Background: an optimization exercise with open tools, aiming at small area, a short achievable clock period and few clock cycles. Do not read the settings as production practice. RTL that was checked went through simulation tests only; none was proved equivalent to the original. Not every run is shown, and edits may drop behaviour that the tests do not exercise. Function not checked in runs 2 and 5: the RTL went through the layout flow alone. Power figures rest on the tool's default switching activity, not on a simulated workload.

==> design.v <==
module add_32(a, b, result);
  input [31:0] a, b;
  output [31:0] result;
  assign result = a + b;
endmodule
module mux_2x1_32(i1, i2, select, out);
input [31:0] i1, i2;
input select;
output [31:0] out;
reg [31:0] out;
always@(i1 or i2 or select)
begin
if(select== 0)
begin
out <= i1;
end
else
begin
out <= i2;
end
end
endmodule
module mux_2x1_5(i1, i2, select, out);
input [4:0] i1, i2;
input select;
output [4:0] out;
reg [4:0] out;
always@(i1 or i2 or select)
begin
if(select== 0)
begin
out <= i1;
end
else
begin
out <= i2;
end
end
endmodule
module pc_4 (pc, pc_4);
input [31:0] pc;
output [31:0] pc_4;
reg [31:0] pc_4;
always@(pc)
begin
pc_4 <= pc + 32'd4;
end
endmodule
module reg32(clk, in, out, reset);
input [31:0] in;
input clk, reset;
output [31:0] out;
reg [31:0] out;
always@(posedge clk )
begin
if (reset) out<=32'd0;
else out<=in;
end
endmodule
module shift_left_2(inData,outData);
  input [31:0]inData;
  output [31:0]outData;
  reg [31:0]outData;
  always@(inData)
    begin
      outData=inData<<2;
    end
endmodule   
module sign_extender_16to32(inputData, outputData);
  input[15:0] inputData;
  output[31:0] outputData;
  reg [31:0] outputData;
  always@(inputData)
    begin
      outputData[15:0]  = inputData[15:0];
      outputData[31:16] = {16{inputData[15]}};
    end
endmodule
module ALU (OUT, ZeroFlag, In1, In2, ALUOP,shift);
input [31:0] In1, In2;
input [3:0] ALUOP;
input [4:0] shift;
output [31:0] OUT ;
reg [31:0] OUT;
output ZeroFlag;
reg ZeroFlag;
always @ (*)
begin
OUT = 32'd0;
ZeroFlag = 1'b0;
case (ALUOP)
4'b0010 : OUT = In1 + In2;
4'b0110 : OUT = In1 - In2;
4'b0000 : OUT = In1 & In2;
4'b0001 : OUT = In1 | In2;
4'b0100 : OUT = In2 << shift;
4'b0101 : OUT = In2 >> shift;
4'b0111 : OUT = In1 < In2;
4'b1000 : if(In1==In2) ZeroFlag=1; else ZeroFlag=0;
4'b1001 : if(In1!=In2) ZeroFlag=1; else ZeroFlag=0;
default : OUT = 32'd0;
endcase
end
endmodule
module alu_control(func, ALUOP, aluctl);
input [5:0] func;
input [2:0] ALUOP;
output [3:0] aluctl;
reg [3:0] aluctl;
    parameter F_add = 6'd32;
    parameter F_sub = 6'd34;
    parameter F_and = 6'd36;
    parameter F_or  = 6'd37;
   parameter F_sll = 6'd0;
   parameter F_srl = 6'd2;
    parameter F_slt = 6'd42;
    parameter ALU_add = 4'b0010;
    parameter ALU_sub = 4'b0110;
    parameter ALU_and = 4'b0000;
    parameter ALU_or  = 4'b0001;
   parameter ALU_sll = 4'b0100;
   parameter ALU_srl = 4'b0101;
    parameter ALU_slt = 4'b0111;
   parameter ALU_beq = 4'b1000;
   parameter ALU_bne = 4'b1001;
    always @(*)
    begin
        aluctl = 4'b1111;
        case (ALUOP) 
            3'b000 : aluctl = ALU_add;
            3'b001 : aluctl = ALU_beq;
        3'b111 : aluctl = ALU_bne;
        3'b011 : aluctl = ALU_and;
        3'b100 : aluctl = ALU_or;
            3'b010 : case (func) 
                        F_add : aluctl = ALU_add;
                        F_sub : aluctl = ALU_sub;
                        F_and : aluctl = ALU_and;
                        F_or  : aluctl = ALU_or;
                        F_sll : aluctl = ALU_sll;
                        F_srl : aluctl = ALU_srl;
                        F_slt : aluctl = ALU_slt;
                    endcase
        endcase
    end
endmodule
module Control(opcode, RegWrite, MemToReg, MemRead, MemWrite, Branch, ALUSrc, RegDest, ALUOp);
input [5:0] opcode;
output RegWrite, MemToReg, MemRead, MemWrite, Branch, ALUSrc, RegDest;
output [2:0] ALUOp;
reg RegWrite, MemToReg, MemRead, MemWrite, Branch, ALUSrc, RegDest;
reg [2:0] ALUOp;
   parameter R = 6'd0;
    parameter LW = 6'd35;
    parameter SW = 6'd43;
    parameter BEQ  = 6'd4;
   parameter BNE  = 6'd5;
   parameter ORI  = 6'hD;
   parameter ANDI = 6'hC;
   parameter ADDI = 6'h8;
always@(*)
begin
RegDest=1'b0;
ALUSrc=1'b0;
MemToReg=1'b0;
RegWrite=1'b0;
MemRead=1'b0;
MemWrite=1'b0;
Branch=1'b0;
ALUOp = 3'b000;
case(opcode)
R:
begin 
RegDest=1'b1;
ALUSrc=1'b0;
MemToReg=1'b0;
RegWrite=1'b1;
MemRead=1'b0;
MemWrite=1'b0;
Branch=1'b0;
ALUOp = 3'b010; 
end
LW:
begin 
RegDest=1'b0;
ALUSrc=1'b1;
MemToReg=1'b1;
RegWrite=1'b1;
MemRead=1'b1;
MemWrite=1'b0;
Branch=1'b0;
ALUOp = 3'b000; 
end
SW:
begin 
RegDest=1'b0;
ALUSrc=1'b1;
MemToReg=1'b0;
RegWrite=1'b0;
MemRead=1'b0;
MemWrite=1'b1;
Branch=1'b0;
ALUOp = 3'b000; 
end
BEQ:
begin 
RegDest=1'b0;
ALUSrc=1'b0;
MemToReg=1'b0;
RegWrite=1'b0;
MemRead=1'b0;
MemWrite=1'b0;
Branch=1'b1;
ALUOp = 3'b001; 
end
BNE:
begin 
RegDest=1'b0;
ALUSrc=1'b0;
MemToReg=1'b0;
RegWrite=1'b0;
MemRead=1'b0;
MemWrite=1'b0;
Branch=1'b1;
ALUOp = 3'b111; 
end
ADDI:
begin 
RegDest=1'b0;
ALUSrc=1'b1;
MemToReg=1'b0;
RegWrite=1'b1;
MemRead=1'b0;
MemWrite=1'b0;
Branch=1'b0;
ALUOp = 3'b000; 
end
ORI:
begin 
RegDest=1'b0;
ALUSrc=1'b1;
MemToReg=1'b0;
RegWrite=1'b1;
MemRead=1'b0;
MemWrite=1'b0;
Branch=1'b0;
ALUOp = 3'b100; 
end
ANDI:
begin 
RegDest=1'b0;
ALUSrc=1'b1;
MemToReg=1'b0;
RegWrite=1'b1;
MemRead=1'b0;
MemWrite=1'b0;
Branch=1'b0;
ALUOp = 3'b011; 
end
endcase
end
endmodule
module register_file(clk, read_reg_1, read_reg_2, write_reg, write_data, regWrite, read_data_1, read_data_2);
input clk;
input [4:0] read_reg_1, read_reg_2, write_reg;
input [31:0] write_data;
input regWrite;
output [31:0] read_data_1, read_data_2;
reg [31:0] registers[31:0];
assign read_data_1 = (read_reg_1==0)? 32'b0 : registers[read_reg_1];
assign read_data_2 = (read_reg_2==0)? 32'b0 : registers[read_reg_2];
always @(posedge clk)
begin
if(regWrite)
begin
if(write_reg!=0)
begin
registers[write_reg] <= write_data;
end
end
end
endmodule
module IF_ID_reg(clk,instruction, pc_4, out1, out2, reset);
input clk, reset;
input [31:0] instruction, pc_4;
output [31:0] out1, out2;
reg [31:0] out1, out2;
always@(posedge clk)
begin
if (reset) out1<=32'd0;
else out1<=instruction;
out2<=pc_4;
end
endmodule
module ID_EX_reg(clk, pc_4, reg1, reg2, sign_extend, rt, rd, RegWrite, MemToReg, MemRead, MemWrite, Branch, ALUSrc, RegDest, ALUOp, out1, out2, out3, out4, out5, out6, out7, out8, out9, out10, out11, out12, out13, out14, reset);
input clk, reset, RegWrite, MemToReg, MemRead, MemWrite, Branch, ALUSrc, RegDest;
input [31:0] pc_4, reg1, reg2, sign_extend;
input [4:0] rt, rd;
input [2:0] ALUOp;
output [31:0] out1, out2, out3, out4;
reg [31:0] out1, out2, out3, out4;
output [4:0] out5, out6;
reg [4:0] out5, out6;
output out7, out8, out9, out10, out11, out12, out13;
reg out7, out8, out9, out10, out11, out12, out13;
output [2:0] out14;
reg [2:0] out14;
always@(posedge clk )
begin
out1<=pc_4;
out2<=reg1;
out3<=reg2;
out4<=sign_extend;
out5<=rt;
out6<=rd;
out7<=reset ? 1'b0 : RegWrite;
out8<=MemToReg;
out9<=reset ? 1'b0 : MemRead;
out10<=reset ? 1'b0 : MemWrite;
out11<=reset ? 1'b0 : Branch;
out12<=ALUSrc;
out13<=RegDest;
out14<=ALUOp;
end
endmodule
module EX_MEM_reg(clk, branch_address, alu_result_address, write_to_memory, rd, zeroflag, RegWrite, MemToReg, MemRead, MemWrite, Branch, out1, out2, out3, out4, out5, out6, out7,out8, out9, out10, reset);
input clk, reset,  RegWrite, MemToReg, MemRead, MemWrite, Branch;
input [31:0] branch_address, alu_result_address, write_to_memory;
input [4:0] rd;
input  zeroflag;
output [31:0] out1, out2, out3;
reg [31:0] out1, out2, out3;
output [4:0] out4;
reg [4:0] out4;
output out5, out6, out7,out8, out9, out10;
reg out5, out6, out7,out8, out9, out10;
always@(posedge clk)
begin
out1<=branch_address;
out2<=alu_result_address;
out3<=write_to_memory;
out4<=rd;
out5<=zeroflag;
out6<=reset ? 1'b0 : RegWrite;
out7<=MemToReg;
out8<=reset ? 1'b0 : MemRead;
out9<=reset ? 1'b0 : MemWrite;
out10<=reset ? 1'b0 : Branch;
end
endmodule
module MEM_WB_reg(clk, alu_result, memoryread, rd, RegWrite, MemToReg, out1, out2, out3,out4,out5, reset);
input clk, reset, RegWrite, MemToReg;
input [31:0] alu_result, memoryread;
input [4:0] rd;
output [31:0] out1, out2;
reg [31:0] out1, out2;
output [4:0] out3;
reg [4:0] out3;
output out4, out5;
reg out4, out5;
always@(posedge clk)
begin
out1<=alu_result;
out2<=memoryread;
out3<=rd;
out4<=reset ? 1'b0 : RegWrite;
out5<=MemToReg;
end
endmodule
module StageOne(clk,add_result,pcSrc, out1,out2, reset, imem_addr, imem_data);
wire [31:0] address;
output [31:0] out1, out2;
input pcSrc, clk, reset;
input [31:0] add_result;
output [31:0] imem_addr;
input [31:0] imem_data;
wire [31:0] pc_out,instruction,pc_4;
wire [31:0] pc_init;
reg32 b(clk,pc_init,pc_out,reset);
mux_2x1_32 a(pc_4,add_result,pcSrc,pc_init);
pc_4 c(pc_out,pc_4);
assign imem_addr = pc_out;
assign instruction = imem_data;
IF_ID_reg e(clk,instruction,pc_4,out1,out2,reset);
endmodule
module StageTwo(clk,WriteReg,WriteData,Writebit,instruction,pc, RegWrite, MemToReg, MemRead, MemWrite, Branch, ALUSrc, RegDest, ALUOp,outpc,data1,data2,signExt,inst15,inst20,reset);
input [31:0] instruction,pc;
input clk, reset;
output RegWrite, MemToReg, MemRead, MemWrite, Branch, ALUSrc, RegDest;
output [2:0] ALUOp;
output [31:0] outpc,data1,data2,signExt;
output [4:0] inst15;
output [4:0] inst20;
wire out1,out2,out3,out4,out5,out6,out7;
wire [2:0] out8;
input [4:0] WriteReg;
input [31:0] WriteData;
input Writebit;
wire [31:0] read_data_1;
wire [31:0] read_data_2;
wire [31:0] signext;
Control e(instruction[31:26], out1, out2, out3, out4, out5, out6, out7, out8);
register_file a(clk, instruction[25:21], instruction[20:16], WriteReg, WriteData, Writebit, read_data_1, read_data_2);
sign_extender_16to32 b(instruction[15:0], signext);
ID_EX_reg c(clk, pc, read_data_1, read_data_2, signext, instruction[20:16], instruction[15:11], out1, out2, out3, out4, out5, out6, out7, out8, outpc, data1, data2, signExt, inst15, inst20, RegWrite, MemToReg, MemRead, MemWrite, Branch, ALUSrc, RegDest, ALUOp, reset );
endmodule
module StageThree (clk,RegWrite, MemToReg, MemRead, MemWrite, Branch, ALUSrc, RegDest,ALUOP,pc_4,data1,data2,sign_extend, rt, rd,out1, out2, out3, out4, out5, out6, out7,out8, out9, out10, reset);
input clk, reset;
input RegWrite, MemToReg, MemRead, MemWrite, Branch, ALUSrc, RegDest;
input [2:0] ALUOP;
input [31:0] pc_4,data1,data2,sign_extend;
input [4:0] rt,rd;
wire [31:0] sign_extend_shifted,outpc,alub,aluout;
wire ZeroFlag;
wire [3:0] aluctl;
wire [4:0] muxout;
output [31:0] out1, out2, out3;
output [4:0] out4;
output out5, out6, out7,out8, out9, out10;
shift_left_2 a(sign_extend,sign_extend_shifted);
add_32 b(pc_4,sign_extend_shifted,outpc);
mux_2x1_32 c(data2,sign_extend,ALUSrc, alub);
alu_control d(sign_extend[5:0], ALUOP, aluctl);
ALU e(aluout, ZeroFlag, data1, alub, aluctl,sign_extend[10:6]);
mux_2x1_5 f(rt,rd,RegDest,muxout);
EX_MEM_reg g(clk, outpc, aluout, data2, muxout, ZeroFlag, RegWrite, MemToReg, MemRead, MemWrite, Branch, out1, out2, out3, out4, out5, out6, out7,out8, out9, out10, reset);
endmodule
module StageFour (clk,pcSrc,RegWrite, MemToReg, MemRead, MemWrite, Branch,ZeroFlag,outpc,alu_result,data2,mux_out,outtostage1,out1, out2, out3,out4,out5, reset, dmem_addr, dmem_wdata, dmem_we, dmem_re, dmem_rdata);
input  RegWrite, MemToReg, MemRead, MemWrite, Branch,ZeroFlag,clk,reset;
input [31:0] outpc,alu_result,data2;
input [4:0] mux_out;
output pcSrc;
output [31:0] outtostage1;
output [31:0] out1, out2;
output [4:0] out3;
output out4, out5;
output [31:0] dmem_addr, dmem_wdata;
output dmem_we, dmem_re;
input [31:0] dmem_rdata;
wire [31:0] memout ;
assign outtostage1=outpc;
and (pcSrc,Branch,ZeroFlag);
assign dmem_addr = alu_result;
assign dmem_wdata = data2;
assign dmem_we = MemWrite;
assign dmem_re = MemRead;
assign memout = dmem_rdata;
MEM_WB_reg b(clk, alu_result, memout, mux_out, RegWrite, MemToReg, out1, out2, out3, out4, out5, reset);
endmodule
module StageFive (clk, alu_result, memout, writeregister, RegWrite, MemToReg,muxout,Regwriteout,writeregister_new);
input clk, RegWrite, MemToReg;
input [31:0] alu_result, memout;
input [4:0] writeregister;
output [31:0] muxout;
output Regwriteout;
output [4:0] writeregister_new;
mux_2x1_32 a(alu_result,memout,MemToReg,muxout);
assign Regwriteout = RegWrite;
assign writeregister_new=writeregister;
endmodule
module cpu (clk, reset, imem_addr, imem_data, dmem_addr, dmem_wdata, dmem_we, dmem_re, dmem_rdata, wb_en, wb_reg, wb_data);
input clk, reset;
output [31:0] imem_addr;
input  [31:0] imem_data;
output [31:0] dmem_addr, dmem_wdata;
output dmem_we, dmem_re;
input  [31:0] dmem_rdata;
output wb_en;
output [4:0] wb_reg;
output [31:0] wb_data;
wire pcSrc;
wire [31:0] add_result,instruction,pc,outtostage1,finalmux,outpc,data1,data2,sign_extend;
wire  RegWrite,Regwriteout;
wire MemToReg, MemRead, MemWrite, Branch, ALUSrc, RegDest;
wire [4:0] writeregister_new,rt,rd;
wire [2:0] ALUOp;
wire [31:0] out1, out2, out3;
wire   [4:0] out4;
wire out5, out6, out7,out8, out9, out10;
wire [31:0] out11, out12;
wire [4:0] out13;
wire out14, out15;
StageOne a(clk,outtostage1,pcSrc, instruction,pc, reset, imem_addr, imem_data);
StageTwo b(clk,writeregister_new ,finalmux, Regwriteout,instruction,pc, RegWrite, MemToReg, MemRead, MemWrite, Branch, ALUSrc, RegDest, ALUOp,outpc,data1,data2,sign_extend,rt,rd, reset);
StageThree c(clk,RegWrite, MemToReg, MemRead, MemWrite, Branch, ALUSrc, RegDest,ALUOp,outpc,data1,data2,sign_extend, rt, rd,out1, out2, out3, out4, out5, out6, out7,out8, out9, out10, reset);
StageFour d(clk,pcSrc,out6, out7,out8, out9, out10,out5,out1,out2,out3,out4,outtostage1,out11, out12, out13, out14, out15, reset, dmem_addr, dmem_wdata, dmem_we, dmem_re, dmem_rdata);
StageFive e(clk, out11, out12, out13, out14, out15,finalmux,Regwriteout,writeregister_new);
assign wb_en = Regwriteout;
assign wb_reg = writeregister_new;
assign wb_data = finalmux;
endmodule
==> run.sh <==
#!/bin/bash
# synth_recipe.tcl (not shown) runs the flow's synth.tcl, then flattens the netlist and writes it again
# the make line also repeats each setting of config.mk as NAME=value (left out here)
make -C /OpenROAD-flow-scripts/flow DESIGN_CONFIG=/design/flow/config.mk WORK_HOME=/design/flow/orfs CLKGATE_MAP_FILE= SYNTH_SCRIPT=/design/flow/synth_recipe.tcl finish
==> config.mk <==
export PLATFORM = sky130hd
export DESIGN_NAME = cpu
export DESIGN_NICKNAME = cpu
export VERILOG_FILES = /design/flow/design.v
export SDC_FILE = /design/flow/constraint.sdc
export NUM_CORES = 4
export LEC_CHECK = 0
export CAP_MARGIN = 20
export CORE_MARGIN = 2
export CORE_UTILIZATION = 40
export SLEW_MARGIN = 20
==> constraint.sdc <==
create_clock -name core_clock -period 6.0 [get_ports {clk}]
set_input_delay 1.2000 -clock core_clock [delete_from_list [all_inputs] [get_ports {clk}]]
set_output_delay 1.2000 -clock core_clock [all_outputs]
set_load 0.01 [all_outputs]
==> flow_summary.json, run 1 <==
{
  "r2r-start": "b.c.out12$_DFF_P_",
  "dp.cells": 6736,
  "postCtsSetupRepairBufs": 0,
  "syn_area_per_cell_sq_um": 15.0,
  "row_count": 150,
  "cp.arrival_ps": 3450,
  "ir_drop_mv": 0.265,
  "grt_pass1_wl_mm": 331,
  "tightest_slew_ps": 1180,
  "vias_per_cell": 6.25,
  "slew_headroom_pct": 21.1,
  "fin_cells": 7031,
  "place_ws_ps": 1440,
  "finalSetupTns_ps": 0,
  "cellPowerDensity_nw_per_um2": 362,
  "yosys_warnings": 14,
  "ctsResizeCount": 0,
  "synth-edff-count": 1024,
  "outcome": "timing/DRC/antenna clean",
  "finalHoldViolations": 0,
  "filler_cell_count": 14500,
  "path_clk_slew_ps": 60,
  "die_area_sq_um": 172000,
  "areaGrowthSynthToFinish_pct": 14.9,
  "num_io_pins": 202,
  "fin_ws_ps": 1350,
  "async_flop_share_pct": 0,
  "rr_endpoint": "c.g.out2[24]$_DFF_P_",
  "die_w_um": 415,
  "critPathLaunch": "d.b.out5$_DFF_P_",
  "stdcell_area_sq_um": 77700,
  "crit_chain": "buf_4 -> mux2_2 -> clkdlybuf4s50_1",
  "first_pass_iters": 5,
  "ant_nets": 0,
  "fin_nets": 4896,
  "rsz0062_at_grt": "no",
  "worstHoldStart": "a.e.out2[0]$_DFF_P_",
  "min_to": "b.c.out1[0]$_DFF_P_",
  "finalPower_mw": 28.2,
  "die_h_um": 415,
  "hold_slack_ps": 322,
  "layout_commonest_cell": "edfxtp_1",
  "worstPathRequired_ps": 4800,
  "finalCriticalPeriod_ps": 4650,
  "hold_buffers": 0,
  "cp_max_fo": 33,
  "cp-end-kind": "output pin",
  "drtIter0Drc": 5949,
  "worstHoldPathType": "flop to flop",
  "yosysUniqueCellTypes": 88,
  "timing.final.max_slew_violations": 0,
  "min_period_over_period_pct": 77.6,
  "grt_max_degree": 91,
  "ff2ff_path_depth": 15,
  "yosys-top-cells-area": "edfxtp_1 (45%), mux4_2 (18%), dfxtp_1 (12%)",
  "max_cap_viol_count": 0,
  "htreeDepth": 4,
  "cts_buffer_depth": 3,
  "synth_top_area_cell": "edfxtp_1",
  "port_buffers": 201,
  "drc": 0,
  "tritoncts": "done",
  "finalSetupViolCount": 0,
  "clock-root-buffer": "clkbuf_16",
  "regToRegSetupSlack_ps": 1390,
  "synth_top_area_share_pct": 45.5,
  "yosysSeqAreaShare_pct": 57.3,
  "hold_depth": 0,
  "slowest_delay_ps": 750,
  "final_cell_mix": "edfxtp_1 (1024), mux4_2 (549), dfxtp_1 (385)",
  "crit_buf_inv": 2,
  "netlist_area_sq_um": 67600,
  "slowest_stage": "clkdlybuf4s50_1",
  "path_delay_family": "buffers and inverters",
  "path_class": "flop to output pin",
  "place_hpwl_mm": 151,
  "netlist_instances": 4512,
  "timing.fmax_mhz": 215,
  "drive_gt1_share_pct": 22.2,
  "start_kind": "flop",
  "antenna_found_initial": 20,
  "p_leak_nw": 26.0,
  "place_area_sq_um": 72500,
  "ys_ff_latch": 1425,
  "synth_ff_type": "edfxtp_1",
  "overflow": 0,
  "grt_pass1_vias": 42900,
  "place.gp.congestion": 1.02
}
Testbench counts for the RTL of run 1, summed over its fixed seeds: cycles 12,905.
## run 1: area by class of cell
cell class / instances / area [sq um] / share of cell area (%)
Clock buffer: 226 / 4360 / 5.61
Antenna cell: 5 / 12.5 / 0.0161
Tap cell: 2204 / 2760 / 3.55
Timing Repair Buffer: 309 / 2960 / 3.81
Sequential cell: 1425 / 38800 / 49.9
Inverter: 120 / 450 / 0.579
Multi-Input combinational cell: 2678 / 27500 / 35.4
Clock inverter: 64 / 842 / 1.08
## run 1: worst max path at each step
stage                           end  slack, ps  cells after the start
2_1_floorplan  c.g.out2[27]$_DFF_P_       2150                     16
6_report                wb_data[13]       1350                      3
5_1_grt        c.g.out2[30]$_DFF_P_       1120                     16
3_5_place_dp   c.g.out2[30]$_DFF_P_       1440                     16
3_3_place_gp   c.g.out2[30]$_DFF_P_       1480                     16
4_1_cts                 wb_data[17]       1240                      3
## run 1: metal layers
layer | vias to the layer above | wire, um | global-route usage, %
li1 | 18400 | - | -
met1 | 22800 | 94500 | 36.5
met2 | 2362 | 109000 | 42.4
met3 | 484 | 21900 | 5.88
met4 | 4 | 12000 | 11.8
met5 | - | 21 | 0
## run 1: registers in the layout, summed over array words and instances (netlist names), 3 cells and up
name,cells
a.b.out,32
a.e.out1,32
a.e.out2,32
b.a.registers,1024
b.c.out1,32
b.c.out14,3
b.c.out2,32
b.c.out3,32
b.c.out4,12
b.c.out5,5
b.c.out6,4
c.g.out1,32
c.g.out2,32
c.g.out3,32
c.g.out4,5
d.b.out1,32
d.b.out2,32
d.b.out3,5
## run 1: cell usage after synthesis (53+ instances only)
library cell     n
buf_1           68
o22ai_1         53
nand2_1        142
nand3_1         54
mux4_2         549
ha_1           137
mux2i_1        211
mux2_2         103
o21ai_0        105
a21oi_1        196
o221ai_1        54
inv_1          113
dfxtp_1        401
nor2_1         302
edfxtp_1      1024
a211oi_1        66
nor2b_1         71
clkbuf_1       189
buf_2           57
nor3_1          80
## run 1: where the power goes
| part | switching, mW | internal (mW) |
|---|---|---|
| logic | 3.67 | 1.99 |
| clock network | 4.09 | 5.62 |
| registers | 0.743 | 12.1 |
| total | 8.50 | 19.7 |
## run 1: logic make-up after synthesis
logic type | synth area share, %
DFF | 57.3
muxes | 23.2
and+or+nand+nor | 5.59
AOI/OAI and AO/OA | 7.89
buffers and inverters | 2.61
adders and majority gates | 2.62
xor gates and xnor gates | 0.803
other | 0.00554
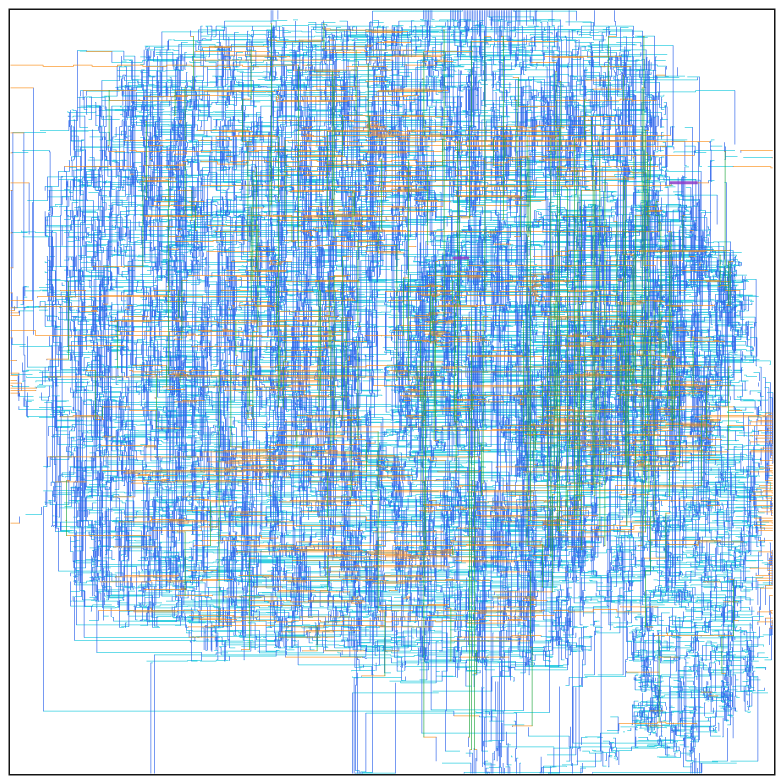
Figure 1: run 1, metal layers overlaid.
- green: M4 (wire length 12000 um)
- blue: M2 (wire length 109 mm)
- cyan: M1 (wire length 94.5 mm)
- orange: M3 (wire length 21.9 mm)
- purple: M5 (wire length 21.2 um)
vias: 44000
Overall Global Routing Usage: 27.1%
Final Routed Wirelength: 237 mm
routed wire length per instance: 33.7 um

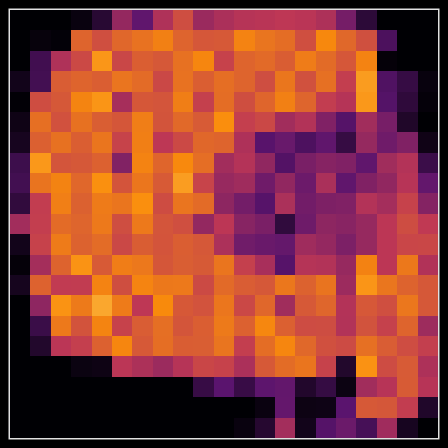
Figure 2: run 1, placement density heat map.
21 x 21 tiles, from black (low) to pale yellow (high), 0 to 100% covered.
- nearly empty tiles: 13%
- fullest tile: 81%
- emptiest ninth of the die: lower left
- tiles over 75% full: 3.2%
Initial Util: 40.4%
core area: 168000 sq um
final core utilization: 46.4%

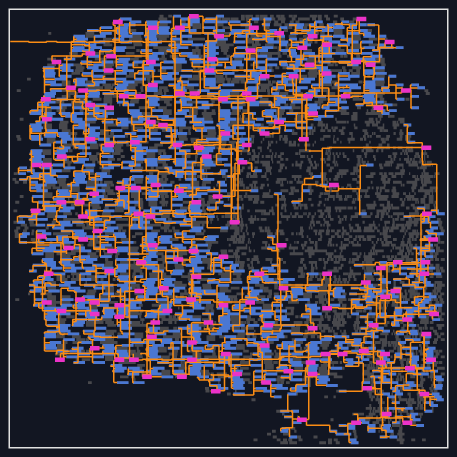
Figure 3: run 1, clock distribution.
- magenta: clock-net drivers (count 156)
- blue: flip-flops (count 1425)
- orange: clock wires (length 17900 um)
- routed clock nets: 157
- flops lie: spread over the die
Clock Skew: 44.1 ps
clock latency (worst-skew pair): 820 ps
clock share of power: 34.5%

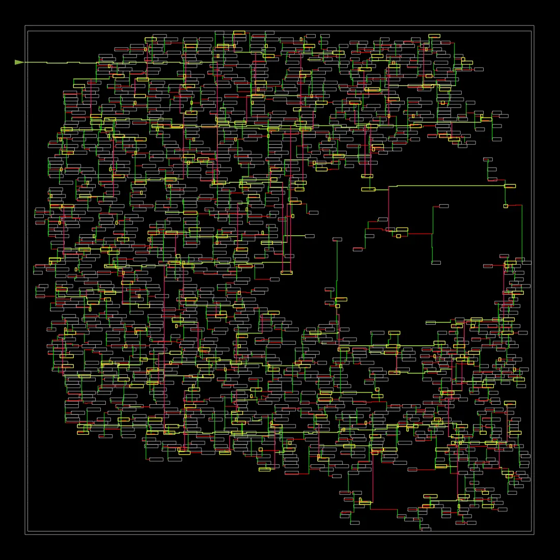
Figure 4: run 1, clock routing.
CTS sink cnt: 1425
Clock Buffer Count: 226
CTS Buf Count: 156

Figure 5. Register map, names as in the netlist (run 1).
Other sequential cells in the stronger gray, the rest of the logic in the fainter gray.
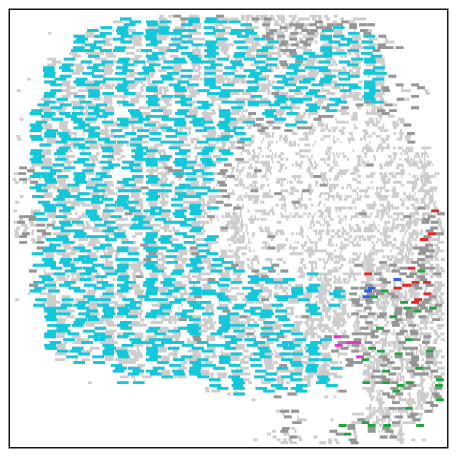

==> run 2, diff against run 1 <==
==> design.v (replaced) <==
module cpu (clk, reset, imem_addr, imem_data, dmem_addr, dmem_wdata, dmem_we, dmem_re, dmem_rdata, wb_en, wb_reg, wb_data);
input clk, reset;
output [31:0] imem_addr;
input  [31:0] imem_data;
output [31:0] dmem_addr, dmem_wdata;
output dmem_we, dmem_re;
input  [31:0] dmem_rdata;
output wb_en;
output [4:0] wb_reg;
output [31:0] wb_data;
reg  [31:2] pc;
reg  [31:0] ir;          
reg  [31:2] pc4_d;       
wire [31:2] pc_inc = pc + 30'd1;
wire        taken_m;
reg  [31:2] tgt_m;
assign imem_addr = {pc, 2'b00};
always @(posedge clk) begin
  if (reset) pc <= 30'd0;
  else if (taken_m) pc <= tgt_m;
  else pc <= pc_inc;
  ir <= reset ? 32'd0 : imem_data;
  pc4_d <= pc_inc;
end
wire [5:0] op = ir[31:26];
wire [5:0] fn = ir[5:0];
wire [4:0] rs = ir[25:21];
wire [4:0] rt = ir[20:16];
wire [4:0] rd = ir[15:11];
wire is_r    = op == 6'd0;
wire is_addi = op == 6'd8;
wire is_andi = op == 6'd12;
wire is_ori  = op == 6'd13;
wire is_lw   = op == 6'd35;
wire is_sw   = op == 6'd43;
wire is_beq  = op == 6'd4;
wire is_bne  = op == 6'd5;
wire f_add = is_r & (fn == 6'd32);
wire f_sub = is_r & (fn == 6'd34);
wire f_and = is_r & (fn == 6'd36);
wire f_or  = is_r & (fn == 6'd37);
wire f_slt = is_r & (fn == 6'd42);
wire f_sll = is_r & (fn == 6'd0);
wire f_srl = is_r & (fn == 6'd2);
reg  [31:0] rf [1:31];
wire [31:0] rfw [0:31];
assign rfw[0] = 32'd0;
genvar g;
generate for (g = 1; g < 32; g = g + 1) begin : rfr
  assign rfw[g] = rf[g];
end endgenerate
wire [31:0] rs_val = rfw[rs];
wire [31:0] rt_val = rfw[rt];
reg  [31:0] a_x, b_x;
reg  [15:0] imm_x;
reg  [31:2] tgt_x;
reg  [4:0]  dst_x;
reg         we_x, re_x, st_x, br_x, bne_x;
reg         imm_sel_x, sub_x, s_arith_x, s_and_x, s_or_x, s_slt_x, s_sll_x, s_srl_x;
always @(posedge clk) begin
  a_x   <= rs_val;
  b_x   <= rt_val;
  imm_x <= ir[15:0];
  tgt_x <= pc4_d + {{14{ir[15]}}, ir[15:0]};
  dst_x <= is_r ? rd : rt;
  we_x  <= ~reset & (is_r | is_addi | is_andi | is_ori | is_lw);
  re_x  <= ~reset & is_lw;
  st_x  <= ~reset & is_sw;
  br_x  <= ~reset & (is_beq | is_bne);
  bne_x <= is_bne;
  imm_sel_x <= is_addi | is_andi | is_ori | is_lw | is_sw;
  sub_x     <= f_sub | f_slt | is_beq | is_bne;
  s_arith_x <= f_add | f_sub | is_addi | is_lw | is_sw | is_beq | is_bne;
  s_and_x   <= f_and | is_andi;
  s_or_x    <= f_or | is_ori;
  s_slt_x   <= f_slt;
  s_sll_x   <= f_sll;
  s_srl_x   <= f_srl;
end
wire [31:0] bop = imm_sel_x ? {{16{imm_x[15]}}, imm_x} : b_x;
wire [32:0] sum = {1'b0, a_x} + {1'b0, bop ^ {32{sub_x}}} + {32'd0, sub_x};
wire [4:0]  sh  = imm_x[10:6];
wire [31:0] shl = b_x << sh;
wire [31:0] shr = b_x >> sh;
wire [31:0] res = ({32{s_arith_x}} & sum[31:0])
                | ({32{s_and_x}} & (a_x & bop))
                | ({32{s_or_x}}  & (a_x | bop))
                | ({32{s_sll_x}} & shl)
                | ({32{s_srl_x}} & shr)
                | {31'd0, s_slt_x & ~sum[32]};
reg  [31:0] r_m, sd_m;
reg  [4:0]  dst_m;
reg         we_m, re_m, st_m, br_m, bne_m;
always @(posedge clk) begin
  r_m   <= res;
  sd_m  <= b_x;
  dst_m <= dst_x;
  tgt_m <= tgt_x;
  we_m  <= ~reset & we_x;
  re_m  <= ~reset & re_x;
  st_m  <= ~reset & st_x;
  br_m  <= ~reset & br_x;
  bne_m <= bne_x;
end
assign dmem_addr  = r_m;
assign dmem_wdata = sd_m;
assign dmem_we    = st_m;
assign dmem_re    = re_m;
assign taken_m = br_m & ((r_m == 32'd0) ^ bne_m);
reg  [31:0] d_w;
reg  [4:0]  dst_w;
reg         we_w;
always @(posedge clk) begin
  d_w   <= re_m ? dmem_rdata : r_m;
  dst_w <= dst_m;
  we_w  <= ~reset & we_m;
end
always @(posedge clk)
  if (we_w && dst_w != 5'd0) rf[dst_w] <= d_w;
assign wb_en   = we_w;
assign wb_reg  = dst_w;
assign wb_data = d_w;
endmodule
--- a/config.mk
+++ b/config.mk
@@ -8,4 +8,5 @@
 export CAP_MARGIN = 20
 export CORE_MARGIN = 2
 export CORE_UTILIZATION = 40
+export SETUP_SLACK_MARGIN = 3.4
 export SLEW_MARGIN = 20
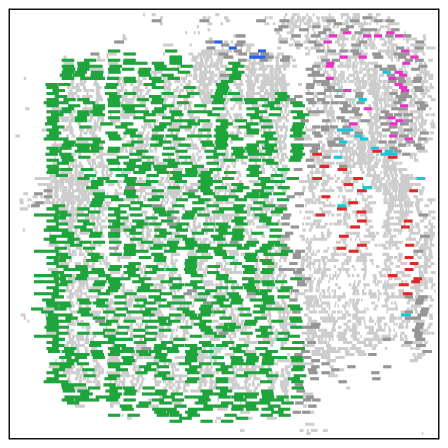
Figure 6: run 2, register map, names as in the netlist.
Other sequential cells in the stronger gray, the rest of the logic in the fainter gray.
- magenta: pc4_d (sequential cells 30; where upper right)
- red: r_m (sequential cells 32; where middle right)
- cyan: imm_x (sequential cells 16)
- blue: dst_m (sequential cells 5; where top center)
- green: rf (sequential cells 992)
- not colored: 279
fraction of area in registers: 52.2%
power in sequential cells: 10.9 mW

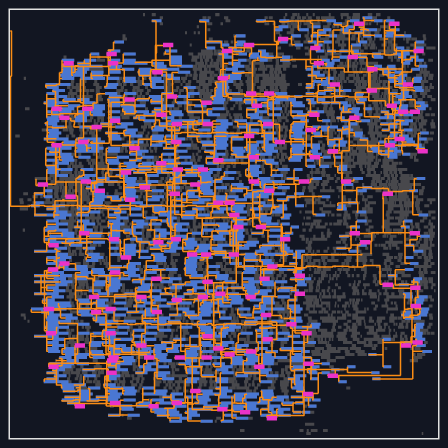
Figure 7: run 2, clock distribution.
- magenta: clock-net drivers (count 143)
- orange: clock wires (length 16400 um)
- blue: flip-flops (count 1354)
- flops lie: spread over the die
Clock Skew: 40.2 ps
clk pwr: 8.99 mW
clock share of power: 38.6%

==> run 2 against run 1 <==
Still clean on timing, DRC and antenna. Critical path depth is 9 higher. Register-to-register slack better by 1400 ps. Global-route usage is 10 points higher. Critical path type is now flop to flop. Critical endpoint is now r_m[26]$_DFF_P_. Largest power group unchanged.
==> flow_summary.json, run 2 <==
{
  "synth-edff-count": 992,
  "final_cell_mix": "edfxtp_1 (992), a22oi_1 (627), buf_4 (257)",
  "async_flop_share_pct": 0,
  "synth_ff_type": "edfxtp_1",
  "die_h_um": 384,
  "areaGrowthSynthToFinish_pct": 24.4,
  "cp-end-kind": "flop",
  "start_kind": "flop",
  "cp_max_fo": 7,
  "grt_max_degree": 72,
  "largest_reg_flops": 992,
  "netlist_area_sq_um": 57600,
  "port_buffers": 199,
  "path_clk_slew_ps": 60,
  "tritoncts": "done",
  "netlist_instances": 4333,
  "yosysSeqAreaShare_pct": 64.3,
  "finalSetupTns_ps": 0,
  "vias_per_cell": 7.22,
  "finalSetupViolCount": 0,
  "ir_drop_mv": 0.316,
  "p_leak_nw": 25.1,
  "cts_sinks": 1354,
  "timing.fmax_mhz": 308,
  "r2r-start": "imm_sel_x$_DFF_P_",
  "worstHoldPathType": "flop to flop",
  "finalHoldViolations": 0,
  "cts_buffer_depth": 3,
  "min_period_over_period_pct": 54.1,
  "tightest_slew_ps": 1140,
  "cp.arrival_ps": 3990,
  "overflow": 0,
  "grt_pass1_wl_mm": 379,
  "antenna_found_initial": 23,
  "clock-root-buffer": "clkbuf_16",
  "max_cap_viol_count": 0,
  "outcome": "timing/DRC/antenna clean",
  "worstPathRequired_ps": 6740,
  "top_register": "rf",
  "grt_usage_pct": 37.4,
  "grt_pass1_vias": 46300,
  "yosys_warnings": 1,
  "rr_endpoint": "r_m[26]$_DFF_P_",
  "ys_ff_latch": 1354,
  "cts_buffers": 143,
  "htreeDepth": 4,
  "crit_path_end": "r_m[26]$_DFF_P_",
  "die_area_sq_um": 147000,
  "row_count": 139,
  "ff2ff_path_depth": 12,
  "slew_headroom_pct": 24.0,
  "fin_ws_ps": 2760,
  "clk_latency_ps": 820,
  "finalCriticalPeriod_ps": 3240,
  "yosysMostFrequentCell": "edfxtp_1",
  "synth_top_area_cell": "edfxtp_1",
  "wl_per_cell_um": 41.8,
  "routed_wl_mm": 284,
  "drtIter0Drc": 11600,
  "place.gp.congestion": 0.990,
  "drive_gt1_share_pct": 25.0,
  "yosys-top-cells-area": "edfxtp_1 (52%), dfxtp_1 (13%), a22oi_1 (8.2%)",
  "regToRegSetupSlack_ps": 2760,
  "num_io_pins": 202,
  "drc": 0,
  "ant_nets": 0,
  "synth_commonest_cells": "edfxtp_1 (992), a22oi_1 (628), dfxtp_1 (362), nor2_1 (250), clkbuf_1 (239)",
  "die_w_um": 384,
  "layout_commonest_cell": "edfxtp_1",
  "path_class": "flop to flop",
  "synth_top_area_share_pct": 51.7,
  "fin_nets": 4908,
  "cellPowerDensity_nw_per_um2": 325,
  "critPathLaunch": "imm_sel_x$_DFF_P_",
  "vias": 49100,
  "hold_slack_ps": 323,
  "first_pass_iters": 17,
  "hold_depth": 0,
  "timing.final.max_slew_violations": 0,
  "rsz0062_at_grt": "yes",
  "place_ws_ps": 2220,
  "place_hpwl_mm": 149,
  "syn_area_per_cell_sq_um": 13.3,
  "yosysUniqueCellTypes": 77
}
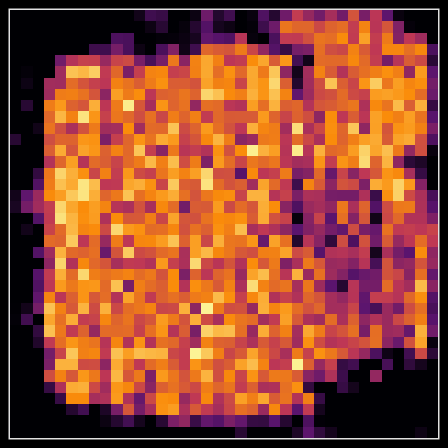
Figure 8: run 2, placement density heat map.
38 x 38 tiles, from black (low) to pale yellow (high), 0 to 100% covered.
- tiles over 75% full: 16%
- densest ninth of the die: center
- fullest tile: 98%
- nearly empty tiles: 16%
- mean over tiles: 47%
- emptiest ninth of the die: lower right
core area: 143000 sq um
Initial Util: 40.2%

run 2: changes by cell type in the layout (fill, tap and decap cells not counted), sizes merged, moves of 106 or more:
cell / delta
a22oi: +624
a22o: +129
mux4: -507
a221oi: +106
clkdlybuf4s50: -136
buf: +331
nand3: +148
run 2: where the power goes:
part           switching, mW  leakage, nW  internal, mW
logic                   2.02         10.7          1.36
clock network           3.85         2.26          5.14
registers              0.392         12.2          10.5
total                   6.27         25.1          17.0
run 2: through the flow:
step	instance area, sq um	utilization (%)	total power [mW]	cells
after floorplan	57900	-	12.3	4334
after global placement	62600	43.7	13.6	6277
after detailed placement	62700	43.7	13.6	6278
after CTS	70700	49.3	23.0	6736
after global routing	71600	50.0	23.8	6786
final	71700	50.0	23.3	6802
run 2: timing repair:
action                                  4_1_cts  5_1_grt
pin swaps                                    78       43
hold buffers                                  0        0
resized for setup                           911      145
endpoints found under the setup margin      565      175
setup buffers                               184       49
cloned                                       17        1
run 2: layout make-up:
cell class	instances	area (sq um)
repair buffers	583	5880
fillers	12200	71600
well taps	1903	2380
inverters	48	183
flip-flops and latches	1354	37400
clock buffers	190	3920
multi-input cells	2641	21100
diodes	16	40.0
clock inverters	67	756
run 2: kinds of logic after synthesis:
family	share of synthesized area, %
compound gates	17.7
simple gates	8.17
xor+xnor	1.53
mux	4.45
other cells	0.00651
buf+inv	2.34
fa+ha+maj	1.57
flops	64.3
run 2: worst max-delay path: stages, from the launching register on:
cell and delay [ps]:
dfxtp_4 400, buf_12 170, mux2i_4 270, xnor2_2 150, ha_1 270, a21o_1 170
a21o_1 190, a21o_1 170, a311o_1 400, o211ai_1 330, a21oi_1 140, or4_1 410
nand3_1 100
run 2: routing by layer:
metal	part of all wire (%)	track usage, %
met1	33	44.5
met2	41	53.5
met3	17	18.3
met4	8.4	24.2
met5	0.096	0.162
run 2: worst min path at each step:
stage | from | slack [ps] | end
after CTS | tgt_x[11]$_DFF_P_ | 320 | tgt_m[11]$_DFF_P_
after detailed placement | dst_m[0]$_DFF_P_ | 310 | dst_w[0]$_DFF_P_
after global routing | tgt_x[9]$_DFF_P_ | 330 | tgt_m[9]$_DFF_P_
after floorplan | bne_x$_DFF_P_ | 310 | bne_m$_DFF_P_
final | tgt_x[9]$_DFF_P_ | 320 | tgt_m[9]$_DFF_P_
after global placement | tgt_x[31]$_DFF_P_ | 310 | tgt_m[31]$_DFF_P_
--- run 3 (changed files replaced; the others as in run 2) ---
==> design.v <==
module cpu (clk, reset, imem_addr, imem_data, dmem_addr, dmem_wdata, dmem_we, dmem_re, dmem_rdata, wb_en, wb_reg, wb_data);
input clk, reset;
output [31:0] imem_addr;
input  [31:0] imem_data;
output [31:0] dmem_addr, dmem_wdata;
output dmem_we, dmem_re;
input  [31:0] dmem_rdata;
output wb_en;
output [4:0] wb_reg;
output [31:0] wb_data;
reg  [31:2] pc;
wire [31:2] pc_inc = pc + 30'd1;
reg         taken_w;
reg  [31:0] d_w;
assign imem_addr = {pc, 2'b00};
function [16:0] add16c1(input [15:0] a, input [15:0] b);    
  integer l, k;
  reg [16:0] g, p, g2, p2;
  begin
    g = {a & b, 1'b1};
    p = {a ^ b, 1'b0};
    for (l = 1; l < 32; l = l * 2) begin
      g2 = g; p2 = p;
      for (k = l; k < 17; k = k + 1) begin
        g2[k] = g[k] | (p[k] & g[k-l]);
        p2[k] = p[k] & p[k-l];
      end
      g = g2; p = p2;
    end
    add16c1 = {g[16], (a ^ b) ^ g[15:0]};
  end
endfunction
function [13:0] inc14(input [13:0] a);
  integer k;
  begin
    for (k = 0; k < 14; k = k + 1) inc14[k] = a[k] ^ ((a & ((14'd1 << k) - 14'd1)) == ((14'd1 << k) - 14'd1));
  end
endfunction
function [13:0] dec14(input [13:0] a);
  integer k;
  begin
    for (k = 0; k < 14; k = k + 1) dec14[k] = a[k] ^ ((a & ((14'd1 << k) - 14'd1)) == 14'd0);
  end
endfunction
wire [16:0] tlo = add16c1(pc[17:2], imem_data[15:0]);
wire [31:18] thi_inc = inc14(pc[31:18]);
wire [31:18] thi_dec = dec14(pc[31:18]);
wire [31:18] thi = (tlo[16] == imem_data[15]) ? pc[31:18] : tlo[16] ? thi_inc : thi_dec;
always @(posedge clk) begin
  if (reset) pc <= 30'd0;
  else if (taken_w) pc <= d_w[31:2];    
  else pc <= pc_inc;
end
wire [31:0] ir = imem_data;
wire [5:0] op = ir[31:26];
wire [5:0] fn = ir[5:0];
wire [4:0] rs = ir[25:21];
wire [4:0] rt = ir[20:16];
wire [4:0] rd = ir[15:11];
wire is_r    = op == 6'd0;
wire is_addi = op == 6'd8;
wire is_andi = op == 6'd12;
wire is_ori  = op == 6'd13;
wire is_lw   = op == 6'd35;
wire is_sw   = op == 6'd43;
wire is_beq  = op == 6'd4;
wire is_bne  = op == 6'd5;
wire f_add = is_r & (fn == 6'd32);
wire f_sub = is_r & (fn == 6'd34);
wire f_and = is_r & (fn == 6'd36);
wire f_or  = is_r & (fn == 6'd37);
wire f_slt = is_r & (fn == 6'd42);
wire f_sll = is_r & (fn == 6'd0);
wire f_srl = is_r & (fn == 6'd2);
reg  [31:0] rf [1:31];
wire [31:0] rfw [0:31];
assign rfw[0] = 32'd0;
genvar g;
generate for (g = 1; g < 32; g = g + 1) begin : rfr
  assign rfw[g] = rf[g];
end endgenerate
function [31:0] rdport(input [4:0] a, input [1023:0] r);
  integer k;
  reg [31:0] q [0:7];
  begin
    rdport = 32'd0;
    for (k = 0; k < 8; k = k + 1) begin
      case (a[1:0])
        2'd0: q[k] = r[(4*k)*32 +: 32];
        2'd1: q[k] = r[(4*k+1)*32 +: 32];
        2'd2: q[k] = r[(4*k+2)*32 +: 32];
        default: q[k] = r[(4*k+3)*32 +: 32];
      endcase
      rdport = rdport | (q[k] & {32{a[4:2] == k}});
    end
  end
endfunction
wire [1023:0] rfall;
generate for (g = 0; g < 32; g = g + 1) begin : rfa
  assign rfall[g*32 +: 32] = rfw[g];
end endgenerate
wire [31:0] rs_val = rdport(rs, rfall);
wire [31:0] rt_val = rdport(rt, rfall);
function [31:0] rev(input [31:0] x);
  integer i;
  begin for (i = 0; i < 32; i = i + 1) rev[i] = x[31-i]; end
endfunction
reg  [31:0] a_x, b_x, sd_x;
reg  [4:0]  sh_x;
reg  [4:0]  dst_x;
reg         we_x, re_x, st_x, br_x, bne_x;
reg         sub_x, s_arith_x, s_and_x, s_or_x, s_slt_x, s_sll_x, s_srl_x;
wire imm_sel = is_addi | is_andi | is_ori | is_lw | is_sw;
wire sub     = f_sub | f_slt | is_beq | is_bne;
wire [31:2] btgt = {thi, tlo[15:0]};
always @(posedge clk) begin
  a_x   <= rs_val;
  b_x   <= imm_sel ? {{16{ir[15]}}, ir[15:0]} : rt_val ^ {32{sub}};
  sd_x  <= (is_beq | is_bne) ? {btgt, 2'b00} : f_sll ? rev(rt_val) : rt_val;
  sh_x  <= ir[10:6];
  dst_x <= is_r ? rd : rt;
  we_x  <= ~reset & (is_r | is_addi | is_andi | is_ori | is_lw);
  re_x  <= ~reset & is_lw;
  st_x  <= ~reset & is_sw;
  br_x  <= ~reset & (is_beq | is_bne);
  bne_x <= is_bne;
  sub_x     <= sub;
  s_arith_x <= f_add | f_sub | is_addi | is_lw | is_sw;
  s_and_x   <= f_and | is_andi;
  s_or_x    <= f_or | is_ori;
  s_slt_x   <= f_slt;
  s_sll_x   <= f_sll;
  s_srl_x   <= f_srl;
end
wire [31:0] bx  = b_x;
wire [31:0] g0 = a_x & bx;
wire [31:0] p0 = a_x ^ bx;
wire [31:0] kg [0:5];
wire [31:0] kp [0:5];
assign kg[0] = {g0[30:0], sub_x};
assign kp[0] = {p0[30:0], 1'b0};
genvar l, i;
generate for (l = 0; l < 5; l = l + 1) begin : ks
  for (i = 0; i < 32; i = i + 1) begin : b
    if (i >= (1 << l)) begin : c
      assign kg[l+1][i] = kg[l][i] | (kp[l][i] & kg[l][i - (1 << l)]);
      assign kp[l+1][i] = kp[l][i] & kp[l][i - (1 << l)];
    end else begin : n
      assign kg[l+1][i] = kg[l][i];
      assign kp[l+1][i] = kp[l][i];
    end
  end
end endgenerate
wire [31:0] sum = p0 ^ kg[5];
wire [4:0]  sh  = sh_x;
wire [31:0] shr  = sd_x >> sh;
wire [31:0] oth = ({32{s_and_x}} & (a_x & b_x))
                | ({32{s_or_x}}  & (a_x | b_x))
                | ({32{s_sll_x}} & rev(shr))
                | ({32{s_srl_x}} & shr);
wire        br_eq = &(a_x ^ b_x);
reg  [31:0] r_m, o_m;
reg         taken_m;
reg  [4:0]  dst_m;
reg         we_m, re_m, st_m, ar_m, lt_m, eq_m;
always @(posedge clk) begin
  r_m   <= sum[31:0];
  o_m   <= (st_x | br_x) ? sd_x : oth;
  taken_m <= ~reset & br_x & (br_eq ^ bne_x);
  lt_m  <= s_slt_x & ~a_x[31] & ~b_x[31];
  eq_m  <= s_slt_x & (a_x[31] ^ b_x[31]);
  ar_m  <= s_arith_x;
  dst_m <= dst_x;
  we_m  <= ~reset & we_x;
  re_m  <= ~reset & re_x;
  st_m  <= ~reset & st_x;
end
assign dmem_addr  = r_m;
assign dmem_wdata = o_m;
assign dmem_we    = st_m;
assign dmem_re    = re_m;
reg  [4:0]  dst_w;
reg         we_w;
always @(posedge clk) begin
  d_w   <= re_m ? dmem_rdata : ar_m ? r_m : {o_m[31:1], o_m[0] | lt_m | (eq_m & r_m[31])};
  dst_w <= dst_m;
  we_w  <= ~reset & we_m;
  taken_w <= ~reset & taken_m;
end
always @(posedge clk)
  if (we_w && dst_w != 5'd0) rf[dst_w] <= d_w;
assign wb_en   = we_w;
assign wb_reg  = dst_w;
assign wb_data = d_w;
endmodule
==> run 3 against run 2 <==
Via count is 15% lower. Sequential power is 9.8% lower. Clock skew rose by 7.6 ps. Area after synthesis up 2.6%. Clock-buffer cell count is 22 lower. Global-route usage decreased by 6.9 points. Sequential cell count fell by 99. Die area rose by 2.6%. Synthesized cell count down 11%. Register-to-register slack better by 520 ps. Total power decreased by 10%. Maximum frequency up 18%. Critical path type is now input pin to flop. Largest cell class unchanged.
==> flow_summary.json, run 3 <==
{
  "drc": 0,
  "finalCriticalPeriod_ps": 2740,
  "grt_pass1_wl_mm": 318,
  "switchingPower_mw": 5.50,
  "ant_nets": 0,
  "start_util_pct": 40.2,
  "pwr-share-seq_pct": 47.1,
  "synth_top_area_cell": "edfxtp_1",
  "top_register": "rf",
  "rsz0062_at_grt": "yes",
  "fin_nets": 4480,
  "num_io_pins": 202,
  "netlist_area_sq_um": 59100,
  "crit_chain": "buf_6 -> or3_4 -> or4_4 -> buf_6 -> nor2_8 -> nand3_4 -> buf_12 -> nor2_4 -> buf_12 -> buf_4 -> mux2_4 -> o21ai_2",
  "clk_latency_ps": 800,
  "finalSetupViolCount": 0,
  "seq_power_mw": 9.83,
  "postCtsSetupRepairBufs": 204,
  "p_leak_nw": 25.9,
  "cts_buffer_depth": 3,
  "timing.final.max_slew_violations": 0,
  "final_cell_mix": "edfxtp_1 (992), mux4_2 (473), buf_4 (257)",
  "hold_buffers": 0,
  "grtUsageMet1_pct": 40.4,
  "cp.arrival_ps": 3450,
  "row_count": 141,
  "antenna_found_initial": 11,
  "outcome": "timing/DRC/antenna clean",
  "slowest_stage": "or4_4",
  "die_h_um": 389,
  "wl_met3_mm": 28.8,
  "powerComb_mw": 2.94,
  "tightest_slew_ps": 1260,
  "timing.fmax_mhz": 365,
  "filler_cell_count": 12200,
  "yosysSeqAreaShare_pct": 59.3,
  "layout_commonest_cell": "edfxtp_1",
  "start_kind": "input pin",
  "core_region_area_sq_um": 147000,
  "finalPower_mw": 20.9,
  "crit_buf_inv": 5,
  "port_buffers": 199,
  "busiest_layer": "met2",
  "place.gp.congestion": 1.01,
  "clock-root-buffer": "clkbuf_16",
  "synth_commonest_cells": "edfxtp_1 (992), mux4_2 (473), nor2_1 (291), dfxtp_1 (263), a22oi_1 (254)",
  "path_delay_family": "simple AND/OR/NAND/NOR gates",
  "finalHoldViolations": 0,
  "min_period_over_period_pct": 45.6,
  "yosysUniqueCellTypes": 84,
  "tritoncts": "done",
  "synth_ff_type": "edfxtp_1",
  "place_hpwl_mm": 135,
  "largest_reg_flops": 992,
  "yosysMostFrequentCell": "edfxtp_1",
  "die_w_um": 389,
  "multi_input_area_sq_um": 24100,
  "async_flop_share_pct": 0,
  "drive_gt1_share_pct": 37.5,
  "routed-wl-met2_mm": 107,
  "overflow": 0,
  "grt_pass1_vias": 39600,
  "maxPowerGroup": "sequential cells",
  "syn_area_per_cell_sq_um": 15.3,
  "finalSetupTns_ps": 0,
  "first_pass_iters": 8,
  "worstPathRequired_ps": 6710,
  "netlist_instances": 3869,
  "synth_top_area_share_pct": 50.4,
  "max_cap_viol_count": 0,
  "swShare_pct": 26.3,
  "use_met2_pct": 47.1,
  "regArea_sq_um": 35400,
  "vias_per_cell": 6.53,
  "path_clk_slew_ps": 60,
  "htreeDepth": 4,
  "yosys-top-cells-area": "edfxtp_1 (50%), mux4_2 (18%), dfxtp_1 (8.9%)",
  "cp_max_fo": 4,
  "drtIter0Drc": 6153,
  "die_area_sq_um": 151000,
  "grt_max_degree": 82,
  "worstHoldPathType": "flop to flop",
  "slew_headroom_pct": 15.8,
  "combPwrFrac_pct": 14.1,
  "cellPowerDensity_nw_per_um2": 284,
  "synth-edff-count": 992,
  "yosys_warnings": 3,
  "path_class": "input pin to flop",
  "internal-power_mw": 15.4,
  "ir_drop_mv": 0.215,
  "areaGrowthSynthToFinish_pct": 24.4,
  "cp-end-kind": "flop",
  "wl_met1_mm": 87.1,
  "met3_usage_pct": 8.02,
  "ys_ff_latch": 1255,
  "ctsResizeCount": 1000,
  "maxUsedRoutingLayer": "met4",
  "slowest_delay_ps": 440
}
Testbench counts for the RTL of run 3, summed over its fixed seeds: cycles 12,873.
## run 3: cell types whose count changed after synthesis, moves of 62 or more
| cell | previous run | this run |
|---|---|---|
| mux4_2 | 43 | 473 |
| dfxtp_1 | 362 | 263 |
| a22oi_1 | 628 | 254 |
| a221oi_1 | 148 | 16 |
| a21oi_1 | 101 | 233 |
| clkbuf_1 | 239 | 177 |
| nand3_1 | 202 | 32 |
| a222oi_1 | 66 | 1 |
| a22o_1 | 135 | 0 |
## run 3: cells by family (layout without fill, tap and decap cells)
| group | after synthesis | after routing | synth area share (%) |
|---|---|---|---|
| adders and majority gates | 83 | 83 | 1.77 |
| buffers and inverters | 368 | 929 | 2.54 |
| AOI/OAI and AO/OA | 727 | 727 | 7.91 |
| and+or+nand+nor | 661 | 668 | 5.46 |
| muxes | 663 | 663 | 21.4 |
| other | 1 | 4 | 0.00634 |
| DFF | 1255 | 1255 | 59.3 |
| xor gates and xnor gates | 111 | 111 | 1.64 |
## run 3: worst reg2reg max path: stages, from the launching register on
cell      delay, ps
dfxtp_4         420
inv_4            60
ha_4            230
a211oi_4        310
o211ai_1        240
buf_4           200
a32oi_4         310
a21oi_4         150
a221oi_4        310
o21ai_1         100
a21oi_1         170
xnor2_1         140
## run 3: path summary, 6_finish.rpt
path	startpoint	to	slack, ps	cells past startpoint
setup / recovery	imem_data[31]	sd_x[13]$_DFF_P_	3260	12
hold / removal	s_arith_x$_DFF_P_	ar_m$_DFF_P_	330	0
setup reg to reg	a_x[0]$_DFF_P_	r_m[30]$_DFF_P_	3280	11
hold reg to reg	s_arith_x$_DFF_P_	ar_m$_DFF_P_	330	0
## run 3: area by class of cell
| class | instances | area share, % |
|---|---|---|
| clock inverters | 72 | 0.895 |
| flip-flops and latches | 1255 | 48.1 |
| clock buffers | 168 | 4.89 |
| repair buffers | 599 | 9.59 |
| multi-input cells | 2254 | 32.8 |
| well taps | 1930 | 3.28 |
| diodes | 2 | 0.00680 |
| repair inverters | 1 | 0.00680 |
| inverters | 89 | 0.476 |
## run 3: through the flow
step                      std cells  hold slack (ps)  setup WS, ps  area [sq um]  util (%)
final                          6370              326          3260         73600      49.9
after global routing           6368              331          3210         73600      49.9
after CTS                      6330              326          3230         72800      49.4
after detailed placement       5841              312          1160         64200      43.6
after global placement         5838              312          1170         64100      43.5
after floorplan                3870              310          2760         60000         -
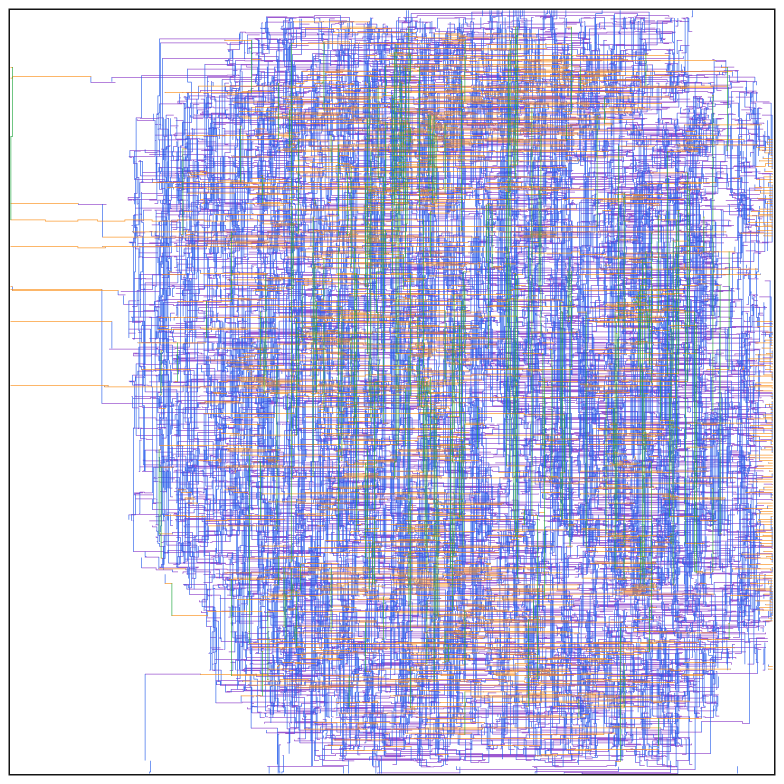
Figure 9: run 3, metal layers overlaid.
- green: M4 (wire length 12200 um)
- orange: M3 (wire length 28.8 mm)
- blue: M2 (wire length 107 mm)
- purple: M1 (wire length 87.1 mm)
vias: 41600
routed wire length per instance: 36.9 um
Final Routed Wirelength: 235 mm
Overall Global Routing Usage: 30.4%

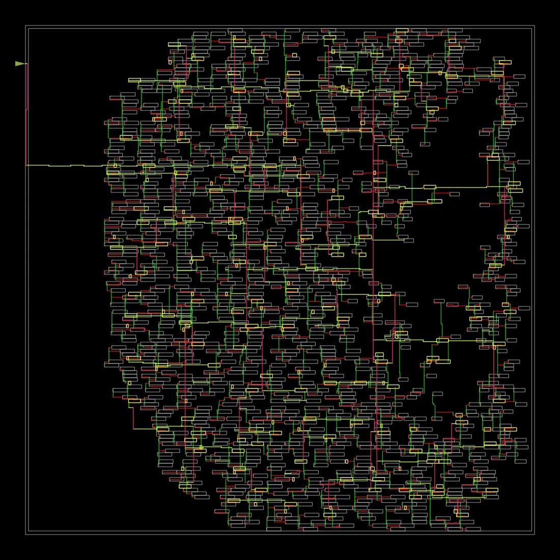
Figure 10: run 3, clock routing.
CTS sink cnt: 1255
Clock Skew: 47.8 ps
CTS Buf Count: 131

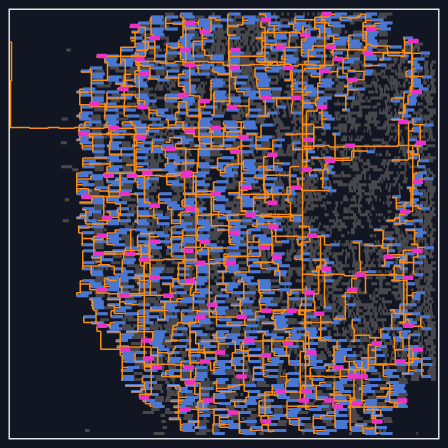
Figure 11: run 3, clock distribution.
- orange: clock wires (length 15400 um)
- magenta: clock-net drivers (count 131)
- blue: flip-flops (count 1255)
- routed clock nets: 132
clk pwr: 8.11 mW
clock share of power: 38.9%

==> run 4, diff against run 3 <==
--- a/design.v
+++ b/design.v
@@ -10,8 +10,10 @@
 output [31:0] wb_data;
 reg  [31:2] pc;
 wire [31:2] pc_inc = pc + 30'd1;
-reg         taken_w;
-reg  [31:0] d_w;
+reg         taken_m;
+reg  [31:0] r_m, o_m;
+reg  [31:0] ir;        
+reg  [31:2] btgt;      
 assign imem_addr = {pc, 2'b00};
 function [16:0] add16c1(input [15:0] a, input [15:0] b);    
   integer l, k;
@@ -48,10 +50,11 @@
 wire [31:18] thi = (tlo[16] == imem_data[15]) ? pc[31:18] : tlo[16] ? thi_inc : thi_dec;
 always @(posedge clk) begin
   if (reset) pc <= 30'd0;
-  else if (taken_w) pc <= d_w[31:2];    
+  else if (taken_m) pc <= o_m[31:2];    
   else pc <= pc_inc;
+  ir   <= reset ? 32'd0 : imem_data;
+  btgt <= {thi, tlo[15:0]};
 end
-wire [31:0] ir = imem_data;
 wire [5:0] op = ir[31:26];
 wire [5:0] fn = ir[5:0];
 wire [4:0] rs = ir[25:21];
@@ -112,7 +115,6 @@
 reg         sub_x, s_arith_x, s_and_x, s_or_x, s_slt_x, s_sll_x, s_srl_x;
 wire imm_sel = is_addi | is_andi | is_ori | is_lw | is_sw;
 wire sub     = f_sub | f_slt | is_beq | is_bne;
-wire [31:2] btgt = {thi, tlo[15:0]};
 always @(posedge clk) begin
   a_x   <= rs_val;
   b_x   <= imm_sel ? {{16{ir[15]}}, ir[15:0]} : rt_val ^ {32{sub}};
@@ -159,8 +161,6 @@
                 | ({32{s_sll_x}} & rev(shr))
                 | ({32{s_srl_x}} & shr);
 wire        br_eq = &(a_x ^ b_x);
-reg  [31:0] r_m, o_m;
-reg         taken_m;
 reg  [4:0]  dst_m;
 reg         we_m, re_m, st_m, ar_m, lt_m, eq_m;
 always @(posedge clk) begin
@@ -179,13 +179,13 @@
 assign dmem_wdata = o_m;
 assign dmem_we    = st_m;
 assign dmem_re    = re_m;
+reg  [31:0] d_w;
 reg  [4:0]  dst_w;
 reg         we_w;
 always @(posedge clk) begin
   d_w   <= re_m ? dmem_rdata : ar_m ? r_m : {o_m[31:1], o_m[0] | lt_m | (eq_m & r_m[31])};
   dst_w <= dst_m;
   we_w  <= ~reset & we_m;
-  taken_w <= ~reset & taken_m;
 end
 always @(posedge clk)
   if (we_w && dst_w != 5'd0) rf[dst_w] <= d_w;
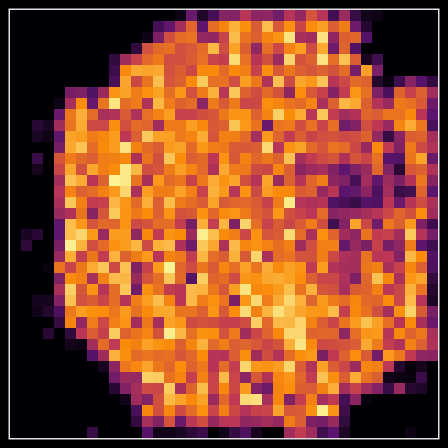
Figure 12: run 4, placement density heat map.
39 x 39 tiles, from black (low) to pale yellow (high), 0 to 100% covered.
- mean over tiles: 47%
- fullest tile: 98%
- densest ninth of the die: center
- nearly empty tiles: 20%
- tiles over 75% full: 19%
core area: 150000 sq um
final core utilization: 49.8%
Initial Util: 40.3%

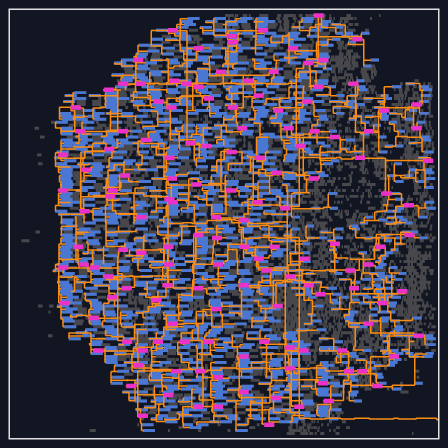
Figure 13: run 4, clock distribution.
- magenta: clock-net drivers (count 143)
- blue: flip-flops (count 1316)
- orange: clock wires (length 16400 um)
- flops lie: spread over the die
clk pwr: 9.27 mW
Clock Skew: 27.4 ps
clock latency (worst-skew pair): 800 ps

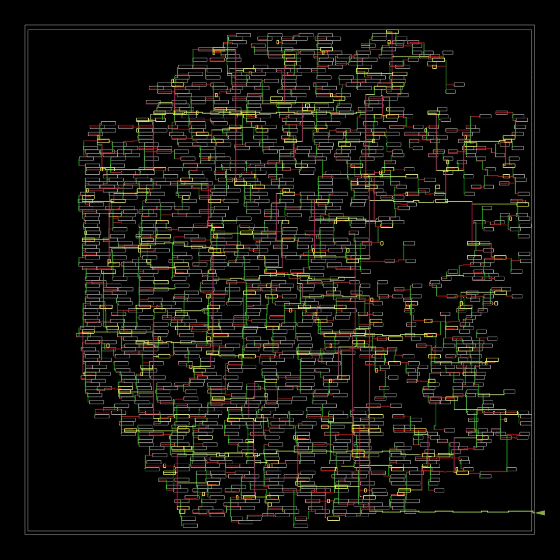
Figure 14: run 4, clock routing.
CTS sink cnt: 1316
seq_cells: 1316

==> run 4 against run 3 <==
Setup slack got worse by 120 ps. Sequential share of layout area increased by 1.1 points. Global-route usage decreased by 1.1 points. Register-to-register slack got worse by 80 ps. Wire length decreased by 2.1%. Sequential cell count increased by 61. Synthesized cell count increased by 4.7%. Clock-buffer cell count increased by 14. Final cell count increased by 4.5%. Die area increased by 2.1%. Non-clock buffer count decreased by 4.
==> flow_summary.json, run 4 <==
{
  "maxUsedRoutingLayer": "met5",
  "cts_buffers": 143,
  "met3_usage_pct": 7.79,
  "yosysUniqueCellTypes": 75,
  "crit_buf_inv": 1,
  "outcome": "timing/DRC/antenna clean",
  "timing.final.max_slew_violations": 0,
  "multi_input_area_sq_um": 24000,
  "port_buffers": 199,
  "cp.depth": 1,
  "busiest_layer": "met2",
  "drc": 0,
  "yosys_warnings": 3,
  "routed-wl-met2_mm": 104,
  "ir_drop_mv": 0.253,
  "worstPathRequired_ps": 4800,
  "fin_ws_ps": 3140,
  "row_count": 142,
  "drive_gt1_share_pct": 36.2,
  "p_leak_nw": 25.3,
  "overflow": 0,
  "synth_top_area_cell": "edfxtp_1",
  "finalHoldViolations": 0,
  "max_cap_viol_count": 0,
  "yosys-top-cells-area": "edfxtp_1 (49%), mux4_2 (17%), dfxtp_1 (11%)",
  "place_hpwl_mm": 133,
  "antenna_found_initial": 13,
  "rsz0062_at_grt": "yes",
  "crit_chain": "clkbuf_2",
  "slew_headroom_pct": 28.6,
  "wl_per_cell_um": 34.5,
  "synth_top_area_share_pct": 49.3,
  "htreeDepth": 4,
  "vias": 42000,
  "grt_pass1_wl_mm": 314,
  "critPathLaunch": "d_w[0]$_DFF_P_",
  "cellPowerDensity_nw_per_um2": 311,
  "netlist_instances": 4052,
  "cp_max_fo": 32,
  "finalCriticalPeriod_ps": 2860,
  "top_register": "rf",
  "fin_nets": 4671,
  "slowest_stage": "dfxtp_4",
  "worstHoldPathType": "flop to flop",
  "areaGrowthSynthToFinish_pct": 23.7,
  "grtUsageMet1_pct": 39.2,
  "largest_reg_flops": 992,
  "synth_commonest_cells": "edfxtp_1 (992), mux4_2 (464), dfxtp_1 (324), nand2_1 (277), nor2_1 (262)",
  "hold_slack_ps": 325,
  "finalSetupTns_ps": 0,
  "filler_cell_count": 12600,
  "clock-root-buffer": "clkbuf_16",
  "ant_nets": 0,
  "async_flop_share_pct": 0,
  "die_area_sq_um": 154000,
  "crit_path_end": "wb_data[0]",
  "vias_per_cell": 6.31,
  "min_period_over_period_pct": 47.6,
  "tritoncts": "done",
  "syn_area_per_cell_sq_um": 14.9,
  "layout_commonest_cell": "edfxtp_1",
  "regToRegSetupSlack_ps": 3200,
  "use_met2_pct": 44.7,
  "cp-end-kind": "output pin",
  "cp.arrival_ps": 1660,
  "routed_wl_mm": 230,
  "synth_ff_type": "edfxtp_1",
  "path_delay_family": "flip-flops",
  "path_clk_slew_ps": 60,
  "first_pass_iters": 5
}
Testbench counts for the RTL of run 4, summed over its fixed seeds: cycles 12,905.
run 4: cell types whose count changed after synthesis, sizes merged, moves of 11 or more:
cell	previous run	this run
mux2	86	75
mux2i	104	78
a21oi	234	219
dfxtp	263	324
o21ai	132	167
nand2	127	277
nor2b	14	54
nor2	293	264
run 4: worst register-to-register path, stage by stage, from the launching register on:
cell	delay, ps
dfxtp_4	370
inv_2	50
ha_4	240
nor2b_4	130
o31a_1	290
o41ai_4	210
buf_4	190
a211oi_4	60
buf_6	140
a41o_4	310
nand3_4	150
nand3b_1	150
a31oi_1	270
xnor2_1	160
run 4: worst min-delay path by stage:
| stage | from | endpoint | slack (ps) | cells past startpoint |
|---|---|---|---|---|
| after CTS | dst_m[2]$_DFF_P_ | dst_w[2]$_DFF_P_ | 320 | 0 |
| after global placement | s_arith_x$_DFF_P_ | ar_m$_DFF_P_ | 310 | 0 |
| final | dst_m[2]$_DFF_P_ | dst_w[2]$_DFF_P_ | 330 | 0 |
| after global routing | dst_m[1]$_DFF_P_ | dst_w[1]$_DFF_P_ | 330 | 0 |
| after floorplan | s_arith_x$_DFF_P_ | ar_m$_DFF_P_ | 310 | 0 |
| after detailed placement | dst_m[2]$_DFF_P_ | dst_w[2]$_DFF_P_ | 310 | 0 |
run 4: timing repair:
item	CTS	global route
pin swaps	73	50
setup buffers	215	34
gates resized for setup	1067	111
hold buffers	0	0
endpoints found under the setup margin	1114	146
cloned	33	7
run 4: logic make-up after synthesis:
family                   share of synthesized area, %
buffers and inverters                            2.59
multiplexers                                     20.0
other                                         0.00621
flip-flops                                       60.0
adder cells (fa/ha/maj)                          1.73
AO/OA/AOI/OAI                                    7.98
AND/OR/NAND/NOR                                  6.14
XOR/XNOR                                         1.54
run 4: final cells by class:
cell class	count	area share, %
repair inverters	1	0.0117
well taps	2016	3.38
flip-flops and latches	1316	49.1
multi-input cells	2367	32.1
clock inverters	80	1.34
inverters	98	0.526
diodes	1	0.00335
repair buffers	595	8.28
clock buffers	182	5.23
run 4: through the flow:
step / util (%) / cell area, sq um
2_1_floorplan: - / 60600
3_3_place_gp: 43.5 / 65200
3_5_place_dp: 43.6 / 65300
4_1_cts: 49.3 / 73900
5_1_grt: 49.8 / 74700
6_report: 49.8 / 74700
run 4: power breakdown:
group	internal, mW	switching (mW)
clock	5.49	3.78
combinational	1.43	1.99
sequential	10.2	0.316
total	17.1	6.09
==> run 5, diff against run 4 <==
--- a/design.v
+++ b/design.v
@@ -1,3 +1,9 @@
+module ks_level #(parameter D = 1) (g, p, go, po);
+input  [31:0] g, p;
+output [31:0] go, po;
+assign go = g | (p & {g[31-D:0], {D{1'b0}}});
+assign po = p & {p[31-D:0], {D{1'b0}}};
+endmodule
 module cpu (clk, reset, imem_addr, imem_data, dmem_addr, dmem_wdata, dmem_we, dmem_re, dmem_rdata, wb_en, wb_reg, wb_data);
 input clk, reset;
 output [31:0] imem_addr;
@@ -141,18 +147,11 @@
 wire [31:0] kp [0:5];
 assign kg[0] = {g0[30:0], sub_x};
 assign kp[0] = {p0[30:0], 1'b0};
-genvar l, i;
-generate for (l = 0; l < 5; l = l + 1) begin : ks
-  for (i = 0; i < 32; i = i + 1) begin : b
-    if (i >= (1 << l)) begin : c
-      assign kg[l+1][i] = kg[l][i] | (kp[l][i] & kg[l][i - (1 << l)]);
-      assign kp[l+1][i] = kp[l][i] & kp[l][i - (1 << l)];
-    end else begin : n
-      assign kg[l+1][i] = kg[l][i];
-      assign kp[l+1][i] = kp[l][i];
-    end
-  end
-end endgenerate
+ks_level #(.D(1))  ks0 (kg[0], kp[0], kg[1], kp[1]);
+ks_level #(.D(2))  ks1 (kg[1], kp[1], kg[2], kp[2]);
+ks_level #(.D(4))  ks2 (kg[2], kp[2], kg[3], kp[3]);
+ks_level #(.D(8))  ks3 (kg[3], kp[3], kg[4], kp[4]);
+ks_level #(.D(16)) ks4 (kg[4], kp[4], kg[5], kp[5]);
 wire [31:0] sum = p0 ^ kg[5];
 wire [4:0]  sh  = sh_x;
 wire [31:0] shr  = sd_x >> sh;
==> flow/run.sh (new file) <==
#!/bin/bash
# The standard flow, with one change: after global placement the port
# buffers become plain buffers (see portbuf.tcl). Each tool's output goes to
# a log of its own in this folder.
set -euo pipefail
RES=$PWD/orfs/results/$FLOW_PLATFORM/cpu/base
bash standard.sh "$RES/3_3_place_gp.odb" > std_to_global_place.log 2>&1
ODB="$RES/3_3_place_gp.odb" openroad -no_init -exit flow/portbuf.tcl > portbuf.log 2>&1
bash standard.sh > std_finish.log 2>&1
test -f out/final.def
==> flow/portbuf.tcl (new file) <==
# The standard flow buffers every port with a delay cell (clkdlybuf4s50_1),
# and its later sizing keeps to that cell's footprint. Swap those port
# buffers for plain buffers before the placement-stage sizing, which then
# sizes them like any other buffer.
read_db $::env(ODB)
set buf [[ord::get_db] findMaster sky130_fd_sc_hd__buf_4]
set n 0
foreach inst [[ord::get_db_block] getInsts] {
  if {[regexp {^(input|output)[0-9]+$} [$inst getName]] &&
      [regexp {dly} [[$inst getMaster] getName]]} {
    $inst swapMaster $buf
    incr n
  }
}
puts "swapped $n port buffers to sky130_fd_sc_hd__buf_4"
write_db $::env(ODB)
==> standard.sh (new file) <==
#!/bin/bash
# synth_recipe.tcl (not shown) runs the flow's synth.tcl, then flattens the netlist and writes it again
# the make line also repeats each setting of config.mk as NAME=value (left out here)
make -C /OpenROAD-flow-scripts/flow DESIGN_CONFIG=/design/flow/config.mk WORK_HOME=/design/flow/orfs CLKGATE_MAP_FILE= SYNTH_SCRIPT=/design/flow/synth_recipe.tcl "${@:-finish}"
--- a/config.mk
+++ b/config.mk
@@ -10,3 +10,4 @@
 export CORE_UTILIZATION = 40
 export SETUP_SLACK_MARGIN = 3.4
 export SLEW_MARGIN = 20
+export SYNTH_HIERARCHICAL = 1
removed: run.sh
==> run 5 against run 4 <==
Sequential cell count unchanged. Total power up 0.88%. Design area up 1.9%. Final cell count up 3.3%. Still clean on timing, DRC and antenna. Highest routed layer unchanged. Register-to-register slack better by 160 ps. Clock-buffer cell count up 11. Sequential power about the same. Non-clock buffer count up 11. Setup slack better by 210 ps.
==> flow_summary.json, run 5 <==
{
  "place_ws_ps": 2250,
  "place_hpwl_mm": 158,
  "cp-end-kind": "output pin",
  "ant_nets": 0,
  "filler_cell_count": 13200,
  "ir_drop_mv": 0.359,
  "grt_pass1_vias": 42400,
  "p_leak_nw": 27.2,
  "worstPathRequired_ps": 4800,
  "place_area_sq_um": 66300,
  "netlist_instances": 4284,
  "start_kind": "flop",
  "cts_buffer_depth": 3,
  "grt_max_degree": 116,
  "finalHoldViolations": 0,
  "cts_buffers": 145,
  "tritoncts": "done",
  "timing.fmax_mhz": 378,
  "drtIter0Drc": 6446,
  "fin_nets": 4859,
  "tightest_slew_ps": 986,
  "first_pass_iters": 5,
  "port_buffers": 199,
  "syn_area_per_cell_sq_um": 14.6,
  "hold_buffers": 0,
  "num_io_pins": 202,
  "clock-root-buffer": "clkbuf_16",
  "die_h_um": 399,
  "finalCriticalPeriod_ps": 2650,
  "worstHoldPathType": "flop to flop",
  "drc": 0,
  "place.gp.congestion": 1.01,
  "die_area_sq_um": 159000,
  "overflow": 0,
  "min_period_over_period_pct": 44.1,
  "fin_ws_ps": 3350,
  "row_count": 144,
  "die_w_um": 399,
  "max_cap_viol_count": 0,
  "areaGrowthSynthToFinish_pct": 22.0,
  "layout_commonest_cell": "edfxtp_1",
  "path_class": "flop to output pin",
  "outcome": "timing/DRC/antenna clean",
  "antenna_found_initial": 20,
  "finalSetupTns_ps": 0,
  "vias_per_cell": 6.45,
  "cp.arrival_ps": 1450,
  "cp_max_fo": 5,
  "grt_pass1_wl_mm": 350,
  "htreeDepth": 4,
  "cts_sinks": 1316,
  "timing.final.max_slew_violations": 0,
  "largest_reg_flops": 992,
  "slew_headroom_pct": 33.6,
  "rsz0062_at_grt": "yes",
  "cellPowerDensity_nw_per_um2": 308,
  "stdcell_area_sq_um": 76100,
  "netlist_area_sq_um": 62400,
  "path_clk_slew_ps": 60,
  "hold_slack_ps": 327,
  "top_register": "rf",
  "drive_gt1_share_pct": 32.9,
  "final_cell_mix": "edfxtp_1 (992), buf_4 (443), mux4_2 (378)",
  "wl_per_cell_um": 38.1,
  "finalSetupViolCount": 0,
  "yosys_warnings": 11
}
[run 5: where the power goes]
group | switching, mW | internal, mW
Combinational | 2.27 | 1.62
Sequential | 0.457 | 10.2
Clock | 3.82 | 5.05
[run 5: layer usage]
layer | vias up | wire, um | track usage (%)
li1 | 17800 | - | -
met1 | 22900 | 98600 | 41.5
met2 | 3020 | 118000 | 49.6
met3 | 638 | 28500 | 8.03
met4 | 8 | 16400 | 17.3
met5 | - | 46 | 0
[run 5: area by class of cell]
class	count	area [sq um]	area share [%]
sequential	1316	36700	48.2
multi-input combinational	2558	25200	33.1
timing repair buffer	606	6760	8.88
clock buffer	193	3990	5.25
tap	2044	2560	3.36
clock inverter	69	631	0.828
inverter	84	318	0.417
antenna	4	10.0	0.0131
[run 5: worst paths after layout]
check / from / cells after the start / to / slack (ps)
worst min register to register: dst_x[2]$_DFF_P_ / 0 / dst_m[2]$_DFF_P_ / 330
worst max register to register: a_x[0]$_DFF_P_ / 8 / r_m[30]$_DFF_P_ / 3360
worst min-delay path: dst_x[2]$_DFF_P_ / 0 / dst_m[2]$_DFF_P_ / 330
worst max-delay path: d_w[20]$_DFF_P_ / 2 / wb_data[20] / 3350
[run 5: critical path: stages (launching register included)]
cell     delay [ps]
dfxtp_4         350
buf_12          140
buf_6           120
[run 5: repair_timing]
item | CTS | global route
buffers inserted | 207 | 37
endpoints found under the setup margin | 1062 | 101
cloned | 33 | 11
pin swaps | 39 | 12
resized for setup | 416 | 74
[run 5: per-stage QoR]
step	power (mW)	instances
3_5_place_dp	14.0	6320
3_3_place_gp	14.1	6320
4_1_cts	23.3	6822
5_1_grt	24.0	6870
6_report	23.4	6874
2_1_floorplan	12.4	4285
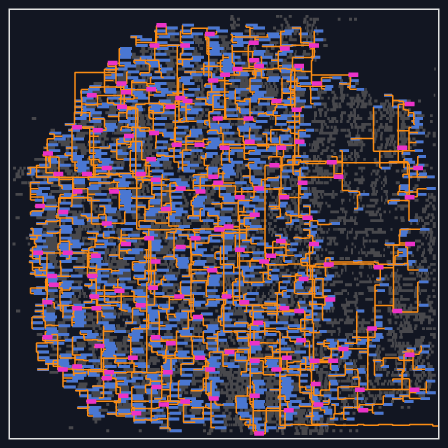
Figure 15: run 5, clock distribution.
- orange: clock wires (length 16900 um)
- magenta: clock-net drivers (count 145)
- blue: flip-flops (count 1316)
- routed clock nets: 146
Clock Skew: 35.4 ps
clock latency (worst-skew pair): 810 ps
clock share of power: 37.8%
clk pwr: 8.86 mW

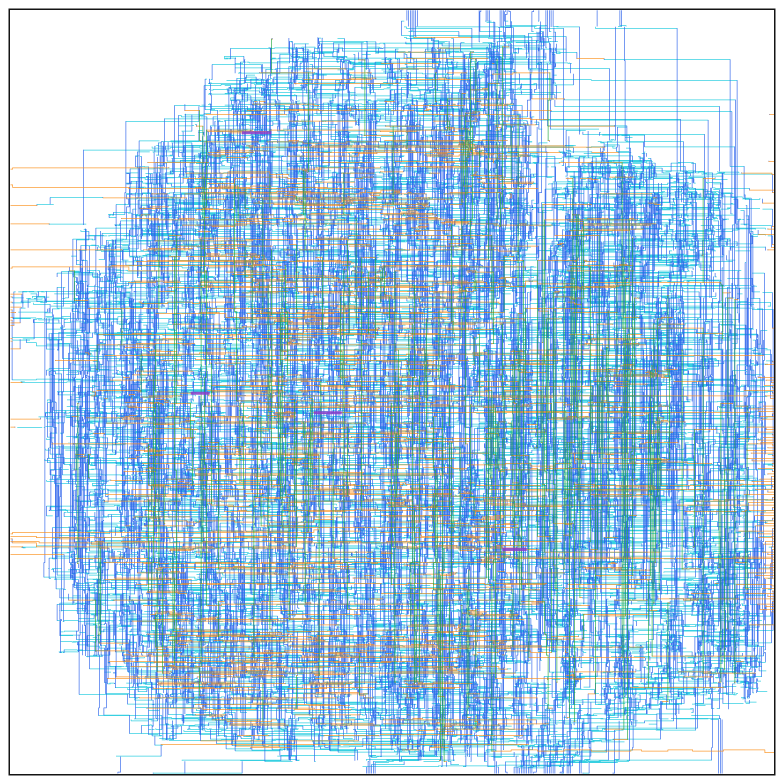
Figure 16: run 5, metal layers overlaid.
- cyan: M1 (wire length 98.6 mm)
- purple: M5 (wire length 46.0 um)
- orange: M3 (wire length 28.5 mm)
- green: M4 (wire length 16400 um)
- blue: M2 (wire length 118 mm)
vias: 44400
Final Routed Wirelength: 262 mm
Overall Global Routing Usage: 32.1%

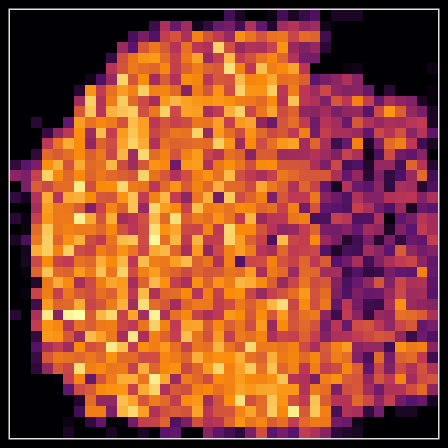
Figure 17: run 5, placement density heat map.
40 x 40 tiles, from black (low) to pale yellow (high), 0 to 100% covered.
- mean over tiles: 46%
- nearly empty tiles: 17%
- tiles over 75% full: 15%
- fullest tile: 100%
Initial Util: 40.4%
core area: 155000 sq um
final core utilization: 49.3%

==> run 6, diff against run 5 <==
--- a/design.v
+++ b/design.v
@@ -19,6 +19,13 @@
 reg         taken_m;
 reg  [31:0] r_m, o_m;
 reg  [31:0] ir;        
+reg  [31:1] rs_oh, rt_oh;    
+function [31:1] onehot(input [4:0] a);
+  integer k;
+  begin
+    for (k = 1; k < 32; k = k + 1) onehot[k] = (a == k);
+  end
+endfunction
 reg  [31:2] btgt;      
 assign imem_addr = {pc, 2'b00};
 function [16:0] add16c1(input [15:0] a, input [15:0] b);    
@@ -59,6 +66,8 @@
   else if (taken_m) pc <= o_m[31:2];    
   else pc <= pc_inc;
   ir   <= reset ? 32'd0 : imem_data;
+  rs_oh <= reset ? 31'd0 : onehot(imem_data[25:21]);
+  rt_oh <= reset ? 31'd0 : onehot(imem_data[20:16]);
   btgt <= {thi, tlo[15:0]};
 end
 wire [5:0] op = ir[31:26];
@@ -88,28 +97,20 @@
 generate for (g = 1; g < 32; g = g + 1) begin : rfr
   assign rfw[g] = rf[g];
 end endgenerate
-function [31:0] rdport(input [4:0] a, input [1023:0] r);
+function [31:0] rdport(input [31:1] sel, input [1023:0] r);
   integer k;
-  reg [31:0] q [0:7];
   begin
     rdport = 32'd0;
-    for (k = 0; k < 8; k = k + 1) begin
-      case (a[1:0])
-        2'd0: q[k] = r[(4*k)*32 +: 32];
-        2'd1: q[k] = r[(4*k+1)*32 +: 32];
-        2'd2: q[k] = r[(4*k+2)*32 +: 32];
-        default: q[k] = r[(4*k+3)*32 +: 32];
-      endcase
-      rdport = rdport | (q[k] & {32{a[4:2] == k}});
-    end
+    for (k = 1; k < 32; k = k + 1)
+      rdport = rdport | (r[k*32 +: 32] & {32{sel[k]}});
   end
 endfunction
 wire [1023:0] rfall;
 generate for (g = 0; g < 32; g = g + 1) begin : rfa
   assign rfall[g*32 +: 32] = rfw[g];
 end endgenerate
-wire [31:0] rs_val = rdport(rs, rfall);
-wire [31:0] rt_val = rdport(rt, rfall);
+wire [31:0] rs_val = rdport(rs_oh, rfall);
+wire [31:0] rt_val = rdport(rt_oh, rfall);
 function [31:0] rev(input [31:0] x);
   integer i;
   begin for (i = 0; i < 32; i = i + 1) rev[i] = x[31-i]; end
--- a/config.mk
+++ b/config.mk
@@ -8,6 +8,8 @@
 export CAP_MARGIN = 20
 export CORE_MARGIN = 2
 export CORE_UTILIZATION = 40
+export CTS_CLUSTER_DIAMETER = 60
+export CTS_CLUSTER_SIZE = 25
 export SETUP_SLACK_MARGIN = 3.4
 export SLEW_MARGIN = 20
 export SYNTH_HIERARCHICAL = 1
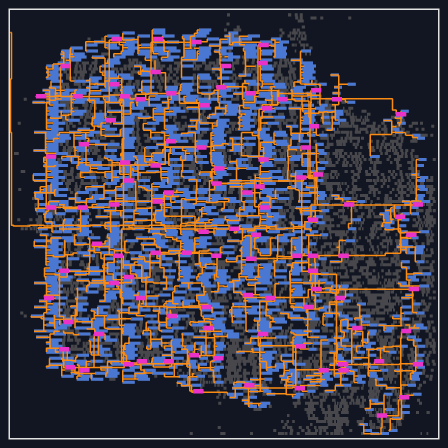
Figure 18: run 6, clock distribution.
- magenta: clock-net drivers (count 101)
- blue: flip-flops (count 1373)
- orange: clock wires (length 15100 um)
- routed clock nets: 102
- flops lie: spread over the die
clock share of power: 36.5%
Clock Skew: 51.1 ps
clock latency (worst-skew pair): 750 ps

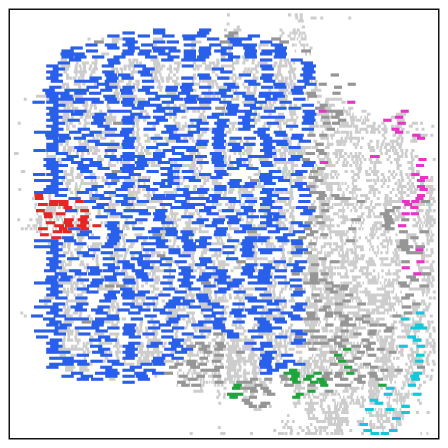
Figure 19: run 6, register map, names as in the netlist.
Other sequential cells in the stronger gray, the rest of the logic in the fainter gray.
- red: rs_oh (sequential cells 31; where middle left)
- cyan: pc (sequential cells 30; where lower right)
- blue: rf (sequential cells 992)
- magenta: r_m (sequential cells 32)
- green: ir (sequential cells 27)
- not colored: 261
fraction of area in registers: 55.0%
Reg area: 37800 sq um
final core utilization: 47.2%

==> run 6 against run 5 <==
Register-to-register slack lost 50 ps. Wire length grew 8.3%. Largest power group unchanged. Largest cell class unchanged. Clock power shrank 14%. Final cell count shrank 2.4%. Clock-buffer cell count shrank 82. Non-clock buffer count shrank 157. Design area shrank 9.7%. Global-route usage grew 4.5 points.
==> flow_summary.json, run 6 <==
{
  "multi_input_area_sq_um": 20100,
  "finalSetupTns_ps": 0,
  "max_cap_viol_count": 0,
  "die_w_um": 387,
  "cts_buffers": 101,
  "layout_commonest_cell": "edfxtp_1",
  "r2r-start": "ir[27]$_SDFF_PP0_",
  "finalCriticalPeriod_ps": 2690,
  "overflow": 0,
  "largest_reg_flops": 992,
  "drc": 0,
  "path_class": "flop to flop",
  "finalSetupViolCount": 0,
  "grt_pass1_wl_mm": 378,
  "slowest_delay_ps": 480,
  "ant_nets": 0,
  "stdcell_area_sq_um": 68800,
  "grt_usage_pct": 36.5,
  "num_io_pins": 202,
  "grt_max_degree": 70,
  "syn_area_per_cell_sq_um": 13.1,
  "tightest_slew_ps": 1210,
  "port_buffers": 199,
  "top_register": "rf",
  "cp-end-kind": "flop",
  "cp.arrival_ps": 3270,
  "timing.fmax_mhz": 372,
  "core_region_area_sq_um": 146000,
  "fin_nets": 4847,
  "antenna_found_initial": 27,
  "start_util_pct": 40.2,
  "vias_per_cell": 7.20,
  "finalPower_mw": 20.9,
  "row_count": 140,
  "p_leak_nw": 24.6,
  "place_area_sq_um": 62400,
  "htreeDepth": 3,
  "grt_pass1_vias": 45300,
  "place_hpwl_mm": 153,
  "drive_gt1_share_pct": 20.5,
  "crit_chain": "or3_4 -> or4_4 -> or4_4 -> buf_12 -> o21ai_4 -> buf_12 -> clkbuf_16 -> xnor2_2 -> a21oi_1",
  "regToRegSetupSlack_ps": 3310,
  "netlist_instances": 4471,
  "slowest_stage": "or4_4",
  "first_pass_iters": 12,
  "netlist_area_sq_um": 58500,
  "filler_cell_count": 12800,
  "cellPowerDensity_nw_per_um2": 304,
  "die_area_sq_um": 149000,
  "drtIter0Drc": 9570,
  "cts_buffer_depth": 3,
  "critPathLaunch": "ir[27]$_SDFF_PP0_",
  "path_clk_slew_ps": 80,
  "clock-root-buffer": "clkbuf_16",
  "finalHoldViolations": 0,
  "hold_slack_ps": 329,
  "die_h_um": 387,
  "min_period_over_period_pct": 44.8,
  "cp_max_fo": 8,
  "slew_headroom_pct": 18.3,
  "cts_sinks": 1373,
  "ir_drop_mv": 0.217,
  "rsz0062_at_grt": "yes",
  "outcome": "timing/DRC/antenna clean",
  "worstHoldStart": "s_arith_x$_DFF_P_",
  "start_kind": "flop",
  "timing.final.max_slew_violations": 0,
  "final_cell_mix": "edfxtp_1 (992), a22oi_1 (641), buf_4 (358)",
  "worstPathRequired_ps": 6580,
  "areaGrowthSynthToFinish_pct": 17.5,
  "yosys_warnings": 7,
  "worstHoldPathType": "flop to flop",
  "tritoncts": "done",
  "place.gp.congestion": 0.972
}
Testbench counts for the RTL of run 6, summed over its fixed seeds: cycles 12,905.
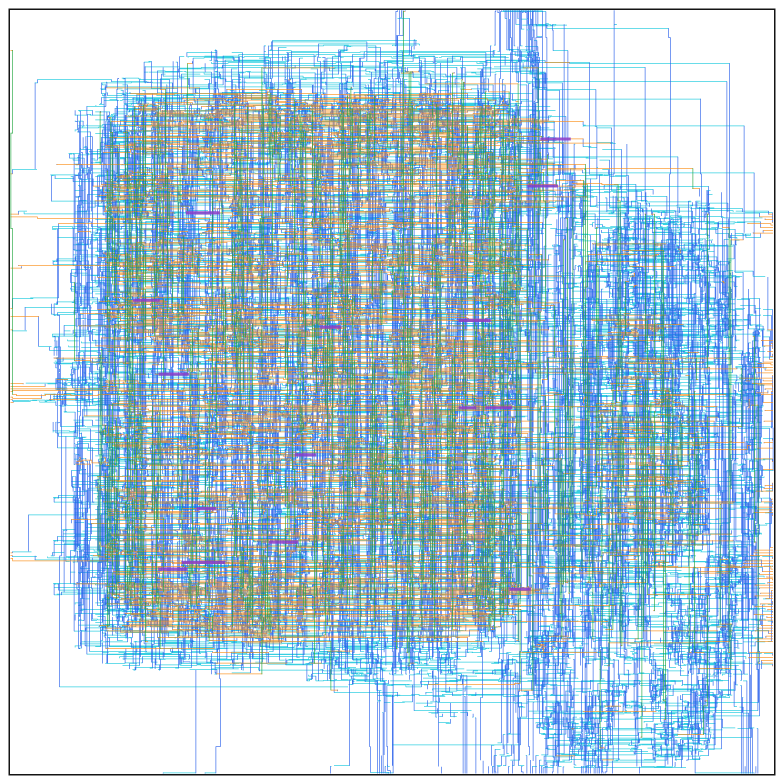
Figure 20: run 6, metal layers overlaid.
- orange: M3 (wire length 47.7 mm)
- purple: M5 (wire length 185 um)
- green: M4 (wire length 24.4 mm)
- blue: M2 (wire length 118 mm)
- cyan: M1 (wire length 93.3 mm)
routed wire length per instance: 42.3 um
vias: 48300
Final Routed Wirelength: 284 mm

## run 6: changes by cell type in the layout (fill, tap and decap cells not counted), sizes merged, moves of 101 or more
cell    change
a221oi    +101
mux2i     -176
a22oi     +481
a22o      +111
mux4      -344
buf       -137
nand3     +132
## run 6: worst paths after layout
path,endpoint,cells past startpoint
max reg2reg,b_x[19]$_DFF_P_,9
min,ar_m$_DFF_P_,0
min reg2reg,ar_m$_DFF_P_,0
max,b_x[19]$_DFF_P_,9
## run 6: stage by stage
step / setup slack, ps / instances
final: 3310 / 6709
after CTS: 3210 / 6676
after global routing: 3260 / 6701
after global placement: 1560 / 6362
after floorplan: 2520 / 4472
after detailed placement: 1990 / 6364
## run 6: timing repair
item | CTS | global route
pin swaps | 17 | 24
cloned | 20 | 4
buffers inserted | 104 | 21
resized for setup | 227 | 68
setup endpoints to repair | 572 | 254
hold buffers | 0 | 0
## run 6: final cells by class
| cell class | count | share of cell area [%] |
|---|---|---|
| inverter | 83 | 0.457 |
| sequential | 1373 | 55.0 |
| clock buffer | 111 | 3.87 |
| clock inverter | 77 | 1.52 |
| tap | 1917 | 3.49 |
| timing repair buffer | 449 | 6.41 |
| antenna | 8 | 0.0291 |
| multi-input combinational | 2691 | 29.3 |
## run 6: where the power goes
| group | total [mW] | switching (mW) | internal (mW) |
|---|---|---|---|
| clock network | 7.63 | 3.97 | 3.66 |
| registers | 10.9 | 0.390 | 10.5 |
| logic | 2.39 | 1.43 | 0.959 |
## run 6: layer usage
layer / global-route usage (%) / vias up / share of wire (%)
li1: - / 18300 / -
met5: 0 / - / 0.065
met1: 43.9 / 23400 / 33
met3: 15.9 / 1433 / 17
met4: 24.1 / 30 / 8.6
met2: 53.1 / 5077 / 42
## run 6: worst max-delay path: cells and delay by family, from the launching register on
kind,cells,cell delay [ps]
AOI/OAI and AO/OA,2,260
and+or+nand+nor,3,1290
xor gates and xnor gates,1,120
buffers and inverters,3,520
DFF,1,330
==> run 7, diff against run 6 <==
--- a/design.v
+++ b/design.v
@@ -65,16 +65,15 @@
   if (reset) pc <= 30'd0;
   else if (taken_m) pc <= o_m[31:2];    
   else pc <= pc_inc;
-  ir   <= reset ? 32'd0 : imem_data;
+  ir   <= imem_data;
   rs_oh <= reset ? 31'd0 : onehot(imem_data[25:21]);
   rt_oh <= reset ? 31'd0 : onehot(imem_data[20:16]);
   btgt <= {thi, tlo[15:0]};
 end
-wire [5:0] op = ir[31:26];
-wire [5:0] fn = ir[5:0];
-wire [4:0] rs = ir[25:21];
-wire [4:0] rt = ir[20:16];
-wire [4:0] rd = ir[15:11];
+wire [5:0] op = imem_data[31:26];
+wire [5:0] fn = imem_data[5:0];
+wire [4:0] rt = imem_data[20:16];
+wire [4:0] rd = imem_data[15:11];
 wire is_r    = op == 6'd0;
 wire is_addi = op == 6'd8;
 wire is_andi = op == 6'd12;
@@ -122,24 +121,43 @@
 reg         sub_x, s_arith_x, s_and_x, s_or_x, s_slt_x, s_sll_x, s_srl_x;
 wire imm_sel = is_addi | is_andi | is_ori | is_lw | is_sw;
 wire sub     = f_sub | f_slt | is_beq | is_bne;
+reg  [4:0]  dst_d;
+reg         imm_sel_d, sub_d, br_d, bne_d, we_d, re_d, st_d;
+reg         s_arith_d, s_and_d, s_or_d, s_slt_d, s_sll_d, s_srl_d;
+always @(posedge clk) begin
+  dst_d     <= is_r ? rd : rt;
+  imm_sel_d <= imm_sel;
+  sub_d     <= sub;
+  br_d      <= ~reset & (is_beq | is_bne);
+  bne_d     <= is_bne;
+  we_d      <= ~reset & (is_r | is_addi | is_andi | is_ori | is_lw);
+  re_d      <= ~reset & is_lw;
+  st_d      <= ~reset & is_sw;
+  s_arith_d <= f_add | f_sub | is_addi | is_lw | is_sw;
+  s_and_d   <= f_and | is_andi;
+  s_or_d    <= f_or | is_ori;
+  s_slt_d   <= f_slt;
+  s_sll_d   <= f_sll;
+  s_srl_d   <= f_srl;
+end
 always @(posedge clk) begin
   a_x   <= rs_val;
-  b_x   <= imm_sel ? {{16{ir[15]}}, ir[15:0]} : rt_val ^ {32{sub}};
-  sd_x  <= (is_beq | is_bne) ? {btgt, 2'b00} : f_sll ? rev(rt_val) : rt_val;
+  b_x   <= imm_sel_d ? {{16{ir[15]}}, ir[15:0]} : rt_val ^ {32{sub_d}};
+  sd_x  <= br_d ? {btgt, 2'b00} : s_sll_d ? rev(rt_val) : rt_val;
   sh_x  <= ir[10:6];
-  dst_x <= is_r ? rd : rt;
-  we_x  <= ~reset & (is_r | is_addi | is_andi | is_ori | is_lw);
-  re_x  <= ~reset & is_lw;
-  st_x  <= ~reset & is_sw;
-  br_x  <= ~reset & (is_beq | is_bne);
-  bne_x <= is_bne;
-  sub_x     <= sub;
-  s_arith_x <= f_add | f_sub | is_addi | is_lw | is_sw;
-  s_and_x   <= f_and | is_andi;
-  s_or_x    <= f_or | is_ori;
-  s_slt_x   <= f_slt;
-  s_sll_x   <= f_sll;
-  s_srl_x   <= f_srl;
+  dst_x <= dst_d;
+  we_x  <= ~reset & we_d;
+  re_x  <= ~reset & re_d;
+  st_x  <= ~reset & st_d;
+  br_x  <= ~reset & br_d;
+  bne_x <= bne_d;
+  sub_x     <= sub_d;
+  s_arith_x <= s_arith_d;
+  s_and_x   <= s_and_d;
+  s_or_x    <= s_or_d;
+  s_slt_x   <= s_slt_d;
+  s_sll_x   <= s_sll_d;
+  s_srl_x   <= s_srl_d;
 end
 wire [31:0] bx  = b_x;
 wire [31:0] g0 = a_x & bx;
--- a/config.mk
+++ b/config.mk
@@ -7,7 +7,7 @@
 export LEC_CHECK = 0
 export CAP_MARGIN = 20
 export CORE_MARGIN = 2
-export CORE_UTILIZATION = 40
+export CORE_UTILIZATION = 47
 export CTS_CLUSTER_DIAMETER = 60
 export CTS_CLUSTER_SIZE = 25
 export SETUP_SLACK_MARGIN = 3.4
==> run 7 against run 6 <==
Non-clock buffer count down 1. Sequential share of layout area up 0.39 points. Largest cell class unchanged. Total power down 2.4%.
==> flow_summary.json, run 7 <==
{
  "outcome": "timing/DRC/antenna clean",
  "overflow": 0,
  "cellPowerDensity_nw_per_um2": 298,
  "first_pass_iters": 10,
  "tritoncts": "done",
  "final_cell_mix": "edfxtp_1 (992), a22oi_1 (703), buf_4 (356)",
  "path_class": "flop to flop",
  "vias_per_cell": 7.46,
  "finalSetupViolCount": 0,
  "min_to": "dst_w[4]$_DFF_P_",
  "path_clk_slew_ps": 90,
  "netlist_instances": 4468,
  "drc": 0,
  "filler_cell_count": 10200,
  "grt_pass1_wl_mm": 377,
  "antenna_found_initial": 19,
  "start_util_pct": 47.3,
  "die_h_um": 357,
  "num_io_pins": 202,
  "grt_max_degree": 64,
  "finalHoldViolations": 0,
  "areaGrowthSynthToFinish_pct": 17.4,
  "fin_nets": 4863,
  "min_period_over_period_pct": 43.8,
  "clock-root-buffer": "clkbuf_16",
  "worstHoldPathType": "flop to flop",
  "slew_headroom_pct": 16.8,
  "netlist_area_sq_um": 58400,
  "hold_slack_ps": 328,
  "rsz0062_at_grt": "yes",
  "regToRegSetupSlack_ps": 3370,
  "die_area_sq_um": 127000,
  "rr_endpoint": "sd_x[25]$_DFF_P_",
  "layout_commonest_cell": "edfxtp_1",
  "timing.final.max_slew_violations": 0,
  "finalCriticalPeriod_ps": 2630,
  "cp_max_fo": 20,
  "row_count": 129,
  "start_kind": "flop",
  "ff2ff_path_depth": 7,
  "drtIter0Drc": 10800,
  "worstPathRequired_ps": 6620,
  "cp-end-kind": "flop",
  "htreeDepth": 3,
  "timing.fmax_mhz": 381,
  "hold_buffers": 0,
  "top_register": "rf",
  "core_region_area_sq_um": 123000,
  "max_cap_viol_count": 0,
  "largest_reg_flops": 992,
  "place_hpwl_mm": 155,
  "drive_gt1_share_pct": 20.1,
  "cts_buffer_depth": 3,
  "regArea_sq_um": 38000,
  "tightest_slew_ps": 1240,
  "port_buffers": 199,
  "place.gp.congestion": 0.963,
  "multi_input_area_sq_um": 19800,
  "finalSetupTns_ps": 0,
  "worstHoldStart": "dst_m[4]$_DFF_P_",
  "die_w_um": 357,
  "ant_nets": 0,
  "yosys_warnings": 7
}
Testbench counts for the RTL of run 7, summed over its fixed seeds: cycles 12,905.
[run 7: layout make-up]
cell class	instances	share of cell area (%)
tap	1637	2.99
multi-input combinational	2683	28.8
timing repair buffer	448	6.27
antenna	12	0.0438
clock inverter	90	1.92
clock buffer	115	4.07
inverter	94	0.520
sequential	1380	55.4
[run 7: worst max path at each step]
stage | slack (ps) | from | cells past startpoint | to
after CTS | 3360 | d_w[25]$_DFF_P_ | 2 | wb_data[25]
after global routing | 3360 | d_w[25]$_DFF_P_ | 2 | wb_data[25]
after detailed placement | 2600 | dst_w[2]$_DFF_P_ | 3 | rf[20][23]$_DFFE_PP_
after floorplan | 2520 | dst_w[4]$_DFF_P_ | 3 | rf[17][0]$_DFFE_PP_
final | 3370 | rt_oh[1]$_SDFF_PP0_ | 7 | sd_x[25]$_DFF_P_
after global placement | 2080 | imem_data[15] | 7 | btgt[31]$_DFF_P_
[run 7: timing repair]
item	in CTS	in global routing
pin swaps	12	7
hold endpoints to repair	0	0
resized for setup	275	36
buffers inserted	98	14
gates cloned	14	0
setup endpoints to repair	776	101
[run 7: per-stage QoR]
stage	total power, mW	cells	utilization [%]	instance area, sq um	setup slack, ps
CTS	20.4	6433	55.3	68300	3360
global route	20.8	6448	55.5	68600	3360
detailed placement	12.3	6116	50.3	62200	2600
global placement	12.3	6114	50.7	62600	2080
finish	20.4	6459	55.6	68600	3370
floorplan	11.4	4469	-	58700	2520
[run 7: layer usage]
layer	up-vias	track usage [%]	routed length, um
li1	18400	-	-
met1	23200	51.4	92200
met2	5047	63.6	118000
met3	1561	18.4	47100
met4	12	31.9	27300
met5	-	0.111	80
[run 7: critical path: stages, from the launching register on]
cell and delay [ps]:
dfxtp_4 490, buf_8 290, a22o_1 290, a221oi_1 270, nand3_1 100, or4_1 720
mux2i_1 220, o21ai_0 90
[run 7: power breakdown]
group / switching, mW / internal (mW) / leakage, nW / total [mW]
Sequential: 0.332 / 10.4 / 13.5 / 10.7
Clock: 4.20 / 3.97 / 1.95 / 8.17
Combinational: 0.920 / 0.596 / 10.2 / 1.52
Total: 5.46 / 15.0 / 25.7 / 20.4
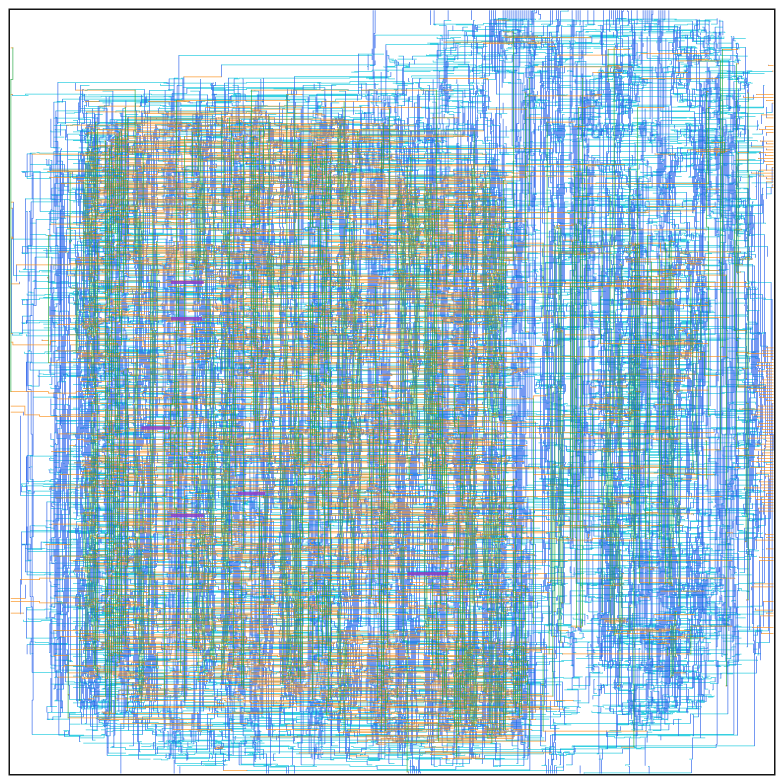
Figure 21: run 7, metal layers overlaid.
- orange: M3 (wire length 47.1 mm)
- green: M4 (wire length 27.3 mm)
- cyan: M1 (wire length 92.2 mm)
- blue: M2 (wire length 118 mm)
- purple: M5 (wire length 81.0 um)
Overall Global Routing Usage: 43.5%
routed wire length per instance: 44.0 um
Final Routed Wirelength: 284 mm
vias: 48200

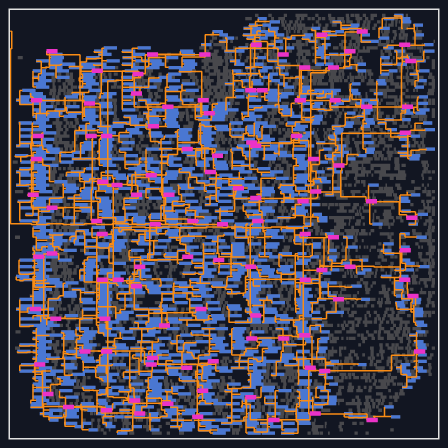
Figure 22: run 7, clock distribution.
- magenta: clock-net drivers (count 108)
- orange: clock wires (length 15300 um)
- blue: flip-flops (count 1380)
- flops lie: spread over the die
- routed clock nets: 109
clock share of power: 40.0%
Clock Skew: 46.9 ps
clock latency (worst-skew pair): 780 ps

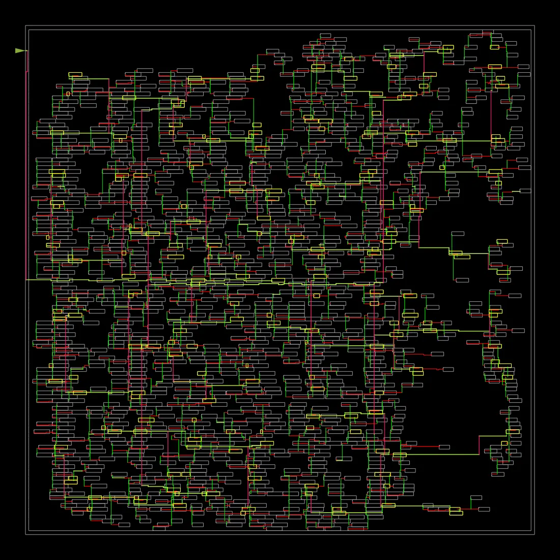
Figure 23: run 7, clock routing.
Clock Buffer Count: 115
CTS sink cnt: 1380
clk pwr: 8.17 mW
CTS Buf Count: 108
seq_cells: 1380

==> run 8, diff against run 7 <==
--- a/design.v
+++ b/design.v
@@ -197,11 +197,13 @@
 assign dmem_wdata = o_m;
 assign dmem_we    = st_m;
 assign dmem_re    = re_m;
-reg  [31:0] d_w;
+wire [31:0] d_m = re_m ? dmem_rdata : ar_m ? r_m : {o_m[31:1], o_m[0] | lt_m | (eq_m & r_m[31])};
+reg  [31:0] d_w, wbd_w;
 reg  [4:0]  dst_w;
 reg         we_w;
 always @(posedge clk) begin
-  d_w   <= re_m ? dmem_rdata : ar_m ? r_m : {o_m[31:1], o_m[0] | lt_m | (eq_m & r_m[31])};
+  wbd_w <= d_m;
+  d_w   <= d_m & {32{we_m}};
   dst_w <= dst_m;
   we_w  <= ~reset & we_m;
 end
@@ -209,5 +211,5 @@
   if (we_w && dst_w != 5'd0) rf[dst_w] <= d_w;
 assign wb_en   = we_w;
 assign wb_reg  = dst_w;
-assign wb_data = d_w;
+assign wb_data = wbd_w;
 endmodule
==> flow/run.sh (replaced) <==
#!/bin/bash
# The standard flow with two changes, passed to its make as variables:
# - the port buffers are plain buffers (buf_4) instead of the delay cell the
#   standard flow picks, so that sizing can treat them like other buffers;
# - clock tree synthesis runs without dummy loads.
# The make output goes to a log of its own in this folder.
set -euo pipefail
bash standard.sh \
  "BUFFER_PORTS_ARGS=-buffer_cell sky130_fd_sc_hd__buf_4" \
  "CTS_ARGS=-sink_clustering_enable -repair_clock_nets -sink_clustering_size 25 -sink_clustering_max_diameter 60 -dont_use_dummy_load" \
  finish > std_finish.log 2>&1
test -f out/final.def
--- a/config.mk
+++ b/config.mk
@@ -7,9 +7,9 @@
 export LEC_CHECK = 0
 export CAP_MARGIN = 20
 export CORE_MARGIN = 2
-export CORE_UTILIZATION = 47
+export CORE_UTILIZATION = 40
 export CTS_CLUSTER_DIAMETER = 60
 export CTS_CLUSTER_SIZE = 25
-export SETUP_SLACK_MARGIN = 3.4
+export SETUP_SLACK_MARGIN = 3.6
 export SLEW_MARGIN = 20
 export SYNTH_HIERARCHICAL = 1
removed: flow/portbuf.tcl
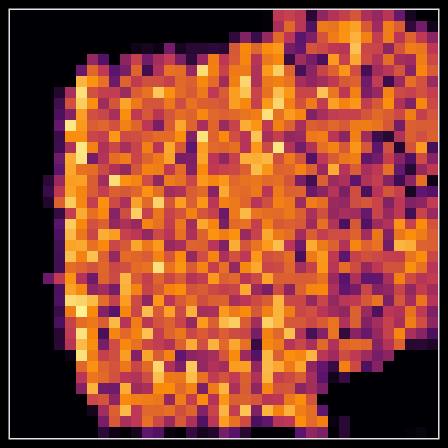
Figure 24: run 8, placement density heat map.
39 x 39 tiles, from black (low) to pale yellow (high), 0 to 100% covered.
- fullest tile: 98%
- tiles over 75% full: 12%
- mean over tiles: 44%
- densest ninth of the die: center
- emptiest ninth of the die: upper left
final core utilization: 46.8%
core area: 147000 sq um
Initial Util: 40.3%

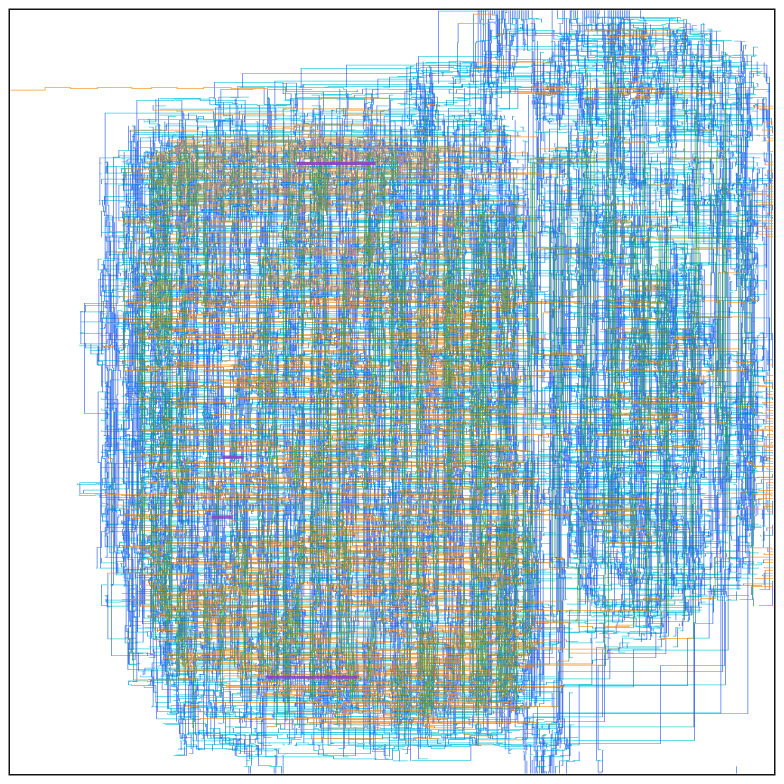
Figure 25: run 8, metal layers overlaid.
- green: M4 (wire length 28.2 mm)
- blue: M2 (wire length 121 mm)
- cyan: M1 (wire length 93.1 mm)
- purple: M5 (wire length 102 um)
- orange: M3 (wire length 45.7 mm)
vias: 48800
routed wire length per instance: 42.7 um

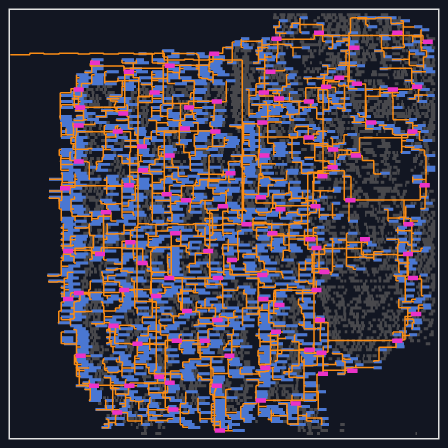
Figure 26: run 8, clock distribution.
- blue: flip-flops (count 1412)
- orange: clock wires (length 15700 um)
- magenta: clock-net drivers (count 106)
- flops lie: spread over the die
- routed clock nets: 107
clock share of power: 34.4%
clk pwr: 6.40 mW

==> run 8 against run 7 <==
Highest routed layer unchanged. Combinational power is essentially flat. Clock skew rose by 60 ps. Clock power decreased by 22%. Critical path type is now flop to output pin. Die area rose by 19%. Synthesized cell count is 1.5% higher. Critical endpoint is now dmem_re. Sequential power barely moved. Sequential share of layout area up 0.61 points. Clock-buffer cell count down 9.
==> flow_summary.json, run 8 <==
{
  "grt_pass1_wl_mm": 384,
  "fin_cells": 6738,
  "stdcell_area_sq_um": 69100,
  "outcome": "timing/DRC/antenna clean",
  "tritoncts": "done",
  "largest_reg_flops": 992,
  "netlist_instances": 4534,
  "vias_per_cell": 7.24,
  "die_w_um": 389,
  "overflow": 0,
  "cp.arrival_ps": 1310,
  "cp_max_fo": 2,
  "finalPower_mw": 18.6,
  "r2r-start": "rs_oh[22]$_SDFF_PP0_",
  "slew_headroom_pct": 19.2,
  "dp.cells": 6452,
  "path_class": "flop to output pin",
  "drc": 0,
  "routed_wl_mm": 288,
  "finalSetupViolCount": 0,
  "ff2ff_path_depth": 5,
  "cellPowerDensity_nw_per_um2": 269,
  "start_kind": "flop",
  "skew_ps": 107,
  "slowest_delay_ps": 350,
  "drive_gt1_share_pct": 19.8,
  "grt_pass1_vias": 45700,
  "grt_usage_pct": 36.8,
  "switchingPower_mw": 4.38,
  "cts_sinks": 1412,
  "drtIter0Drc": 10400,
  "grt_max_degree": 64,
  "rsz0062_at_grt": "yes",
  "row_count": 141,
  "pwr-share-seq_pct": 57.4,
  "finalSetupTns_ps": 0,
  "ir_drop_mv": 0.231,
  "htreeDepth": 3,
  "timing.final.max_slew_violations": 0,
  "port_buffers": 199,
  "min_period_over_period_pct": 41.9,
  "layout_commonest_cell": "edfxtp_1",
  "die_h_um": 389,
  "antenna_found_initial": 13,
  "path_clk_slew_ps": 80,
  "areaGrowthSynthToFinish_pct": 16.4,
  "top_register": "rf",
  "cts_buffer_depth": 3,
  "p_leak_nw": 22.4,
  "worstHoldStart": "dst_x[1]$_DFF_P_",
  "syn_area_per_cell_sq_um": 13.1,
  "fin_nets": 4941,
  "first_pass_iters": 11,
  "internal-power_mw": 14.2,
  "place_area_sq_um": 63400
}
Testbench counts for the RTL of run 8, summed over its fixed seeds: cycles 12,905.
==> run 8: what timing repair did <==
item                                    CTS  global route
endpoints found under the hold margin     0             0
pin swaps                                18            21
gates cloned                              3             1
gates resized for setup                 404            87
buffers inserted                        132            27
hold buffers                              0             0
setup endpoints to repair              1224           227
==> run 8: worst max path at each step <==
stage                                 from            endpoint  slack (ps)  depth (start not counted)
after CTS                     re_m$_DFF_P_             dmem_re        3450                          2
after detailed placement     imem_data[14]    btgt[29]$_DFF_P_        2530                          8
after global routing         imem_data[15]    btgt[29]$_DFF_P_        3440                          8
final                         re_m$_DFF_P_             dmem_re        3490                          2
after floorplan           dst_w[2]$_DFF_P_  rf[5][0]$_DFFE_PP_        2940                          3
after global placement       imem_data[14]    btgt[29]$_DFF_P_        2520                          8
==> run 8: per-layer routing <==
metal,up-vias,part of all wire (%),global-route usage [%]
li1,18500,-,-
met1,23600,32,42.9
met2,5123,42,54.1
met3,1560,16,15.3
met4,8,9.8,27.5
met5,-,0.035,1.05
==> run 8: power groups by stage <==
stage	Clock, mW	Combinational, mW	Sequential, mW
3_5_place_dp	0	1.19	10.9
4_1_cts	6.39	1.42	10.7
6_report	6.40	1.52	10.7
2_1_floorplan	0	0.523	10.8
5_1_grt	6.74	1.57	10.7
3_3_place_gp	0	1.19	10.9
==> run 8: cell type report <==
type | instances | area [sq um]
diodes | 17 | 42.5
clock buffers | 106 | 2650
fillers | 12900 | 78400
inverters | 91 | 355
multi-input cells | 2722 | 20500
flip-flops and latches | 1412 | 38700
well taps | 1930 | 2410
repair buffers | 460 | 4480
==> run 8: critical path: cells and delay by family, from the launching register on <==
family                 cells  cell delay (ps)
buffers and inverters      2              230
flip-flops                 1              350
==> run 8: through the flow <==
stage,hold slack [ps],setup WS [ps],util (%)
6_report,304,3490,46.8
3_5_place_dp,312,2530,43.0
5_1_grt,298,3440,46.8
4_1_cts,293,3450,46.4
3_3_place_gp,312,2520,43.0
2_1_floorplan,310,2940,-
==> run 9, diff against run 8 <==
--- a/design.v
+++ b/design.v
@@ -66,8 +66,8 @@
   else if (taken_m) pc <= o_m[31:2];    
   else pc <= pc_inc;
   ir   <= imem_data;
-  rs_oh <= reset ? 31'd0 : onehot(imem_data[25:21]);
-  rt_oh <= reset ? 31'd0 : onehot(imem_data[20:16]);
+  rs_oh <= onehot(imem_data[25:21]);
+  rt_oh <= onehot(imem_data[20:16]);
   btgt <= {thi, tlo[15:0]};
 end
 wire [5:0] op = imem_data[31:26];
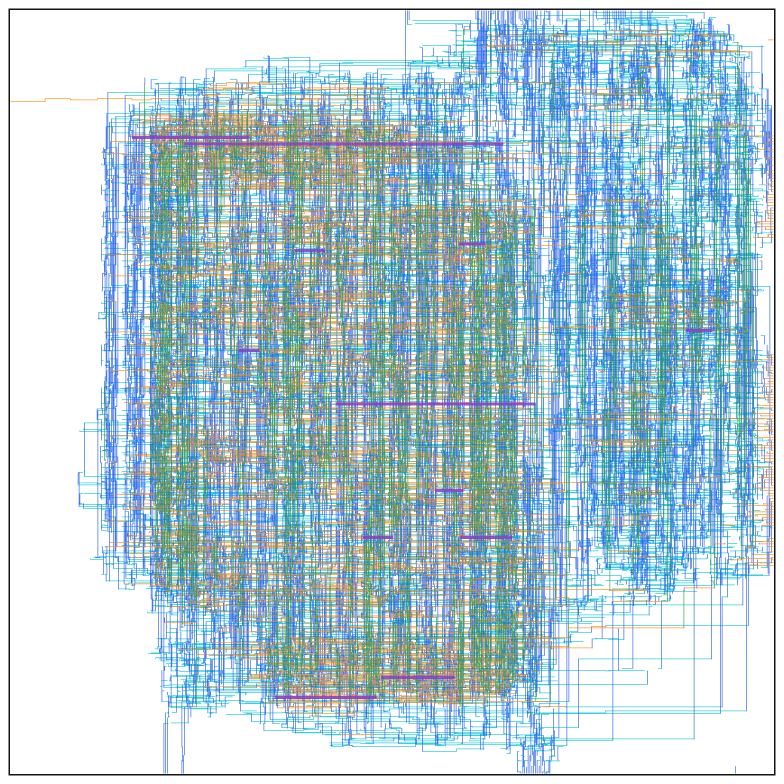
Figure 27: run 9, metal layers overlaid.
- green: M4 (wire length 28.4 mm)
- purple: M5 (wire length 504 um)
- blue: M2 (wire length 115 mm)
- orange: M3 (wire length 45.6 mm)
- cyan: M1 (wire length 91.2 mm)
Final Routed Wirelength: 281 mm
Overall Global Routing Usage: 35.8%
routed wire length per instance: 41.7 um

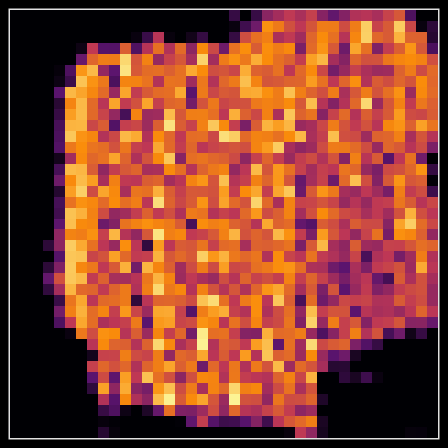
Figure 28: run 9, placement density heat map.
39 x 39 tiles, from black (low) to pale yellow (high), 0 to 100% covered.
- fullest tile: 97%
- tiles over 75% full: 12%
- nearly empty tiles: 22%
- mean over tiles: 44%
- densest ninth of the die: center
final core utilization: 47.0%
core area: 148000 sq um
Initial Util: 40.3%

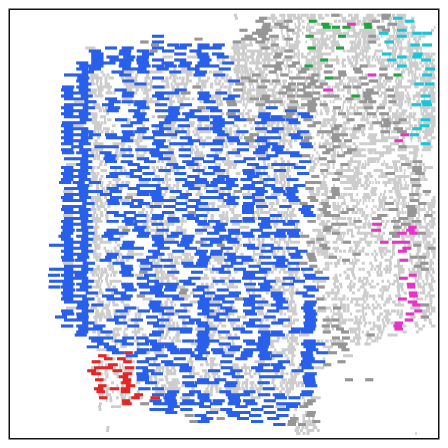
Figure 29: run 9, register map, names as in the netlist.
Other sequential cells in the stronger gray, the rest of the logic in the fainter gray.
- cyan: pc (sequential cells 30; where upper right)
- red: rs_oh (sequential cells 31; where lower left)
- magenta: r_m (sequential cells 32)
- blue: rf (sequential cells 992)
- green: ir (sequential cells 16; where upper right)
fraction of area in registers: 55.8%
Reg area: 38700 sq um
power in sequential cells: 10.7 mW

==> run 9 against run 8 <==
Design area increased by 0.44%. Area after synthesis increased by 0.17%. Worst hold slack improved by 16 ps. Sequential share of layout area decreased by 0.20 points. Clock-buffer cell count decreased by 2. Still clean on timing, DRC and antenna. Wire length decreased by 2.3%. Maximum frequency decreased by 0.64%. Core utilization increased by 0.15 points. Largest power group unchanged. Total power increased by 0.82%.
==> flow_summary.json, run 9 <==
{
  "die_w_um": 390,
  "finalHoldViolations": 0,
  "p_leak_nw": 22.6,
  "grtUsageMet1_pct": 42.9,
  "drtIter0Drc": 10800,
  "netlist_instances": 4523,
  "timing.final.max_slew_violations": 0,
  "cts_buffers": 104,
  "skew_ps": 93.9,
  "worstHoldPathType": "flop to flop",
  "cts_sinks": 1412,
  "cp-end-kind": "output pin",
  "slew_headroom_pct": 21.9,
  "clk_latency_ps": 790,
  "vias": 48500,
  "outcome": "timing/DRC/antenna clean",
  "yosys_warnings": 7,
  "cp_max_fo": 3,
  "num_io_pins": 202,
  "hold_buffers": 0,
  "antenna_found_initial": 20,
  "ant_nets": 0,
  "overflow": 0,
  "tritoncts": "done",
  "drc": 0,
  "vias_per_cell": 7.19,
  "largest_reg_flops": 992,
  "cellPowerDensity_nw_per_um2": 270,
  "finalSetupTns_ps": 0,
  "die_h_um": 390,
  "clock-root-buffer": "clkbuf_16",
  "place.gp.congestion": 0.980,
  "die_area_sq_um": 152000,
  "grt_max_degree": 65,
  "ir_drop_mv": 0.236,
  "filler_cell_count": 12900,
  "finalSetupViolCount": 0,
  "htreeDepth": 3,
  "areaGrowthSynthToFinish_pct": 16.7,
  "drive_gt1_share_pct": 20.9,
  "timing.fmax_mhz": 395,
  "min_period_over_period_pct": 42.2,
  "grt_pass1_vias": 45000,
  "netlist_area_sq_um": 59500,
  "met3_usage_pct": 14.3,
  "max_cap_viol_count": 0,
  "row_count": 141,
  "busiest_layer": "met2",
  "place_hpwl_mm": 161,
  "finalCriticalPeriod_ps": 2530,
  "grt_pass1_wl_mm": 375,
  "port_buffers": 199,
  "cp.arrival_ps": 1330,
  "path_clk_slew_ps": 90,
  "hold_slack_ps": 320,
  "fin_nets": 4944,
  "layout_commonest_cell": "edfxtp_1",
  "use_met2_pct": 52.0,
  "syn_area_per_cell_sq_um": 13.2,
  "cts_buffer_depth": 3,
  "start_kind": "flop",
  "worstPathRequired_ps": 4800,
  "path_class": "flop to output pin",
  "top_register": "rf",
  "first_pass_iters": 14,
  "final_cell_mix": "edfxtp_1 (992), a22oi_1 (687), buf_4 (298)",
  "rsz0062_at_grt": "yes",
  "tightest_slew_ps": 1170
}
Testbench counts for the RTL of run 9, summed over its fixed seeds: cycles 12,905.
-- run 9: path summary, 6_finish.rpt --
kind	from	to	slack (ps)	depth (start not counted)
max	dst_w[2]$_DFF_P_	wb_reg[2]	3470	2
min	s_srl_d$_DFF_P_	s_srl_x$_DFF_P_	320	0
max reg2reg	rs_oh[24]$_DFF_P_	a_x[24]$_DFF_P_	3530	4
min reg2reg	s_srl_d$_DFF_P_	s_srl_x$_DFF_P_	320	0
-- run 9: critical path: stages (launching register included) --
cell and delay [ps]:
dfxtp_2 340, buf_12 120, buf_6 110
-- run 9: cell type report --
class,count,area (sq um),area share [%]
Sequential cell,1412,38700,55.8
Multi-Input combinational cell,2708,20600,29.6
Timing Repair Buffer,487,4770,6.87
Clock buffer,104,2600,3.75
Tap cell,1930,2410,3.48
Inverter,83,314,0.453
Antenna cell,15,37.5,0.0541
-- run 9: per-layer routing --
metal / share of wire, % / up-vias / wire [um]
met4: 10 / 24 / 28400
met1: 32 / 23200 / 91200
met3: 16 / 1656 / 45600
met5: 0.18 / - / 504
li1: - / 18400 / -
met2: 41 / 5137 / 115000
-- run 9: repair_timing --
| item | 4_1_cts | 5_1_grt |
|---|---|---|
| setup endpoints to repair | 1026 | 330 |
| setup buffers | 120 | 56 |
| gates cloned | 0 | 1 |
| gates resized for setup | 410 | 118 |
| pin swaps | 22 | 36 |
-- run 9: per-stage QoR --
step / power (mW) / utilization [%] / std cells / area [sq um] / setup WS, ps
6_report: 18.8 / 47.0 / 6739 / 69400 / 3470
5_1_grt: 19.1 / 47.0 / 6729 / 69400 / 3450
4_1_cts: 18.6 / 46.3 / 6666 / 68400 / 3430
3_5_place_dp: 12.3 / 43.0 / 6442 / 63500 / 2630
3_3_place_gp: 12.3 / 43.0 / 6437 / 63400 / 2650
2_1_floorplan: 11.5 / - / 4524 / 59800 / 2820
-- run 9: power breakdown --
group          leakage (nW)  total (mW)  internal (mW)  switching, mW
Clock                  1.28        6.32           3.04           3.28
Sequential             10.5        10.7           10.5          0.236
Combinational          10.9        1.72          0.756          0.967

==> notes/layouts.md <==
Pictures saved along the way, in no particular order.

Placement density heat map.
(a)
36 x 36 tiles, from black (low) to pale yellow (high), 0 to 100% covered.
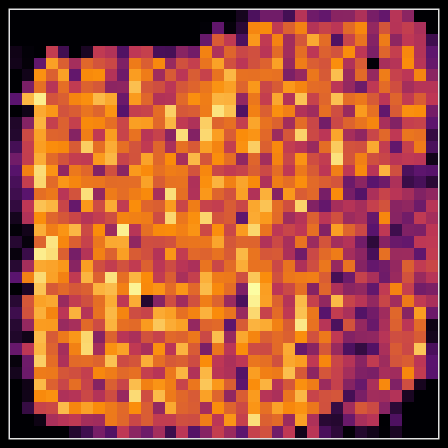
(b)
39 x 39 tiles, from black (low) to pale yellow (high), 0 to 100% covered.
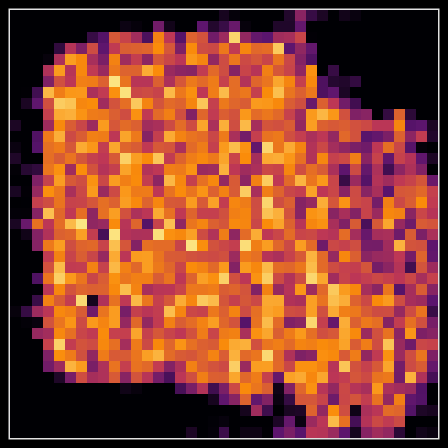
(c)
39 x 39 tiles, from black (low) to pale yellow (high), 0 to 100% covered.
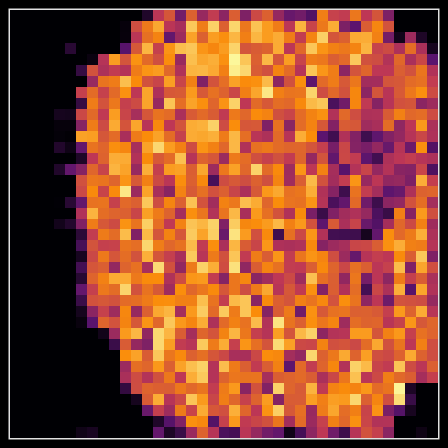
| from | picture |
|---|---|
| run 6 | (b) |
| run 7 | (a) |
| run 3 | (c) |

Key to (b):
- emptiest ninth of the die: upper right
- densest ninth of the die: center
- tiles over 75% full: 13%
- fullest tile: 94%
- nearly empty tiles: 20%
- mean over tiles: 44%


==> notes/layouts.md <==
Pictures saved along the way, in no particular order.

Register map, names as in the netlist.
Other sequential cells in the stronger gray, the rest of the logic in the fainter gray.
picture 1
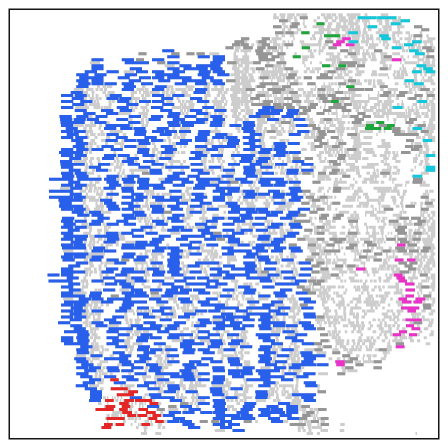
picture 2
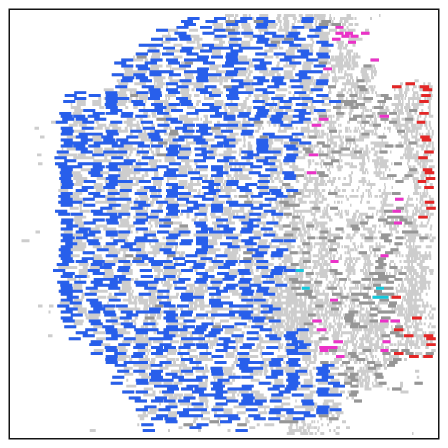
picture 3
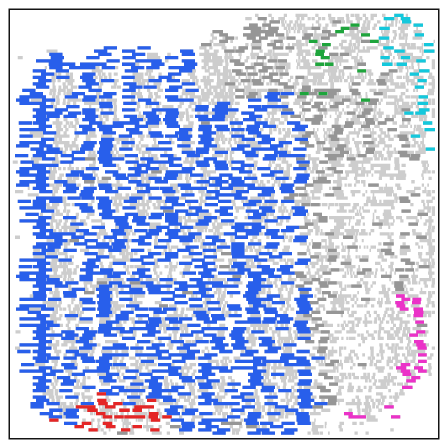
picture 4
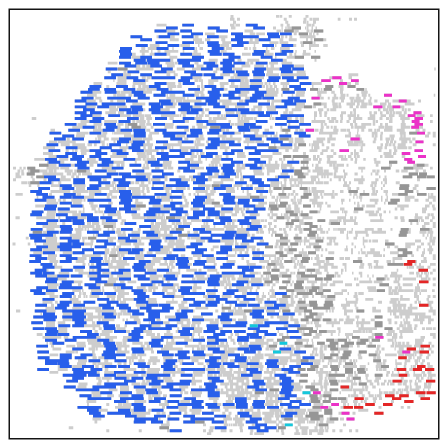
picture 5
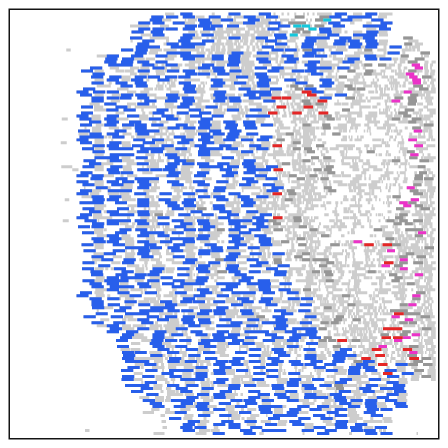
Picture 3 is run 7.
Picture 2 is run 4.
Picture 4 is run 5.
Picture 1 is run 8.
Picture 5 is run 3.

Key to picture 2:
- red: pc (sequential cells 30)
- blue: rf (sequential cells 992)
- cyan: dst_m (sequential cells 5)
- magenta: r_m (sequential cells 32; where a column on the right)
- not colored: 257

-- what the ideal ports hide --
Ports are ideal in the flow. The routed layouts listed here were re-timed in OpenROAD.
Step 1 sets driving cells, clkbuf_16 on the clock port and buf_2 on the other inputs (assumed; they add their load-dependent delay and slew).
Step 2 moves the port delays by t, midway between the first and last clock arrival at a register: inputs arrive t later, outputs are due t later. That takes back most of the time a late clock gives input paths.
a / b / c = no drivers / after step 1 / after step 2; a / b = the first two.
run | shift t [ns] | setup slack, ns | latest minus earliest clock arrival (ns) | slew at the worst register clock pin (ns)
run 1 | 0.887 | 1.347 / 1.257 / 1.395 | 0.048 / 0.048 | 0.07 / 0.07
run 2 | 0.878 | 2.756 / 2.756 / 2.756 | 0.044 / 0.044 | 0.07 / 0.07
run 3 | 0.863 | 3.262 / 3.145 / 2.283 | 0.051 / 0.051 | 0.07 / 0.07
run 4 | 0.870 | 3.144 / 3.060 / 2.548 | 0.032 / 0.032 | 0.07 / 0.07
run 5 | 0.883 | 3.352 / 3.263 / 2.664 | 0.037 / 0.037 | 0.07 / 0.07
run 6 | 0.814 | 3.311 / 3.311 / 2.692 | 0.063 / 0.063 | 0.10 / 0.10
run 7 | 0.834 | 3.374 / 3.312 / 2.724 | 0.050 / 0.050 | 0.10 / 0.10
run 8 | 0.814 | 3.487 / 3.404 / 2.786 | 0.121 / 0.121 | 0.09 / 0.09
run 9 | 0.833 | 3.471 / 3.382 / 2.764 | 0.095 / 0.094 | 0.10 / 0.10
After both steps every run listed still meets setup and hold. For run 3, which loses most, drivers alone change the setup slack by -0.117 ns; drivers and shift together by -0.979 ns.
